Context: an optimization exercise on an open-source flow, tuned for a short achievable clock period and few clock cycles. The choices shown serve that exercise and are no tape-out recipe. Function was checked by simulation only, so behaviour that the tests miss may differ from the original. The series may have gaps, and a smaller design here may also do less where the tests do not look. No activity file was given, so power comes from the tool's default toggle rates.

**flow/config.mk**
```make
export PLATFORM = sky130hd
export DESIGN_NAME = minirv_top
export DESIGN_NICKNAME = minirv_top
export VERILOG_FILES = /design/flow/design.v
export SDC_FILE = /design/flow/constraint.sdc
export NUM_CORES = 4
export LEC_CHECK = 0
export CAP_MARGIN = 20
export CORE_MARGIN = 2
export CORE_UTILIZATION = 30
export PLACE_DENSITY = 0.5
export SETUP_SLACK_MARGIN = 0.6
export SLEW_MARGIN = 20
```
**flow/design.v**
```verilog
module pc
(
    input  wire [31:0]  D,
    input  wire         enable,
    input  wire         clk,
    input  wire         rst,
    output wire [31:0]  pc_out
);
    reg [31:0] reg_pc_out;
    always @(posedge clk or posedge rst)
    begin
        if (rst) 
        begin
            reg_pc_out <= 32'h80000000;
        end else if (enable) 
        begin
            reg_pc_out <= D;
        end
    end
    assign pc_out = reg_pc_out;
endmodule
module my_decoder 
(
    input   wire [31:0] instruction,
    output  wire [6:0]  opcode,
    output  wire [4:0]  rd,
    output  wire [2:0]  funct3,
    output  wire [4:0]  rs1,
    output  wire [4:0]  rs2,
    output  wire [6:0]  funct7,
    output  wire        ebreak
);
    assign opcode   = instruction[6:0];
    assign rd       = instruction[11:7];
    assign funct3   = instruction[14:12];
    assign rs1      = instruction[19:15];
    assign rs2      = instruction[24:20];
    assign funct7   = instruction[31:25];
    assign ebreak   = (instruction == 32'h0010_0073) ? 1'b1 : 1'b0;
endmodule
module which_type (
    input  wire [6:0]   opcode,
    output wire         r_type,
    output wire         i_type,
    output wire         s_type,
    output wire         u_type
);
    assign r_type = (opcode == 7'b0110011);  
    assign i_type =
        (opcode == 7'b0010011) ||  
        (opcode == 7'b0000011) ||  
        (opcode == 7'b1100111);    
    assign s_type = (opcode == 7'b0100011);  
    assign u_type = (opcode == 7'b0110111);  
endmodule
module which_instruction
(
    input   wire [6:0]  opcode,
    input   wire [2:0]  funct3,
    input   wire [6:0]  funct7,
    input   wire        ebreak,
    output  wire        add,
    output  wire        addi,
    output  wire        lui,
    output  wire        lw,
    output  wire        lbu,
    output  wire        sw,
    output  wire        sb,
    output  wire        jalr,
    output  wire        illegal
);
    localparam [6:0] OPCODE_RTYPE  = 7'b0110011;  
    localparam [6:0] OPCODE_ITYPE  = 7'b0010011;  
    localparam [6:0] OPCODE_LOAD   = 7'b0000011;  
    localparam [6:0] OPCODE_STORE  = 7'b0100011;  
    localparam [6:0] OPCODE_LUI    = 7'b0110111;  
    localparam [6:0] OPCODE_JALR   = 7'b1100111;  
    assign add  = (opcode == OPCODE_RTYPE) && (funct3 == 3'b000) && (funct7 == 7'b0000000) && ~ebreak;
    assign addi = (opcode == OPCODE_ITYPE) && (funct3 == 3'b000) && ~ebreak;
    assign lui  = (opcode == OPCODE_LUI) && ~ebreak;
    assign lw   = (opcode == OPCODE_LOAD)  && (funct3 == 3'b010) && ~ebreak;
    assign lbu  = (opcode == OPCODE_LOAD)  && (funct3 == 3'b100) && ~ebreak;
    assign sw   = (opcode == OPCODE_STORE) && (funct3 == 3'b010) && ~ebreak;
    assign sb   = (opcode == OPCODE_STORE) && (funct3 == 3'b000) && ~ebreak;
    assign jalr = (opcode == OPCODE_JALR)  && (funct3 == 3'b000) && ~ebreak;
    assign illegal = ~(add | addi | lui | lw | lbu | sw | sb | jalr) && ~ebreak;
endmodule
module immediate_generator (
    input   wire [31:0] instruction,
    input   wire        illegal,
    input   wire        r_type,
    input   wire        i_type,
    input   wire        s_type,
    input   wire        u_type,
    output  wire [31:0] imm
);
    reg     [31:0] reg_imm;
    wire    [11:0] imm_i = instruction[31:20];
    wire    [11:0] imm_s = {instruction[31:25], instruction[11:7]};
    wire    [19:0] imm_u = instruction[31:12];
    always @(*) 
    begin
        if (i_type) 
        begin
            reg_imm = {{20{imm_i[11]}}, imm_i};
        end
        else if (s_type) 
        begin
            reg_imm = {{20{imm_s[11]}}, imm_s};
        end
        else if (u_type) 
        begin
            reg_imm = {imm_u, 12'b0};
        end
        else 
        begin
            reg_imm = 32'b0;
        end
    end
    assign imm = reg_imm;
endmodule
module reg_write_enabler
(
    input   wire add,
    input   wire addi,
    input   wire lui,
    input   wire lw,
    input   wire lbu,
    input   wire jalr,
    input   wire illegal,
    input   wire ebreak,
    output  wire reg_write
);
    assign reg_write = ((add || addi || lui || lw || lbu || jalr) && ~illegal && ~ebreak);
endmodule
module register_32bits 
(
    input   wire [31:0]     D,
    input   wire            enable,
    input   wire            clk,
    input   wire            rst,
    output  wire [31:0]     reg_out
);
    reg [31:0] reg_reg_out;
    always @(posedge clk or posedge rst)
    begin
        if (rst) 
        begin
            reg_reg_out <= 32'b0;
        end
        else 
        begin
            if (enable) 
            begin
                reg_reg_out <= D;
            end
        end
    end
    assign reg_out = reg_reg_out;
endmodule
module mux_32to1_32bits 
(   
    input   wire    [31:0]  in0,
    input   wire    [31:0]  in1,
    input   wire    [31:0]  in2,
    input   wire    [31:0]  in3,
    input   wire    [31:0]  in4,
    input   wire    [31:0]  in5,
    input   wire    [31:0]  in6,
    input   wire    [31:0]  in7,
    input   wire    [31:0]  in8,
    input   wire    [31:0]  in9,
    input   wire    [31:0]  in10,
    input   wire    [31:0]  in11,
    input   wire    [31:0]  in12,
    input   wire    [31:0]  in13,
    input   wire    [31:0]  in14,
    input   wire    [31:0]  in15,
    input   wire    [31:0]  in16,
    input   wire    [31:0]  in17,
    input   wire    [31:0]  in18,
    input   wire    [31:0]  in19,
    input   wire    [31:0]  in20,
    input   wire    [31:0]  in21,
    input   wire    [31:0]  in22,
    input   wire    [31:0]  in23,
    input   wire    [31:0]  in24,
    input   wire    [31:0]  in25,
    input   wire    [31:0]  in26,
    input   wire    [31:0]  in27,
    input   wire    [31:0]  in28,
    input   wire    [31:0]  in29,
    input   wire    [31:0]  in30,
    input   wire    [31:0]  in31,
    input   wire    [4:0]   sel, 
    output  wire    [31:0]  mux_out
);
    reg [31:0] reg_mux_out;
    always @(*) 
    begin
        case (sel)
            5'b00000: reg_mux_out = in0;
            5'b00001: reg_mux_out = in1;
            5'b00010: reg_mux_out = in2;
            5'b00011: reg_mux_out = in3;
            5'b00100: reg_mux_out = in4;
            5'b00101: reg_mux_out = in5;
            5'b00110: reg_mux_out = in6;
            5'b00111: reg_mux_out = in7;
            5'b01000: reg_mux_out = in8;
            5'b01001: reg_mux_out = in9;
            5'b01010: reg_mux_out = in10;
            5'b01011: reg_mux_out = in11;
            5'b01100: reg_mux_out = in12;
            5'b01101: reg_mux_out = in13;
            5'b01110: reg_mux_out = in14;
            5'b01111: reg_mux_out = in15;
            5'b10000: reg_mux_out = in16;
            5'b10001: reg_mux_out = in17;
            5'b10010: reg_mux_out = in18;
            5'b10011: reg_mux_out = in19;
            5'b10100: reg_mux_out = in20;
            5'b10101: reg_mux_out = in21;
            5'b10110: reg_mux_out = in22;
            5'b10111: reg_mux_out = in23;
            5'b11000: reg_mux_out = in24;
            5'b11001: reg_mux_out = in25;
            5'b11010: reg_mux_out = in26;
            5'b11011: reg_mux_out = in27;
            5'b11100: reg_mux_out = in28;
            5'b11101: reg_mux_out = in29;
            5'b11110: reg_mux_out = in30;
            5'b11111: reg_mux_out = in31;
            default: reg_mux_out = 32'd0;
        endcase
    end
    assign mux_out = reg_mux_out;
endmodule
module register_file
(
    input   wire [4:0]  rs1_addr,
    input   wire [4:0]  rs2_addr,
    input   wire [4:0]  rd_addr,
    input   wire        reg_write,
    input   wire [31:0] rd_data,
    input   wire        clk,
    input   wire        rst,
    output  wire [31:0] rs1_val,
    output  wire [31:0] rs2_val,
    output wire [31:0] register_32bits_0_value,
    output wire [31:0] register_32bits_1_value,
    output wire [31:0] register_32bits_2_value,
    output wire [31:0] register_32bits_3_value,
    output wire [31:0] register_32bits_4_value,
    output wire [31:0] register_32bits_5_value,
    output wire [31:0] register_32bits_6_value,
    output wire [31:0] register_32bits_7_value,
    output wire [31:0] register_32bits_8_value,
    output wire [31:0] register_32bits_9_value,
    output wire [31:0] register_32bits_10_value,
    output wire [31:0] register_32bits_11_value,
    output wire [31:0] register_32bits_12_value,
    output wire [31:0] register_32bits_13_value,
    output wire [31:0] register_32bits_14_value,
    output wire [31:0] register_32bits_15_value,
    output wire [31:0] register_32bits_16_value,
    output wire [31:0] register_32bits_17_value,
    output wire [31:0] register_32bits_18_value,
    output wire [31:0] register_32bits_19_value,
    output wire [31:0] register_32bits_20_value,
    output wire [31:0] register_32bits_21_value,
    output wire [31:0] register_32bits_22_value,
    output wire [31:0] register_32bits_23_value,
    output wire [31:0] register_32bits_24_value,
    output wire [31:0] register_32bits_25_value,
    output wire [31:0] register_32bits_26_value,
    output wire [31:0] register_32bits_27_value,
    output wire [31:0] register_32bits_28_value,
    output wire [31:0] register_32bits_29_value,
    output wire [31:0] register_32bits_30_value,
    output wire [31:0] register_32bits_31_value
);
    wire [31:0] wire_register_32bits_0_reg_out;
    wire [31:0] wire_register_32bits_1_reg_out;
    wire [31:0] wire_register_32bits_2_reg_out;
    wire [31:0] wire_register_32bits_3_reg_out;
    wire [31:0] wire_register_32bits_4_reg_out;
    wire [31:0] wire_register_32bits_5_reg_out;
    wire [31:0] wire_register_32bits_6_reg_out;
    wire [31:0] wire_register_32bits_7_reg_out;
    wire [31:0] wire_register_32bits_8_reg_out;
    wire [31:0] wire_register_32bits_9_reg_out;
    wire [31:0] wire_register_32bits_10_reg_out;
    wire [31:0] wire_register_32bits_11_reg_out;
    wire [31:0] wire_register_32bits_12_reg_out;
    wire [31:0] wire_register_32bits_13_reg_out;
    wire [31:0] wire_register_32bits_14_reg_out;
    wire [31:0] wire_register_32bits_15_reg_out;
    wire [31:0] wire_register_32bits_16_reg_out;
    wire [31:0] wire_register_32bits_17_reg_out;
    wire [31:0] wire_register_32bits_18_reg_out;
    wire [31:0] wire_register_32bits_19_reg_out;
    wire [31:0] wire_register_32bits_20_reg_out;
    wire [31:0] wire_register_32bits_21_reg_out;
    wire [31:0] wire_register_32bits_22_reg_out;
    wire [31:0] wire_register_32bits_23_reg_out;
    wire [31:0] wire_register_32bits_24_reg_out;
    wire [31:0] wire_register_32bits_25_reg_out;
    wire [31:0] wire_register_32bits_26_reg_out;
    wire [31:0] wire_register_32bits_27_reg_out;
    wire [31:0] wire_register_32bits_28_reg_out;
    wire [31:0] wire_register_32bits_29_reg_out;
    wire [31:0] wire_register_32bits_30_reg_out;
    wire [31:0] wire_register_32bits_31_reg_out;
    assign register_32bits_0_value  = wire_register_32bits_0_reg_out;
    assign register_32bits_1_value  = wire_register_32bits_1_reg_out;
    assign register_32bits_2_value  = wire_register_32bits_2_reg_out;
    assign register_32bits_3_value  = wire_register_32bits_3_reg_out;
    assign register_32bits_4_value  = wire_register_32bits_4_reg_out;
    assign register_32bits_5_value  = wire_register_32bits_5_reg_out;
    assign register_32bits_6_value  = wire_register_32bits_6_reg_out;
    assign register_32bits_7_value  = wire_register_32bits_7_reg_out;
    assign register_32bits_8_value  = wire_register_32bits_8_reg_out;
    assign register_32bits_9_value  = wire_register_32bits_9_reg_out;
    assign register_32bits_10_value = wire_register_32bits_10_reg_out;
    assign register_32bits_11_value = wire_register_32bits_11_reg_out;
    assign register_32bits_12_value = wire_register_32bits_12_reg_out;
    assign register_32bits_13_value = wire_register_32bits_13_reg_out;
    assign register_32bits_14_value = wire_register_32bits_14_reg_out;
    assign register_32bits_15_value = wire_register_32bits_15_reg_out;
    assign register_32bits_16_value = wire_register_32bits_16_reg_out;
    assign register_32bits_17_value = wire_register_32bits_17_reg_out;
    assign register_32bits_18_value = wire_register_32bits_18_reg_out;
    assign register_32bits_19_value = wire_register_32bits_19_reg_out;
    assign register_32bits_20_value = wire_register_32bits_20_reg_out;
    assign register_32bits_21_value = wire_register_32bits_21_reg_out;
    assign register_32bits_22_value = wire_register_32bits_22_reg_out;
    assign register_32bits_23_value = wire_register_32bits_23_reg_out;
    assign register_32bits_24_value = wire_register_32bits_24_reg_out;
    assign register_32bits_25_value = wire_register_32bits_25_reg_out;
    assign register_32bits_26_value = wire_register_32bits_26_reg_out;
    assign register_32bits_27_value = wire_register_32bits_27_reg_out;
    assign register_32bits_28_value = wire_register_32bits_28_reg_out;
    assign register_32bits_29_value = wire_register_32bits_29_reg_out;
    assign register_32bits_30_value = wire_register_32bits_30_reg_out;
    assign register_32bits_31_value = wire_register_32bits_31_reg_out;
    register_32bits register_32bits_0 
    (
        .D(32'd0),
        .enable(1'b0),
        .clk(clk),
        .rst(rst),
        .reg_out(wire_register_32bits_0_reg_out)
    );
    register_32bits register_32bits_1 
    (
        .D(rd_data),
        .enable((rd_addr == 5'd1) && reg_write),
        .clk(clk),
        .rst(rst),
        .reg_out(wire_register_32bits_1_reg_out)
    );
    register_32bits register_32bits_2
    (
        .D(rd_data),
        .enable((rd_addr == 5'd2) && reg_write),
        .clk(clk),
        .rst(rst),
        .reg_out(wire_register_32bits_2_reg_out)
    );
    register_32bits register_32bits_3
    (
        .D(rd_data),
        .enable((rd_addr == 5'd3) && reg_write),
        .clk(clk),
        .rst(rst),
        .reg_out(wire_register_32bits_3_reg_out)
    );
    register_32bits register_32bits_4 
    (
        .D(rd_data),
        .enable((rd_addr == 5'd4) && reg_write),
        .clk(clk),
        .rst(rst),
        .reg_out(wire_register_32bits_4_reg_out)
    );
    register_32bits register_32bits_5
    (
        .D(rd_data),
        .enable((rd_addr == 5'd5) && reg_write),
        .clk(clk),
        .rst(rst),
        .reg_out(wire_register_32bits_5_reg_out)
    );
    register_32bits register_32bits_6 
    (
        .D(rd_data),
        .enable((rd_addr == 5'd6) && reg_write),
        .clk(clk),
        .rst(rst),
        .reg_out(wire_register_32bits_6_reg_out)
    );
    register_32bits register_32bits_7 
    (
        .D(rd_data),
        .enable((rd_addr == 5'd7) && reg_write),
        .clk(clk),
        .rst(rst),
        .reg_out(wire_register_32bits_7_reg_out)
    );
    register_32bits register_32bits_8 
    (
        .D(rd_data),
        .enable((rd_addr == 5'd8) && reg_write),
        .clk(clk),
        .rst(rst),
        .reg_out(wire_register_32bits_8_reg_out)
    );
    register_32bits register_32bits_9 
    (
        .D(rd_data),
        .enable((rd_addr == 5'd9) && reg_write),
        .clk(clk),
        .rst(rst),
        .reg_out(wire_register_32bits_9_reg_out)
    );
    register_32bits register_32bits_10 
    (
        .D(rd_data),
        .enable((rd_addr == 5'd10) && reg_write),
        .clk(clk),
        .rst(rst),
        .reg_out(wire_register_32bits_10_reg_out)
    );
    register_32bits register_32bits_11 
    (
        .D(rd_data),
        .enable((rd_addr == 5'd11) && reg_write),
        .clk(clk),
        .rst(rst),
        .reg_out(wire_register_32bits_11_reg_out)
    );
    register_32bits register_32bits_12 
    (
        .D(rd_data),
        .enable((rd_addr == 5'd12) && reg_write),
        .clk(clk),
        .rst(rst),
        .reg_out(wire_register_32bits_12_reg_out)
    );
    register_32bits register_32bits_13 
    (
        .D(rd_data),
        .enable((rd_addr == 5'd13) && reg_write),
        .clk(clk),
        .rst(rst),
        .reg_out(wire_register_32bits_13_reg_out)
    );
    register_32bits register_32bits_14 
    (
        .D(rd_data),
        .enable((rd_addr == 5'd14) && reg_write),
        .clk(clk),
        .rst(rst),
        .reg_out(wire_register_32bits_14_reg_out)
    );
    register_32bits register_32bits_15 
    (
        .D(rd_data),
        .enable((rd_addr == 5'd15) && reg_write),
        .clk(clk),
        .rst(rst),
        .reg_out(wire_register_32bits_15_reg_out)
    );
    register_32bits register_32bits_16
    (
        .D(rd_data),
        .enable((rd_addr == 5'd16) && reg_write),
        .clk(clk),
        .rst(rst),
        .reg_out(wire_register_32bits_16_reg_out)
    );
    register_32bits register_32bits_17
    (
        .D(rd_data),
        .enable((rd_addr == 5'd17) && reg_write),
        .clk(clk),
        .rst(rst),
        .reg_out(wire_register_32bits_17_reg_out)
    );
    register_32bits register_32bits_18
    (
        .D(rd_data),
        .enable((rd_addr == 5'd18) && reg_write),
        .clk(clk),
        .rst(rst),
        .reg_out(wire_register_32bits_18_reg_out)
    );
    register_32bits register_32bits_19
    (
        .D(rd_data),
        .enable((rd_addr == 5'd19) && reg_write),
        .clk(clk),
        .rst(rst),
        .reg_out(wire_register_32bits_19_reg_out)
    );
    register_32bits register_32bits_20
    (
        .D(rd_data),
        .enable((rd_addr == 5'd20) && reg_write),
        .clk(clk),
        .rst(rst),
        .reg_out(wire_register_32bits_20_reg_out)
    );
    register_32bits register_32bits_21
    (
        .D(rd_data),
        .enable((rd_addr == 5'd21) && reg_write),
        .clk(clk),
        .rst(rst),
        .reg_out(wire_register_32bits_21_reg_out)
    );
    register_32bits register_32bits_22
    (
        .D(rd_data),
        .enable((rd_addr == 5'd22) && reg_write),
        .clk(clk),
        .rst(rst),
        .reg_out(wire_register_32bits_22_reg_out)
    );
    register_32bits register_32bits_23
    (
        .D(rd_data),
        .enable((rd_addr == 5'd23) && reg_write),
        .clk(clk),
        .rst(rst),
        .reg_out(wire_register_32bits_23_reg_out)
    );
    register_32bits register_32bits_24
    (
        .D(rd_data),
        .enable((rd_addr == 5'd24) && reg_write),
        .clk(clk),
        .rst(rst),
        .reg_out(wire_register_32bits_24_reg_out)
    );
    register_32bits register_32bits_25
    (
        .D(rd_data),
        .enable((rd_addr == 5'd25) && reg_write),
        .clk(clk),
        .rst(rst),
        .reg_out(wire_register_32bits_25_reg_out)
    );
    register_32bits register_32bits_26
    (
        .D(rd_data),
        .enable((rd_addr == 5'd26) && reg_write),
        .clk(clk),
        .rst(rst),
        .reg_out(wire_register_32bits_26_reg_out)
    );
    register_32bits register_32bits_27
    (
        .D(rd_data),
        .enable((rd_addr == 5'd27) && reg_write),
        .clk(clk),
        .rst(rst),
        .reg_out(wire_register_32bits_27_reg_out)
    );
    register_32bits register_32bits_28
    (
        .D(rd_data),
        .enable((rd_addr == 5'd28) && reg_write),
        .clk(clk),
        .rst(rst),
        .reg_out(wire_register_32bits_28_reg_out)
    );
    register_32bits register_32bits_29
    (
        .D(rd_data),
        .enable((rd_addr == 5'd29) && reg_write),
        .clk(clk),
        .rst(rst),
        .reg_out(wire_register_32bits_29_reg_out)
    );
    register_32bits register_32bits_30
    (
        .D(rd_data),
        .enable((rd_addr == 5'd30) && reg_write),
        .clk(clk),
        .rst(rst),
        .reg_out(wire_register_32bits_30_reg_out)
    );
    register_32bits register_32bits_31
    (
        .D(rd_data),
        .enable((rd_addr == 5'd31) && reg_write),
        .clk(clk),
        .rst(rst),
        .reg_out(wire_register_32bits_31_reg_out)
    );
    mux_32to1_32bits mux_32to1_32bits_0 
    (
        .in0(wire_register_32bits_0_reg_out),
        .in1(wire_register_32bits_1_reg_out),
        .in2(wire_register_32bits_2_reg_out),
        .in3(wire_register_32bits_3_reg_out),
        .in4(wire_register_32bits_4_reg_out),
        .in5(wire_register_32bits_5_reg_out),
        .in6(wire_register_32bits_6_reg_out),
        .in7(wire_register_32bits_7_reg_out),
        .in8(wire_register_32bits_8_reg_out),
        .in9(wire_register_32bits_9_reg_out),
        .in10(wire_register_32bits_10_reg_out),
        .in11(wire_register_32bits_11_reg_out),
        .in12(wire_register_32bits_12_reg_out),
        .in13(wire_register_32bits_13_reg_out),
        .in14(wire_register_32bits_14_reg_out),
        .in15(wire_register_32bits_15_reg_out),
        .in16(wire_register_32bits_16_reg_out),
        .in17(wire_register_32bits_17_reg_out),
        .in18(wire_register_32bits_18_reg_out),
        .in19(wire_register_32bits_19_reg_out),
        .in20(wire_register_32bits_20_reg_out),
        .in21(wire_register_32bits_21_reg_out),
        .in22(wire_register_32bits_22_reg_out),
        .in23(wire_register_32bits_23_reg_out),
        .in24(wire_register_32bits_24_reg_out),
        .in25(wire_register_32bits_25_reg_out),
        .in26(wire_register_32bits_26_reg_out),
        .in27(wire_register_32bits_27_reg_out),
        .in28(wire_register_32bits_28_reg_out),
        .in29(wire_register_32bits_29_reg_out),
        .in30(wire_register_32bits_30_reg_out),
        .in31(wire_register_32bits_31_reg_out),
        .sel(rs1_addr),
        .mux_out(rs1_val)
    );
    mux_32to1_32bits mux_32to1_32bits_1
    (
        .in0(wire_register_32bits_0_reg_out),
        .in1(wire_register_32bits_1_reg_out),
        .in2(wire_register_32bits_2_reg_out),
        .in3(wire_register_32bits_3_reg_out),
        .in4(wire_register_32bits_4_reg_out),
        .in5(wire_register_32bits_5_reg_out),
        .in6(wire_register_32bits_6_reg_out),
        .in7(wire_register_32bits_7_reg_out),
        .in8(wire_register_32bits_8_reg_out),
        .in9(wire_register_32bits_9_reg_out),
        .in10(wire_register_32bits_10_reg_out),
        .in11(wire_register_32bits_11_reg_out),
        .in12(wire_register_32bits_12_reg_out),
        .in13(wire_register_32bits_13_reg_out),
        .in14(wire_register_32bits_14_reg_out),
        .in15(wire_register_32bits_15_reg_out),
        .in16(wire_register_32bits_16_reg_out),
        .in17(wire_register_32bits_17_reg_out),
        .in18(wire_register_32bits_18_reg_out),
        .in19(wire_register_32bits_19_reg_out),
        .in20(wire_register_32bits_20_reg_out),
        .in21(wire_register_32bits_21_reg_out),
        .in22(wire_register_32bits_22_reg_out),
        .in23(wire_register_32bits_23_reg_out),
        .in24(wire_register_32bits_24_reg_out),
        .in25(wire_register_32bits_25_reg_out),
        .in26(wire_register_32bits_26_reg_out),
        .in27(wire_register_32bits_27_reg_out),
        .in28(wire_register_32bits_28_reg_out),
        .in29(wire_register_32bits_29_reg_out),
        .in30(wire_register_32bits_30_reg_out),
        .in31(wire_register_32bits_31_reg_out),
        .sel(rs2_addr),
        .mux_out(rs2_val)
    );
endmodule
module b_mux 
(
    input   wire [31:0] rs2_val,
    input   wire [31:0] imm,
    input   wire        addi,
    input   wire        lw,
    input   wire        lbu,
    input   wire        sw,
    input   wire        sb,
    input   wire        jalr,
    output  wire [31:0] b
);
    assign b = (addi || lw || lbu || sw || sb || jalr) ? imm : rs2_val;
endmodule
module alu
(
    input   wire [31:0] a,
    input   wire [31:0] b,
    output  wire [31:0] y
);
    assign y = a + b;
endmodule
module pc_plus_4
(
    input   wire [31:0] pc,
    output  wire [31:0] pc_plus_4_out
);
    assign pc_plus_4_out = pc + 4;
endmodule
module writeback_mux
(
    input   wire [31:0] y,
    input   wire [31:0] imm,
    input   wire [31:0] read_data,
    input   wire [31:0] pc_plus_4,
    input   wire        lw,
    input   wire        lbu,
    input   wire        lui,
    input   wire        jalr,
    output  wire [31:0] rd_data
);
    assign rd_data =
        (lw  || lbu) ? read_data :
        (lui)        ? imm       :
        (jalr)       ? pc_plus_4  :
                       y;
endmodule
module next_pc 
(
    input   wire [31:0] pc_plus_4,
    input   wire [31:0] y,
    input   wire        jalr,
    output  wire [31:0] pc_next
);
    assign pc_next = jalr ? {y[31:1], 1'b0} : pc_plus_4;
endmodule
module memory_control
(
    input  wire [31:0] y,          
    input  wire [31:0] rs2_val,     
    input  wire        lw,
    input  wire        lbu,
    input  wire        sw,
    input  wire        sb,
    input  wire        ebreak,      
    input  wire [31:0] d_rdata_word,   
    output wire [31:0] d_addr,         
    output wire [31:0] d_wdata,        
    output wire [3:0]  d_wstrb,        
    output wire        d_we,           
    output wire [31:0] load_data       
);
    wire [31:0] addr_aligned = {y[31:2], 2'b00};
    assign d_addr = addr_aligned;
    assign d_we = (sw | sb) & ~ebreak;
    assign d_wstrb =
        sw ? 4'b1111 :
        sb ? (4'b0001 << y[1:0]) :
             4'b0000;
    assign d_wdata =
        sw ? rs2_val :
        sb ? {4{rs2_val[7:0]}} :
             32'b0;
    wire [7:0] sel_byte =
        (y[1:0] == 2'b00) ? d_rdata_word[7:0]   :
        (y[1:0] == 2'b01) ? d_rdata_word[15:8]  :
        (y[1:0] == 2'b10) ? d_rdata_word[23:16] :
                            d_rdata_word[31:24];
    assign load_data =
        lw  ? d_rdata_word :
        lbu ? {24'b0, sel_byte} :
              32'b0;
endmodule
module minirv_top
(
    input   wire        clk,
    input   wire        rst,
    output  wire [31:0] i_addr,
    input   wire [31:0] i_rdata,
    output  wire [31:0] d_addr,
    output  wire [31:0] d_wdata,
    output  wire [3:0]  d_wstrb,
    output  wire        d_we,
    input   wire [31:0] d_rdata,
    output  wire        halt,
    output  wire [31:0] reg0_val,
    output  wire [31:0] reg1_val,
    output  wire [31:0] reg2_val,
    output  wire [31:0] reg3_val,
    output  wire [31:0] reg4_val,
    output  wire [31:0] reg5_val,
    output  wire [31:0] reg6_val,
    output  wire [31:0] reg7_val,
    output  wire [31:0] reg8_val,
    output  wire [31:0] reg9_val,
    output  wire [31:0] reg10_val,
    output  wire [31:0] reg11_val,
    output  wire [31:0] reg12_val,
    output  wire [31:0] reg13_val,
    output  wire [31:0] reg14_val,
    output  wire [31:0] reg15_val,
    output  wire [31:0] reg16_val,
    output  wire [31:0] reg17_val,
    output  wire [31:0] reg18_val,
    output  wire [31:0] reg19_val,
    output  wire [31:0] reg20_val,
    output  wire [31:0] reg21_val,
    output  wire [31:0] reg22_val,
    output  wire [31:0] reg23_val,
    output  wire [31:0] reg24_val,
    output  wire [31:0] reg25_val,
    output  wire [31:0] reg26_val,
    output  wire [31:0] reg27_val,
    output  wire [31:0] reg28_val,
    output  wire [31:0] reg29_val,
    output  wire [31:0] reg30_val,
    output  wire [31:0] reg31_val
);
    wire [31:0] wire_pc_pc_out;
    wire [6:0] wire_my_decoder_opcode;
    wire [4:0] wire_my_decoder_rd;
    wire [2:0] wire_my_decoder_funct3;
    wire [4:0] wire_my_decoder_rs1;
    wire [4:0] wire_my_decoder_rs2;
    wire [6:0] wire_my_decoder_funct7;
    wire       wire_my_decoder_ebreak;
    wire wire_which_type_r_type;
    wire wire_which_type_i_type;
    wire wire_which_type_s_type;
    wire wire_which_type_u_type;
    wire [31:0] wire_register_file_rs1_val;
    wire [31:0] wire_register_file_rs2_val;
    wire [31:0] wire_register_file_reg0_val;
    wire [31:0] wire_register_file_reg1_val;
    wire [31:0] wire_register_file_reg2_val;
    wire [31:0] wire_register_file_reg3_val;
    wire [31:0] wire_register_file_reg4_val;
    wire [31:0] wire_register_file_reg5_val;
    wire [31:0] wire_register_file_reg6_val;
    wire [31:0] wire_register_file_reg7_val;
    wire [31:0] wire_register_file_reg8_val;
    wire [31:0] wire_register_file_reg9_val;
    wire [31:0] wire_register_file_reg10_val;
    wire [31:0] wire_register_file_reg11_val;
    wire [31:0] wire_register_file_reg12_val;
    wire [31:0] wire_register_file_reg13_val;
    wire [31:0] wire_register_file_reg14_val;
    wire [31:0] wire_register_file_reg15_val;
    wire [31:0] wire_register_file_reg16_val;
    wire [31:0] wire_register_file_reg17_val;
    wire [31:0] wire_register_file_reg18_val;
    wire [31:0] wire_register_file_reg19_val;
    wire [31:0] wire_register_file_reg20_val;
    wire [31:0] wire_register_file_reg21_val;
    wire [31:0] wire_register_file_reg22_val;
    wire [31:0] wire_register_file_reg23_val;
    wire [31:0] wire_register_file_reg24_val;
    wire [31:0] wire_register_file_reg25_val;
    wire [31:0] wire_register_file_reg26_val;
    wire [31:0] wire_register_file_reg27_val;
    wire [31:0] wire_register_file_reg28_val;
    wire [31:0] wire_register_file_reg29_val;
    wire [31:0] wire_register_file_reg30_val;
    wire [31:0] wire_register_file_reg31_val;
    wire [31:0] wire_immediate_generator_imm;
    wire wire_which_instruction_add;
    wire wire_which_instruction_addi;
    wire wire_which_instruction_lui;
    wire wire_which_instruction_lw;
    wire wire_which_instruction_lbu;
    wire wire_which_instruction_sw;
    wire wire_which_instruction_sb;
    wire wire_which_instruction_jalr;
    wire wire_which_instruction_illegal;
    wire [31:0] wire_b_mux_b;
    wire [31:0] wire_alu_y;
    wire [31:0] wire_writeback_mux_rd_data;
    wire [31:0] wire_pc_plus_4_pc_plus_4_out;
    wire [31:0] wire_next_pc_pc_next;
    wire wire_reg_write_enabler_reg_write;
    wire [31:0] wire_unified_memory_i_rdata;
    wire [31:0] wire_unified_memory_d_rdata;
    wire [31:0] wire_memory_control_d_addr;
    wire [31:0] wire_memory_control_d_wdata;
    wire [3:0]  wire_memory_control_d_wstrb;
    wire        wire_memory_control_d_we;
    wire [31:0] wire_memory_control_load_data;
    pc pc_0 
    (
        .D      (wire_next_pc_pc_next),
        .enable (~wire_my_decoder_ebreak),
        .clk    (clk),
        .rst    (rst),
        .pc_out (wire_pc_pc_out)
    );
    assign wire_unified_memory_i_rdata = i_rdata;
    assign wire_unified_memory_d_rdata = d_rdata;
    assign i_addr  = wire_pc_pc_out;
    assign d_addr  = wire_memory_control_d_addr;
    assign d_wdata = wire_memory_control_d_wdata;
    assign d_wstrb = wire_memory_control_d_wstrb;
    assign d_we    = wire_memory_control_d_we;
    memory_control memory_control_0
    (
        .y                  (wire_alu_y),
        .rs2_val            (wire_register_file_rs2_val),
        .lw                 (wire_which_instruction_lw),
        .lbu                (wire_which_instruction_lbu),
        .sw                 (wire_which_instruction_sw),
        .sb                 (wire_which_instruction_sb),
        .ebreak             (wire_my_decoder_ebreak),
        .d_rdata_word       (wire_unified_memory_d_rdata),
        .d_addr             (wire_memory_control_d_addr),
        .d_wdata            (wire_memory_control_d_wdata),
        .d_wstrb            (wire_memory_control_d_wstrb),
        .d_we               (wire_memory_control_d_we),
        .load_data          (wire_memory_control_load_data)
    );
    my_decoder my_decoder_0 
    (
        .instruction (wire_unified_memory_i_rdata),
        .opcode      (wire_my_decoder_opcode),
        .rd          (wire_my_decoder_rd),
        .funct3      (wire_my_decoder_funct3),
        .rs1         (wire_my_decoder_rs1),
        .rs2         (wire_my_decoder_rs2),
        .funct7      (wire_my_decoder_funct7),
        .ebreak      (wire_my_decoder_ebreak)
    );
    which_type which_type_0
    (
        .opcode (wire_my_decoder_opcode),
        .r_type (wire_which_type_r_type),
        .i_type (wire_which_type_i_type),
        .s_type (wire_which_type_s_type),
        .u_type (wire_which_type_u_type)
    );
    which_instruction which_instruction_0
    (
        .opcode  (wire_my_decoder_opcode),
        .funct3  (wire_my_decoder_funct3),
        .funct7  (wire_my_decoder_funct7),
        .ebreak  (wire_my_decoder_ebreak),
        .add     (wire_which_instruction_add),
        .addi    (wire_which_instruction_addi),
        .lui     (wire_which_instruction_lui),
        .lw      (wire_which_instruction_lw),
        .lbu     (wire_which_instruction_lbu),
        .sw      (wire_which_instruction_sw),
        .sb      (wire_which_instruction_sb),
        .jalr    (wire_which_instruction_jalr),
        .illegal (wire_which_instruction_illegal)
    );
    immediate_generator immediate_generator_0
    (
        .instruction (wire_unified_memory_i_rdata),
        .illegal     (wire_which_instruction_illegal),
        .r_type      (wire_which_type_r_type),
        .i_type      (wire_which_type_i_type),
        .s_type      (wire_which_type_s_type),
        .u_type      (wire_which_type_u_type),
        .imm         (wire_immediate_generator_imm)
    );
    reg_write_enabler reg_write_enabler_0
    (
        .add      (wire_which_instruction_add),
        .addi     (wire_which_instruction_addi),
        .lui      (wire_which_instruction_lui),
        .lw       (wire_which_instruction_lw),
        .lbu      (wire_which_instruction_lbu),
        .jalr     (wire_which_instruction_jalr),
        .illegal  (wire_which_instruction_illegal),
        .ebreak   (wire_my_decoder_ebreak),
        .reg_write(wire_reg_write_enabler_reg_write)
    );
    register_file register_file_0
    (
        .rs1_addr                   (wire_my_decoder_rs1),
        .rs2_addr                   (wire_my_decoder_rs2),
        .rd_addr                    (wire_my_decoder_rd),
        .reg_write                  (wire_reg_write_enabler_reg_write),
        .rd_data                    (wire_writeback_mux_rd_data),
        .clk                        (clk),
        .rst                        (rst),
        .rs1_val                    (wire_register_file_rs1_val),
        .rs2_val                    (wire_register_file_rs2_val),
        .register_32bits_0_value    (wire_register_file_reg0_val),
        .register_32bits_1_value    (wire_register_file_reg1_val),
        .register_32bits_2_value    (wire_register_file_reg2_val),
        .register_32bits_3_value    (wire_register_file_reg3_val),
        .register_32bits_4_value    (wire_register_file_reg4_val),
        .register_32bits_5_value    (wire_register_file_reg5_val),
        .register_32bits_6_value    (wire_register_file_reg6_val),
        .register_32bits_7_value    (wire_register_file_reg7_val),
        .register_32bits_8_value    (wire_register_file_reg8_val),
        .register_32bits_9_value    (wire_register_file_reg9_val),
        .register_32bits_10_value   (wire_register_file_reg10_val),
        .register_32bits_11_value   (wire_register_file_reg11_val),
        .register_32bits_12_value   (wire_register_file_reg12_val),
        .register_32bits_13_value   (wire_register_file_reg13_val),
        .register_32bits_14_value   (wire_register_file_reg14_val),
        .register_32bits_15_value   (wire_register_file_reg15_val),
        .register_32bits_16_value   (wire_register_file_reg16_val),
        .register_32bits_17_value   (wire_register_file_reg17_val),
        .register_32bits_18_value   (wire_register_file_reg18_val),
        .register_32bits_19_value   (wire_register_file_reg19_val),
        .register_32bits_20_value   (wire_register_file_reg20_val),
        .register_32bits_21_value   (wire_register_file_reg21_val),
        .register_32bits_22_value   (wire_register_file_reg22_val),
        .register_32bits_23_value   (wire_register_file_reg23_val),
        .register_32bits_24_value   (wire_register_file_reg24_val),
        .register_32bits_25_value   (wire_register_file_reg25_val),
        .register_32bits_26_value   (wire_register_file_reg26_val),
        .register_32bits_27_value   (wire_register_file_reg27_val),
        .register_32bits_28_value   (wire_register_file_reg28_val),
        .register_32bits_29_value   (wire_register_file_reg29_val),
        .register_32bits_30_value   (wire_register_file_reg30_val),
        .register_32bits_31_value   (wire_register_file_reg31_val)
    );
    b_mux b_mux_0
    (
        .rs2_val (wire_register_file_rs2_val),
        .imm     (wire_immediate_generator_imm),
        .addi    (wire_which_instruction_addi),
        .lw      (wire_which_instruction_lw),
        .lbu     (wire_which_instruction_lbu),
        .sw      (wire_which_instruction_sw),
        .sb      (wire_which_instruction_sb),
        .jalr    (wire_which_instruction_jalr),
        .b       (wire_b_mux_b)
    );
    alu alu_0
    (
        .a (wire_register_file_rs1_val),
        .b (wire_b_mux_b),
        .y (wire_alu_y)
    );
    pc_plus_4 pc_plus_4_0
    (
        .pc          (wire_pc_pc_out),
        .pc_plus_4_out(wire_pc_plus_4_pc_plus_4_out)
    );
    writeback_mux writeback_mux_0
    (
        .y         (wire_alu_y),
        .imm       (wire_immediate_generator_imm),
        .read_data (wire_memory_control_load_data),
        .pc_plus_4 (wire_pc_plus_4_pc_plus_4_out),
        .lw        (wire_which_instruction_lw),
        .lbu       (wire_which_instruction_lbu),
        .lui       (wire_which_instruction_lui),
        .jalr      (wire_which_instruction_jalr),
        .rd_data   (wire_writeback_mux_rd_data)
    );
    next_pc next_pc_0
    (
        .pc_plus_4 (wire_pc_plus_4_pc_plus_4_out),
        .y         (wire_alu_y),
        .jalr      (wire_which_instruction_jalr),
        .pc_next   (wire_next_pc_pc_next)
    );
    assign halt        = wire_my_decoder_ebreak;
    assign reg0_val  = wire_register_file_reg0_val;
    assign reg1_val  = wire_register_file_reg1_val;
    assign reg2_val  = wire_register_file_reg2_val;
    assign reg3_val  = wire_register_file_reg3_val;
    assign reg4_val  = wire_register_file_reg4_val;
    assign reg5_val  = wire_register_file_reg5_val;
    assign reg6_val  = wire_register_file_reg6_val;
    assign reg7_val  = wire_register_file_reg7_val;
    assign reg8_val  = wire_register_file_reg8_val;
    assign reg9_val  = wire_register_file_reg9_val;
    assign reg10_val = wire_register_file_reg10_val;
    assign reg11_val = wire_register_file_reg11_val;
    assign reg12_val = wire_register_file_reg12_val;
    assign reg13_val = wire_register_file_reg13_val;
    assign reg14_val = wire_register_file_reg14_val;
    assign reg15_val = wire_register_file_reg15_val;
    assign reg16_val  = wire_register_file_reg16_val;
    assign reg17_val  = wire_register_file_reg17_val;
    assign reg18_val  = wire_register_file_reg18_val;
    assign reg19_val  = wire_register_file_reg19_val;
    assign reg20_val  = wire_register_file_reg20_val;
    assign reg21_val  = wire_register_file_reg21_val;
    assign reg22_val  = wire_register_file_reg22_val;
    assign reg23_val  = wire_register_file_reg23_val;
    assign reg24_val  = wire_register_file_reg24_val;
    assign reg25_val  = wire_register_file_reg25_val;
    assign reg26_val = wire_register_file_reg26_val;
    assign reg27_val = wire_register_file_reg27_val;
    assign reg28_val = wire_register_file_reg28_val;
    assign reg29_val = wire_register_file_reg29_val;
    assign reg30_val = wire_register_file_reg30_val;
    assign reg31_val = wire_register_file_reg31_val;
endmodule
```
**flow/constraint.sdc**
```tcl
create_clock -name core_clock -period 9.5 [get_ports {clk}]
set_input_delay 1.9000 -clock core_clock [delete_from_list [all_inputs] [get_ports {clk}]]
set_output_delay 1.9000 -clock core_clock [all_outputs]
set_load 0.01 [all_outputs]
```
**flow/run.sh**
```bash
#!/bin/bash
# synth_recipe.tcl (not shown) runs the flow's synth.tcl, then flattens the netlist and writes it again
# the make line also repeats each setting of config.mk as NAME=value (left out here)
make -C /OpenROAD-flow-scripts/flow DESIGN_CONFIG=/design/flow/config.mk WORK_HOME=/design/flow/orfs CLKGATE_MAP_FILE= SYNTH_SCRIPT=/design/flow/synth_recipe.tcl finish
```
==> run_1/final_ir_drop.png <==
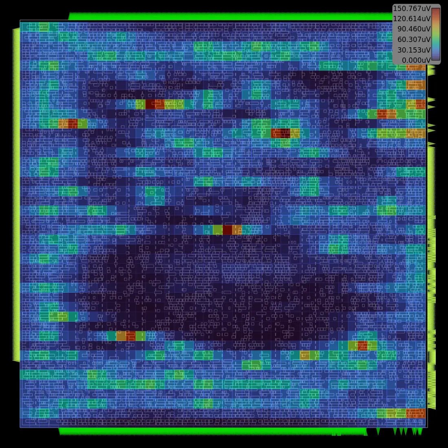
internal power: 0.00738 W
NetSw: 0.00291 W
Final Power: 0.0103 W

==> run_1/met2.png <==
Scale: 1 px per um.
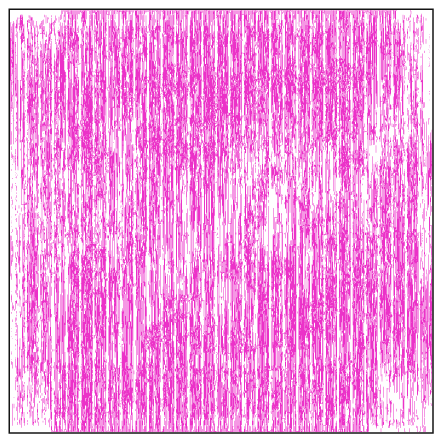
share of all routed wire: 41%
main direction: vertical
wire length on this layer: 188 mm
nets with wire on the layer: 5940

==> run_1/cell_classes.png <==
Scale: 1 px per um.
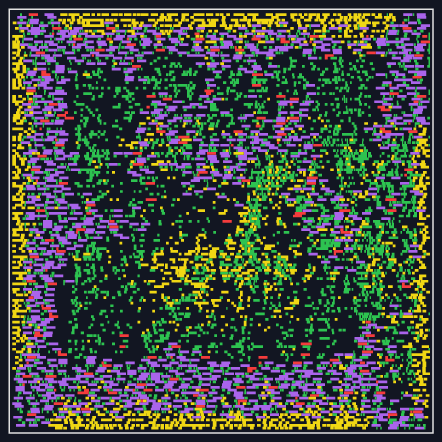
| color | class | cells |
|---|---|---|
| purple | flip-flops | 1023 |
| yellow | other buffers and delay cells | 1736 |
| green | all other logic | 4230 |
| red | clock drivers and dummy loads | 200 |

==> flow_summary.yaml, run 1 <==
detailed_routing:
  dr.max_layer_used: "met5"
  wl_met2_mm: 188
  drtAntennaViolNets: 0
  detail_route.wl_per_cell_um: 48.5
clock_network:
  cts_root_buf: "clkbuf_16"
  tritoncts: "done"
placement:
  place.gp.congestion: 1.07
sta:
  tightest_slew_ns: 1.18
  setup_viol: 0
  slew_headroom: 0.209
  min_period_over_period: 0.945
cells_and_area:
  largest_class: "multi-input gates"
  seq_cell_count: 1023
  nMultiInputCombCells: 4198
  nClkBuffers: 155
  clkCellAreaFrac: 0.0494
  fin_cells: 9533
  nonClkBufAreaFrac: 0.227
  multi_input_area_um2: 25900
  area_growth_pct: 43.9
worst_setup_path:
  crit_path_end: "d_addr[29]"
  cp.required_ns: 7.60
  path_depth: 22
  critPathCaptureType: "primary output"
floorplanning:
  die_h_um: 422
synth:
  synth_cell_types: 88
  synth_simple_gate_area_frac: 0.154
  ys_seq_area_frac: 0.488
global_route:
  met1_usage: 0.626
  track_usage: 0.498
job:
  drv_cap: 0
hold_path:
  hold_end: "pc_0.reg_pc_out[1]$_DFFE_PP0P_"
  min_from: "pc_0.reg_pc_out[1]$_DFFE_PP0P_"
power_and_ir_drop:
  power_clock_w: 0.00457
  p_clk_frac: 0.444
run_status:
  status: "finished clean"
Testbench counts for the RTL of run 1, summed over its fixed seeds: cycles 30,642.
==> run 2, diff against run 1 <==
--- a/flow/design.v
+++ b/flow/design.v
@@ -815,278 +815,204 @@
 );
-    wire [31:0] wire_pc_pc_out;
-    wire [6:0] wire_my_decoder_opcode;
-    wire [4:0] wire_my_decoder_rd;
-    wire [2:0] wire_my_decoder_funct3;
-    wire [4:0] wire_my_decoder_rs1;
-    wire [4:0] wire_my_decoder_rs2;
-    wire [6:0] wire_my_decoder_funct7;
-    wire       wire_my_decoder_ebreak;
-    wire wire_which_type_r_type;
-    wire wire_which_type_i_type;
-    wire wire_which_type_s_type;
-    wire wire_which_type_u_type;
-    wire [31:0] wire_register_file_rs1_val;
-    wire [31:0] wire_register_file_rs2_val;
-    wire [31:0] wire_register_file_reg0_val;
-    wire [31:0] wire_register_file_reg1_val;
-    wire [31:0] wire_register_file_reg2_val;
-    wire [31:0] wire_register_file_reg3_val;
-    wire [31:0] wire_register_file_reg4_val;
-    wire [31:0] wire_register_file_reg5_val;
-    wire [31:0] wire_register_file_reg6_val;
-    wire [31:0] wire_register_file_reg7_val;
-    wire [31:0] wire_register_file_reg8_val;
-    wire [31:0] wire_register_file_reg9_val;
-    wire [31:0] wire_register_file_reg10_val;
-    wire [31:0] wire_register_file_reg11_val;
-    wire [31:0] wire_register_file_reg12_val;
-    wire [31:0] wire_register_file_reg13_val;
-    wire [31:0] wire_register_file_reg14_val;
-    wire [31:0] wire_register_file_reg15_val;
-    wire [31:0] wire_register_file_reg16_val;
-    wire [31:0] wire_register_file_reg17_val;
-    wire [31:0] wire_register_file_reg18_val;
-    wire [31:0] wire_register_file_reg19_val;
-    wire [31:0] wire_register_file_reg20_val;
-    wire [31:0] wire_register_file_reg21_val;
-    wire [31:0] wire_register_file_reg22_val;
-    wire [31:0] wire_register_file_reg23_val;
-    wire [31:0] wire_register_file_reg24_val;
-    wire [31:0] wire_register_file_reg25_val;
-    wire [31:0] wire_register_file_reg26_val;
-    wire [31:0] wire_register_file_reg27_val;
-    wire [31:0] wire_register_file_reg28_val;
-    wire [31:0] wire_register_file_reg29_val;
-    wire [31:0] wire_register_file_reg30_val;
-    wire [31:0] wire_register_file_reg31_val;
-    wire [31:0] wire_immediate_generator_imm;
-    wire wire_which_instruction_add;
-    wire wire_which_instruction_addi;
-    wire wire_which_instruction_lui;
-    wire wire_which_instruction_lw;
-    wire wire_which_instruction_lbu;
-    wire wire_which_instruction_sw;
-    wire wire_which_instruction_sb;
-    wire wire_which_instruction_jalr;
-    wire wire_which_instruction_illegal;
-    wire [31:0] wire_b_mux_b;
-    wire [31:0] wire_alu_y;
-    wire [31:0] wire_writeback_mux_rd_data;
-    wire [31:0] wire_pc_plus_4_pc_plus_4_out;
-    wire [31:0] wire_next_pc_pc_next;
-    wire wire_reg_write_enabler_reg_write;
-    wire [31:0] wire_unified_memory_i_rdata;
-    wire [31:0] wire_unified_memory_d_rdata;
-    wire [31:0] wire_memory_control_d_addr;
-    wire [31:0] wire_memory_control_d_wdata;
-    wire [3:0]  wire_memory_control_d_wstrb;
-    wire        wire_memory_control_d_we;
-    wire [31:0] wire_memory_control_load_data;
-    pc pc_0 
-    (
-        .D      (wire_next_pc_pc_next),
-        .enable (~wire_my_decoder_ebreak),
-        .clk    (clk),
-        .rst    (rst),
-        .pc_out (wire_pc_pc_out)
-    );
-    assign wire_unified_memory_i_rdata = i_rdata;
-    assign wire_unified_memory_d_rdata = d_rdata;
-    assign i_addr  = wire_pc_pc_out;
-    assign d_addr  = wire_memory_control_d_addr;
-    assign d_wdata = wire_memory_control_d_wdata;
-    assign d_wstrb = wire_memory_control_d_wstrb;
-    assign d_we    = wire_memory_control_d_we;
-    memory_control memory_control_0
-    (
-        .y                  (wire_alu_y),
-        .rs2_val            (wire_register_file_rs2_val),
-        .lw                 (wire_which_instruction_lw),
-        .lbu                (wire_which_instruction_lbu),
-        .sw                 (wire_which_instruction_sw),
-        .sb                 (wire_which_instruction_sb),
-        .ebreak             (wire_my_decoder_ebreak),
-        .d_rdata_word       (wire_unified_memory_d_rdata),
-        .d_addr             (wire_memory_control_d_addr),
-        .d_wdata            (wire_memory_control_d_wdata),
-        .d_wstrb            (wire_memory_control_d_wstrb),
-        .d_we               (wire_memory_control_d_we),
-        .load_data          (wire_memory_control_load_data)
-    );
-    my_decoder my_decoder_0 
-    (
-        .instruction (wire_unified_memory_i_rdata),
-        .opcode      (wire_my_decoder_opcode),
-        .rd          (wire_my_decoder_rd),
-        .funct3      (wire_my_decoder_funct3),
-        .rs1         (wire_my_decoder_rs1),
-        .rs2         (wire_my_decoder_rs2),
-        .funct7      (wire_my_decoder_funct7),
-        .ebreak      (wire_my_decoder_ebreak)
-    );
-    which_type which_type_0
-    (
-        .opcode (wire_my_decoder_opcode),
-        .r_type (wire_which_type_r_type),
-        .i_type (wire_which_type_i_type),
-        .s_type (wire_which_type_s_type),
-        .u_type (wire_which_type_u_type)
-    );
-    which_instruction which_instruction_0
-    (
-        .opcode  (wire_my_decoder_opcode),
-        .funct3  (wire_my_decoder_funct3),
-        .funct7  (wire_my_decoder_funct7),
-        .ebreak  (wire_my_decoder_ebreak),
-        .add     (wire_which_instruction_add),
-        .addi    (wire_which_instruction_addi),
-        .lui     (wire_which_instruction_lui),
-        .lw      (wire_which_instruction_lw),
-        .lbu     (wire_which_instruction_lbu),
-        .sw      (wire_which_instruction_sw),
-        .sb      (wire_which_instruction_sb),
-        .jalr    (wire_which_instruction_jalr),
-        .illegal (wire_which_instruction_illegal)
-    );
-    immediate_generator immediate_generator_0
-    (
-        .instruction (wire_unified_memory_i_rdata),
-        .illegal     (wire_which_instruction_illegal),
-        .r_type      (wire_which_type_r_type),
-        .i_type      (wire_which_type_i_type),
-        .s_type      (wire_which_type_s_type),
-        .u_type      (wire_which_type_u_type),
-        .imm         (wire_immediate_generator_imm)
-    );
-    reg_write_enabler reg_write_enabler_0
-    (
-        .add      (wire_which_instruction_add),
-        .addi     (wire_which_instruction_addi),
-        .lui      (wire_which_instruction_lui),
-        .lw       (wire_which_instruction_lw),
-        .lbu      (wire_which_instruction_lbu),
-        .jalr     (wire_which_instruction_jalr),
-        .illegal  (wire_which_instruction_illegal),
-        .ebreak   (wire_my_decoder_ebreak),
-        .reg_write(wire_reg_write_enabler_reg_write)
-    );
-    register_file register_file_0
-    (
-        .rs1_addr                   (wire_my_decoder_rs1),
-        .rs2_addr                   (wire_my_decoder_rs2),
-        .rd_addr                    (wire_my_decoder_rd),
-        .reg_write                  (wire_reg_write_enabler_reg_write),
-        .rd_data                    (wire_writeback_mux_rd_data),
-        .clk                        (clk),
-        .rst                        (rst),
-        .rs1_val                    (wire_register_file_rs1_val),
-        .rs2_val                    (wire_register_file_rs2_val),
-        .register_32bits_0_value    (wire_register_file_reg0_val),
-        .register_32bits_1_value    (wire_register_file_reg1_val),
-        .register_32bits_2_value    (wire_register_file_reg2_val),
-        .register_32bits_3_value    (wire_register_file_reg3_val),
-        .register_32bits_4_value    (wire_register_file_reg4_val),
-        .register_32bits_5_value    (wire_register_file_reg5_val),
-        .register_32bits_6_value    (wire_register_file_reg6_val),
-        .register_32bits_7_value    (wire_register_file_reg7_val),
-        .register_32bits_8_value    (wire_register_file_reg8_val),
-        .register_32bits_9_value    (wire_register_file_reg9_val),
-        .register_32bits_10_value   (wire_register_file_reg10_val),
-        .register_32bits_11_value   (wire_register_file_reg11_val),
-        .register_32bits_12_value   (wire_register_file_reg12_val),
-        .register_32bits_13_value   (wire_register_file_reg13_val),
-        .register_32bits_14_value   (wire_register_file_reg14_val),
-        .register_32bits_15_value   (wire_register_file_reg15_val),
-        .register_32bits_16_value   (wire_register_file_reg16_val),
-        .register_32bits_17_value   (wire_register_file_reg17_val),
-        .register_32bits_18_value   (wire_register_file_reg18_val),
-        .register_32bits_19_value   (wire_register_file_reg19_val),
-        .register_32bits_20_value   (wire_register_file_reg20_val),
-        .register_32bits_21_value   (wire_register_file_reg21_val),
-        .register_32bits_22_value   (wire_register_file_reg22_val),
-        .register_32bits_23_value   (wire_register_file_reg23_val),
-        .register_32bits_24_value   (wire_register_file_reg24_val),
-        .register_32bits_25_value   (wire_register_file_reg25_val),
-        .register_32bits_26_value   (wire_register_file_reg26_val),
-        .register_32bits_27_value   (wire_register_file_reg27_val),
-        .register_32bits_28_value   (wire_register_file_reg28_val),
-        .register_32bits_29_value   (wire_register_file_reg29_val),
-        .register_32bits_30_value   (wire_register_file_reg30_val),
-        .register_32bits_31_value   (wire_register_file_reg31_val)
-    );
-    b_mux b_mux_0
-    (
-        .rs2_val (wire_register_file_rs2_val),
-        .imm     (wire_immediate_generator_imm),
-        .addi    (wire_which_instruction_addi),
-        .lw      (wire_which_instruction_lw),
-        .lbu     (wire_which_instruction_lbu),
-        .sw      (wire_which_instruction_sw),
-        .sb      (wire_which_instruction_sb),
-        .jalr    (wire_which_instruction_jalr),
-        .b       (wire_b_mux_b)
-    );
-    alu alu_0
-    (
-        .a (wire_register_file_rs1_val),
-        .b (wire_b_mux_b),
-        .y (wire_alu_y)
-    );
-    pc_plus_4 pc_plus_4_0
-    (
-        .pc          (wire_pc_pc_out),
-        .pc_plus_4_out(wire_pc_plus_4_pc_plus_4_out)
-    );
-    writeback_mux writeback_mux_0
-    (
-        .y         (wire_alu_y),
-        .imm       (wire_immediate_generator_imm),
-        .read_data (wire_memory_control_load_data),
-        .pc_plus_4 (wire_pc_plus_4_pc_plus_4_out),
-        .lw        (wire_which_instruction_lw),
-        .lbu       (wire_which_instruction_lbu),
-        .lui       (wire_which_instruction_lui),
-        .jalr      (wire_which_instruction_jalr),
-        .rd_data   (wire_writeback_mux_rd_data)
-    );
-    next_pc next_pc_0
-    (
-        .pc_plus_4 (wire_pc_plus_4_pc_plus_4_out),
-        .y         (wire_alu_y),
-        .jalr      (wire_which_instruction_jalr),
-        .pc_next   (wire_next_pc_pc_next)
-    );
-    assign halt        = wire_my_decoder_ebreak;
-    assign reg0_val  = wire_register_file_reg0_val;
-    assign reg1_val  = wire_register_file_reg1_val;
-    assign reg2_val  = wire_register_file_reg2_val;
-    assign reg3_val  = wire_register_file_reg3_val;
-    assign reg4_val  = wire_register_file_reg4_val;
-    assign reg5_val  = wire_register_file_reg5_val;
-    assign reg6_val  = wire_register_file_reg6_val;
-    assign reg7_val  = wire_register_file_reg7_val;
-    assign reg8_val  = wire_register_file_reg8_val;
-    assign reg9_val  = wire_register_file_reg9_val;
-    assign reg10_val = wire_register_file_reg10_val;
-    assign reg11_val = wire_register_file_reg11_val;
-    assign reg12_val = wire_register_file_reg12_val;
-    assign reg13_val = wire_register_file_reg13_val;
-    assign reg14_val = wire_register_file_reg14_val;
-    assign reg15_val = wire_register_file_reg15_val;
-    assign reg16_val  = wire_register_file_reg16_val;
-    assign reg17_val  = wire_register_file_reg17_val;
-    assign reg18_val  = wire_register_file_reg18_val;
-    assign reg19_val  = wire_register_file_reg19_val;
-    assign reg20_val  = wire_register_file_reg20_val;
-    assign reg21_val  = wire_register_file_reg21_val;
-    assign reg22_val  = wire_register_file_reg22_val;
-    assign reg23_val  = wire_register_file_reg23_val;
-    assign reg24_val  = wire_register_file_reg24_val;
-    assign reg25_val  = wire_register_file_reg25_val;
-    assign reg26_val = wire_register_file_reg26_val;
-    assign reg27_val = wire_register_file_reg27_val;
-    assign reg28_val = wire_register_file_reg28_val;
-    assign reg29_val = wire_register_file_reg29_val;
-    assign reg30_val = wire_register_file_reg30_val;
-    assign reg31_val = wire_register_file_reg31_val;
+    localparam [31:0] RESET_PC = 32'h8000_0000;
+    wire [31:0] rfv [0:31];
+    assign rfv[0] = 32'd0;
+    reg  [4:0]  rd_w;
+    reg  [31:0] res_w;
+    genvar gi;
+    generate
+        for (gi = 1; gi < 32; gi = gi + 1) begin : g_rf
+            reg [31:0] r;
+            always @(posedge clk or posedge rst) begin
+                if (rst)
+                    r <= 32'd0;
+                else if (rd_w == gi)
+                    r <= res_w;
+            end
+            assign rfv[gi] = r;
+        end
+    endgenerate
+    reg  [31:0] pc_f;
+    reg  [31:0] ir_d, pc_d;
+    reg         v_d;
+    reg         stopped;
+    reg  [31:0] a_e, b_e, sd_e, link_e;
+    reg         fa_m, fa_l, fa_w, fa_0;
+    reg         fb_m, fb_l, fb_w, fb_0;
+    reg         fs_m, fs_l, fs_w, fs_0;
+    reg  [4:0]  rd_e;
+    reg         ld_e, lw_e, st_e, sw_e, jalr_e;
+    reg         h_e;
+    reg  [31:0] sum_m, link_m, wdata_m;
+    reg  [3:0]  wstrb_m;
+    reg         we_m;
+    reg  [4:0]  rd_m;
+    reg         lw_m, lbu_m, jalr_m;
+    reg         h_m;
+    reg         halt_r;
+    wire [6:0] op  = ir_d[6:0];
+    wire [2:0] f3  = ir_d[14:12];
+    wire [6:0] f7  = ir_d[31:25];
+    wire [4:0] rd  = ir_d[11:7];
+    wire [4:0] rs1 = ir_d[19:15];
+    wire [4:0] rs2 = ir_d[24:20];
+    wire d_add   = (op == 7'h33) && (f3 == 3'd0) && (f7 == 7'd0);
+    wire d_addi  = (op == 7'h13) && (f3 == 3'd0);
+    wire d_lui   = (op == 7'h37);
+    wire d_lw    = (op == 7'h03) && (f3 == 3'd2);
+    wire d_lbu   = (op == 7'h03) && (f3 == 3'd4);
+    wire d_sw    = (op == 7'h23) && (f3 == 3'd2);
+    wire d_sb    = (op == 7'h23) && (f3 == 3'd0);
+    wire d_jalr  = (op == 7'h67) && (f3 == 3'd0);
+    wire d_ebrk  = (ir_d == 32'h0010_0073);
+    wire d_wr    = (d_add | d_addi | d_lui | d_lw | d_lbu | d_jalr) && (rd != 5'd0);
+    wire d_use1  = d_add | d_addi | d_lw | d_lbu | d_sw | d_sb | d_jalr;
+    wire d_use2  = d_add | d_sw | d_sb;
+    wire d_st    = d_sw | d_sb;
+    wire d_live  = d_wr | d_st | d_jalr;
+    wire [31:0] imm_i = {{20{ir_d[31]}}, ir_d[31:20]};
+    wire [31:0] imm_s = {{20{ir_d[31]}}, ir_d[31:25], ir_d[11:7]};
+    wire [31:0] imm_u = {ir_d[31:12], 12'd0};
+    wire [31:0] r1 = (rd_w == rs1 && rs1 != 5'd0) ? res_w : rfv[rs1];
+    wire [31:0] r2 = (rd_w == rs2 && rs2 != 5'd0) ? res_w : rfv[rs2];
+    wire m1e = (rs1 != 5'd0) && (rs1 == rd_e);
+    wire m1m = (rs1 != 5'd0) && (rs1 == rd_m);
+    wire m2e = (rs2 != 5'd0) && (rs2 == rd_e);
+    wire m2m = (rs2 != 5'd0) && (rs2 == rd_m);
+    wire        redirect = jalr_e;
+    wire        stall    = v_d && ld_e && ((d_use1 && m1e) || (d_use2 && m2e));
+    wire        ebrk_go  = v_d && d_ebrk && !redirect;
+    wire        issue    = v_d && d_live && !redirect && !stall;
+    wire [31:0] a_x = ({32{fa_m}} & sum_m) | ({32{fa_l}} & link_m) |
+                      ({32{fa_w}} & res_w) | ({32{fa_0}} & a_e);
+    wire [31:0] b_x = ({32{fb_m}} & sum_m) | ({32{fb_l}} & link_m) |
+                      ({32{fb_w}} & res_w) | ({32{fb_0}} & b_e);
+    wire [31:0] s_x = ({32{fs_m}} & sum_m) | ({32{fs_l}} & link_m) |
+                      ({32{fs_w}} & res_w) | ({32{fs_0}} & sd_e);
+    wire [31:0] sum = a_x + b_x;
+    reg [7:0] lbyte;
+    always @(*) begin
+        case (sum_m[1:0])
+            2'd0: lbyte = d_rdata[7:0];
+            2'd1: lbyte = d_rdata[15:8];
+            2'd2: lbyte = d_rdata[23:16];
+            default: lbyte = d_rdata[31:24];
+        endcase
+    end
+    wire [31:0] res_mx = lw_m   ? d_rdata :
+                         lbu_m  ? {24'd0, lbyte} :
+                         jalr_m ? link_m : sum_m;
+    always @(posedge clk or posedge rst) begin
+        if (rst) begin
+            pc_f    <= RESET_PC;
+            v_d     <= 1'b0;
+            stopped <= 1'b0;
+            rd_e    <= 5'd0;
+            ld_e    <= 1'b0;
+            lw_e    <= 1'b0;
+            st_e    <= 1'b0;
+            sw_e    <= 1'b0;
+            jalr_e  <= 1'b0;
+            h_e     <= 1'b0;
+            we_m    <= 1'b0;
+            rd_m    <= 5'd0;
+            lw_m    <= 1'b0;
+            lbu_m   <= 1'b0;
+            jalr_m  <= 1'b0;
+            h_m     <= 1'b0;
+            halt_r  <= 1'b0;
+            rd_w    <= 5'd0;
+        end else begin
+            if (redirect) begin
+                pc_f <= {sum[31:1], 1'b0};
+                v_d  <= 1'b0;
+            end else if (stall) begin
+            end else if (stopped || ebrk_go) begin
+                v_d  <= 1'b0;
+            end else begin
+                pc_f <= pc_f + 32'd4;
+                v_d  <= 1'b1;
+            end
+            if (ebrk_go) stopped <= 1'b1;
+            rd_e   <= (issue && d_wr) ? rd : 5'd0;
+            ld_e   <= issue && (d_lw | d_lbu) && d_wr;
+            lw_e   <= d_lw;
+            st_e   <= issue && d_st;
+            sw_e   <= d_sw;
+            jalr_e <= issue && d_jalr;
+            h_e    <= ebrk_go;
+            we_m   <= st_e;
+            rd_m   <= rd_e;
+            lw_m   <= ld_e && lw_e;
+            lbu_m  <= ld_e && !lw_e;
+            jalr_m <= jalr_e;
+            h_m    <= h_e;
+            halt_r <= halt_r | h_m;
+            rd_w   <= rd_m;
+        end
+    end
+    always @(posedge clk) begin
+        if (!stall && !redirect) begin
+            ir_d <= i_rdata;
+            pc_d <= pc_f;
+        end
+        a_e    <= d_lui ? 32'd0 : r1;
+        b_e    <= d_add ? r2 : (d_lui ? imm_u : (d_st ? imm_s : imm_i));
+        sd_e   <= r2;
+        link_e <= pc_d + 32'd4;
+        fa_m   <= d_use1 && m1e && !jalr_e;
+        fa_l   <= d_use1 && m1e && jalr_e;
+        fa_w   <= d_use1 && !m1e && m1m;
+        fa_0   <= !(d_use1 && (m1e || m1m));
+        fb_m   <= d_add && m2e && !jalr_e;
+        fb_l   <= d_add && m2e && jalr_e;
+        fb_w   <= d_add && !m2e && m2m;
+        fb_0   <= !(d_add && (m2e || m2m));
+        fs_m   <= m2e && !jalr_e;
+        fs_l   <= m2e && jalr_e;
+        fs_w   <= !m2e && m2m;
+        fs_0   <= !(m2e || m2m);
+        sum_m   <= sum;
+        link_m  <= link_e;
+        wdata_m <= sw_e ? s_x : {4{s_x[7:0]}};
+        wstrb_m <= sw_e ? 4'b1111 : (4'b0001 << sum[1:0]);
+        res_w  <= res_mx;
+    end
+    assign i_addr  = pc_f;
+    assign d_addr  = sum_m;
+    assign d_wdata = wdata_m;
+    assign d_wstrb = wstrb_m;
+    assign d_we    = we_m;
+    assign halt    = halt_r;
+    assign reg0_val = rfv[0];
+    assign reg1_val = rfv[1];
+    assign reg2_val = rfv[2];
+    assign reg3_val = rfv[3];
+    assign reg4_val = rfv[4];
+    assign reg5_val = rfv[5];
+    assign reg6_val = rfv[6];
+    assign reg7_val = rfv[7];
+    assign reg8_val = rfv[8];
+    assign reg9_val = rfv[9];
+    assign reg10_val = rfv[10];
+    assign reg11_val = rfv[11];
+    assign reg12_val = rfv[12];
+    assign reg13_val = rfv[13];
+    assign reg14_val = rfv[14];
+    assign reg15_val = rfv[15];
+    assign reg16_val = rfv[16];
+    assign reg17_val = rfv[17];
+    assign reg18_val = rfv[18];
+    assign reg19_val = rfv[19];
+    assign reg20_val = rfv[20];
+    assign reg21_val = rfv[21];
+    assign reg22_val = rfv[22];
+    assign reg23_val = rfv[23];
+    assign reg24_val = rfv[24];
+    assign reg25_val = rfv[25];
+    assign reg26_val = rfv[26];
+    assign reg27_val = rfv[27];
+    assign reg28_val = rfv[28];
+    assign reg29_val = rfv[29];
+    assign reg30_val = rfv[30];
+    assign reg31_val = rfv[31];
 endmodule
==> flow/flow/run.sh (new file) <==
#!/bin/bash
# Standard ORFS layout (standard synthesis unchanged) with more timing repair:
#  - cell resizing after CTS may change footprints;
set -euo pipefail
MARGIN=$(cat flow/margin.txt 2>/dev/null || echo 6.5)
bash standard.sh SETUP_SLACK_MARGIN=$MARGIN MATCH_CELL_FOOTPRINT=0 \
    POST_RESIZE_TCL=$PWD/flow/post_resize.tcl finish > make_finish.log 2>&1
==> flow/flow/post_resize.tcl (new file) <==
# extra timing repair after placement resizing (detailed placement follows);
# aims past the loose clock, like the setup margin given to the later steps
estimate_parasitics -placement
repair_timing -setup -setup_margin 6.5 -repair_tns 100 -verbose
==> flow/standard.sh (new file) <==
#!/bin/bash
# synth_recipe.tcl (not shown) runs the flow's synth.tcl, then flattens the netlist and writes it again
# the make line also repeats each setting of config.mk as NAME=value (left out here)
make -C /OpenROAD-flow-scripts/flow DESIGN_CONFIG=/design/flow/config.mk WORK_HOME=/design/flow/orfs CLKGATE_MAP_FILE= SYNTH_SCRIPT=/design/flow/synth_recipe.tcl "${@:-finish}"
--- a/flow/config.mk
+++ b/flow/config.mk
@@ -7,2 +7,3 @@
 export LEC_CHECK = 0
+export ABC_CLOCK_PERIOD_IN_PS = 1000
 export CAP_MARGIN = 20
@@ -11,3 +12,3 @@
 export PLACE_DENSITY = 0.5
-export SETUP_SLACK_MARGIN = 0.6
+export SETUP_SLACK_MARGIN = 5
 export SLEW_MARGIN = 20
removed: flow/run.sh
==> run_2/pins.png <==
Scale: 1 px per um. Pins as bars across the die edge, other pins in gray.
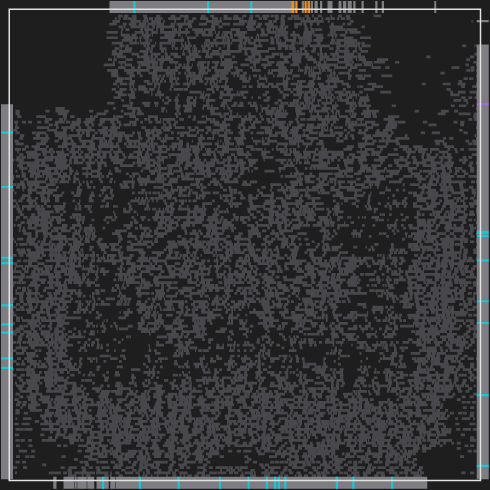
| color | port | pins | direction | edge |
|---|---|---|---|---|
| cyan | `reg29_val` | 32 | output | 12 south, 9 west, 8 east, 3 north |
| orange | `d_wstrb` | 4 | output | north |
| purple | `halt` | 1 | output | east |

==> run_2/met2.png <==
Scale: 1 px per um.
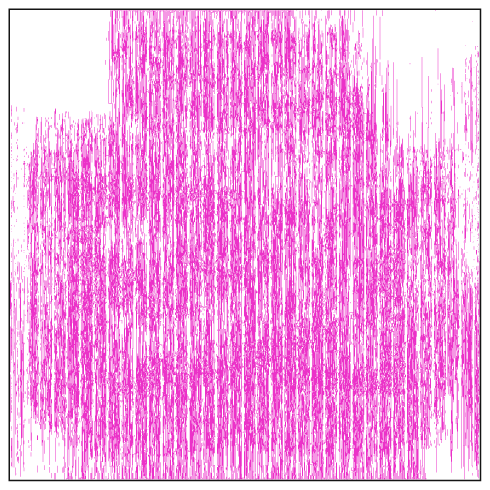
main direction: vertical
nets with wire on the layer: 7449
longest straight run: 181 um
share of all routed wire: 40%

==> run 2 against run 1 <==
  * Still clean on timing, DRC and antenna
  * Combinational power up 83%
  * Register-to-register slack better by 2.8 ns
  * Sequential power up 38%
  * Core utilization up 3.4 points
  * Global-route usage down 5.3 points
  * First-iteration DRC count up 20%
  * Critical path depth down 21
  * Count of clock-buffer cells in the layout up 88
  * Power up 45%
  * Worst hold slack worse by 0.23 ns
  * Clock skew down 0.053 ns
  * Die area up 24%
  * Critical endpoint is now reg13_val[30]
  * Largest cell class is now flip-flops and latches
==> flow_summary.yaml, run 2 <==
sta:
  finalCriticalPeriod_ns: 3.55
  min_period_over_period: 0.374
  fin_tns_setup_ns: 0
  tightest_slew_ns: 1.26
  slew_headroom: 0.158
  setup_viol: 0
power_and_ir_drop:
  p_int_w: 0.0107
  power.total_w: 0.0149
  p_clk_frac: 0.440
cells_and_area:
  final_cell_mix: "1345 x buf_4, 1042 x buf_6, 1014 x a22oi_1, 998 x mux2_2, 882 x dfrtp_2"
  clkCellAreaFrac: 0.0543
  area_growth_pct: 54.8
  fin_cells: 11035
  drive_above_1_share: 0.621
  multi_input_area_um2: 31200
  nonClkBufAreaFrac: 0.253
  largest_reg_flops: 992
  nClkBuffers: 243
  nMultiInputCombCells: 3814
  seq_cell_count: 1385
synth:
  ys_seq_area_frac: 0.517
  synth_cell_types: 71
run_status:
  status: "finished clean"
worst_setup_path:
  crit_path_end: "reg13_val[30]"
  critPathCaptureType: "primary output"
  cp.required_ns: 7.60
  path_depth: 1
global_route:
  grt.met3_usage: 0.184
  track_usage: 0.445
  met1_usage: 0.522
detailed_routing:
  detail_route.wl_per_cell_um: 46.3
  drc: 0
  dr.max_layer_used: "met5"
  wl_met2_mm: 206
floorplanning:
  start_util: 0.303
  die_h_um: 470
hold_path:
  min_from: "link_e[15]$_DFF_P_"
clock_network:
  tritoncts: "done"
placement:
  place.gp.congestion: 1.02
job:
  drv_cap: 0
Testbench counts for the RTL of run 2, summed over its fixed seeds: cycles 33,659.

-- re-timing with driven ports --
In the flow no input, the clock included, has a driving cell. The finished layouts below were timed again as built, in two steps. Step 1: set_driving_cell puts a clkbuf_16 on clk and a buf_2 on each other input, an assumption about the parent block. Step 2 moves the port delays by t, midway between the first and last clock arrival at a register: inputs arrive t later, outputs are due t later. That takes back most of the time a late clock gives input paths. Three values: no drivers, after step 1, after step 2; two values: the first two.
| run | t (ns) | setup WS [ns] | cell pins on the clock port's net |
|---|---|---|---|
| run 1 | 0.896 | 0.521 / 0.486 / 0.486 | 1 |
| run 2 | 0.935 | 5.946 / 5.851 / 6.048 | 1 |
After both steps every run listed still meets setup and hold. The setup slack of run 1, which loses most, moves by -0.035 ns with the drivers and by -0.035 ns with both steps.
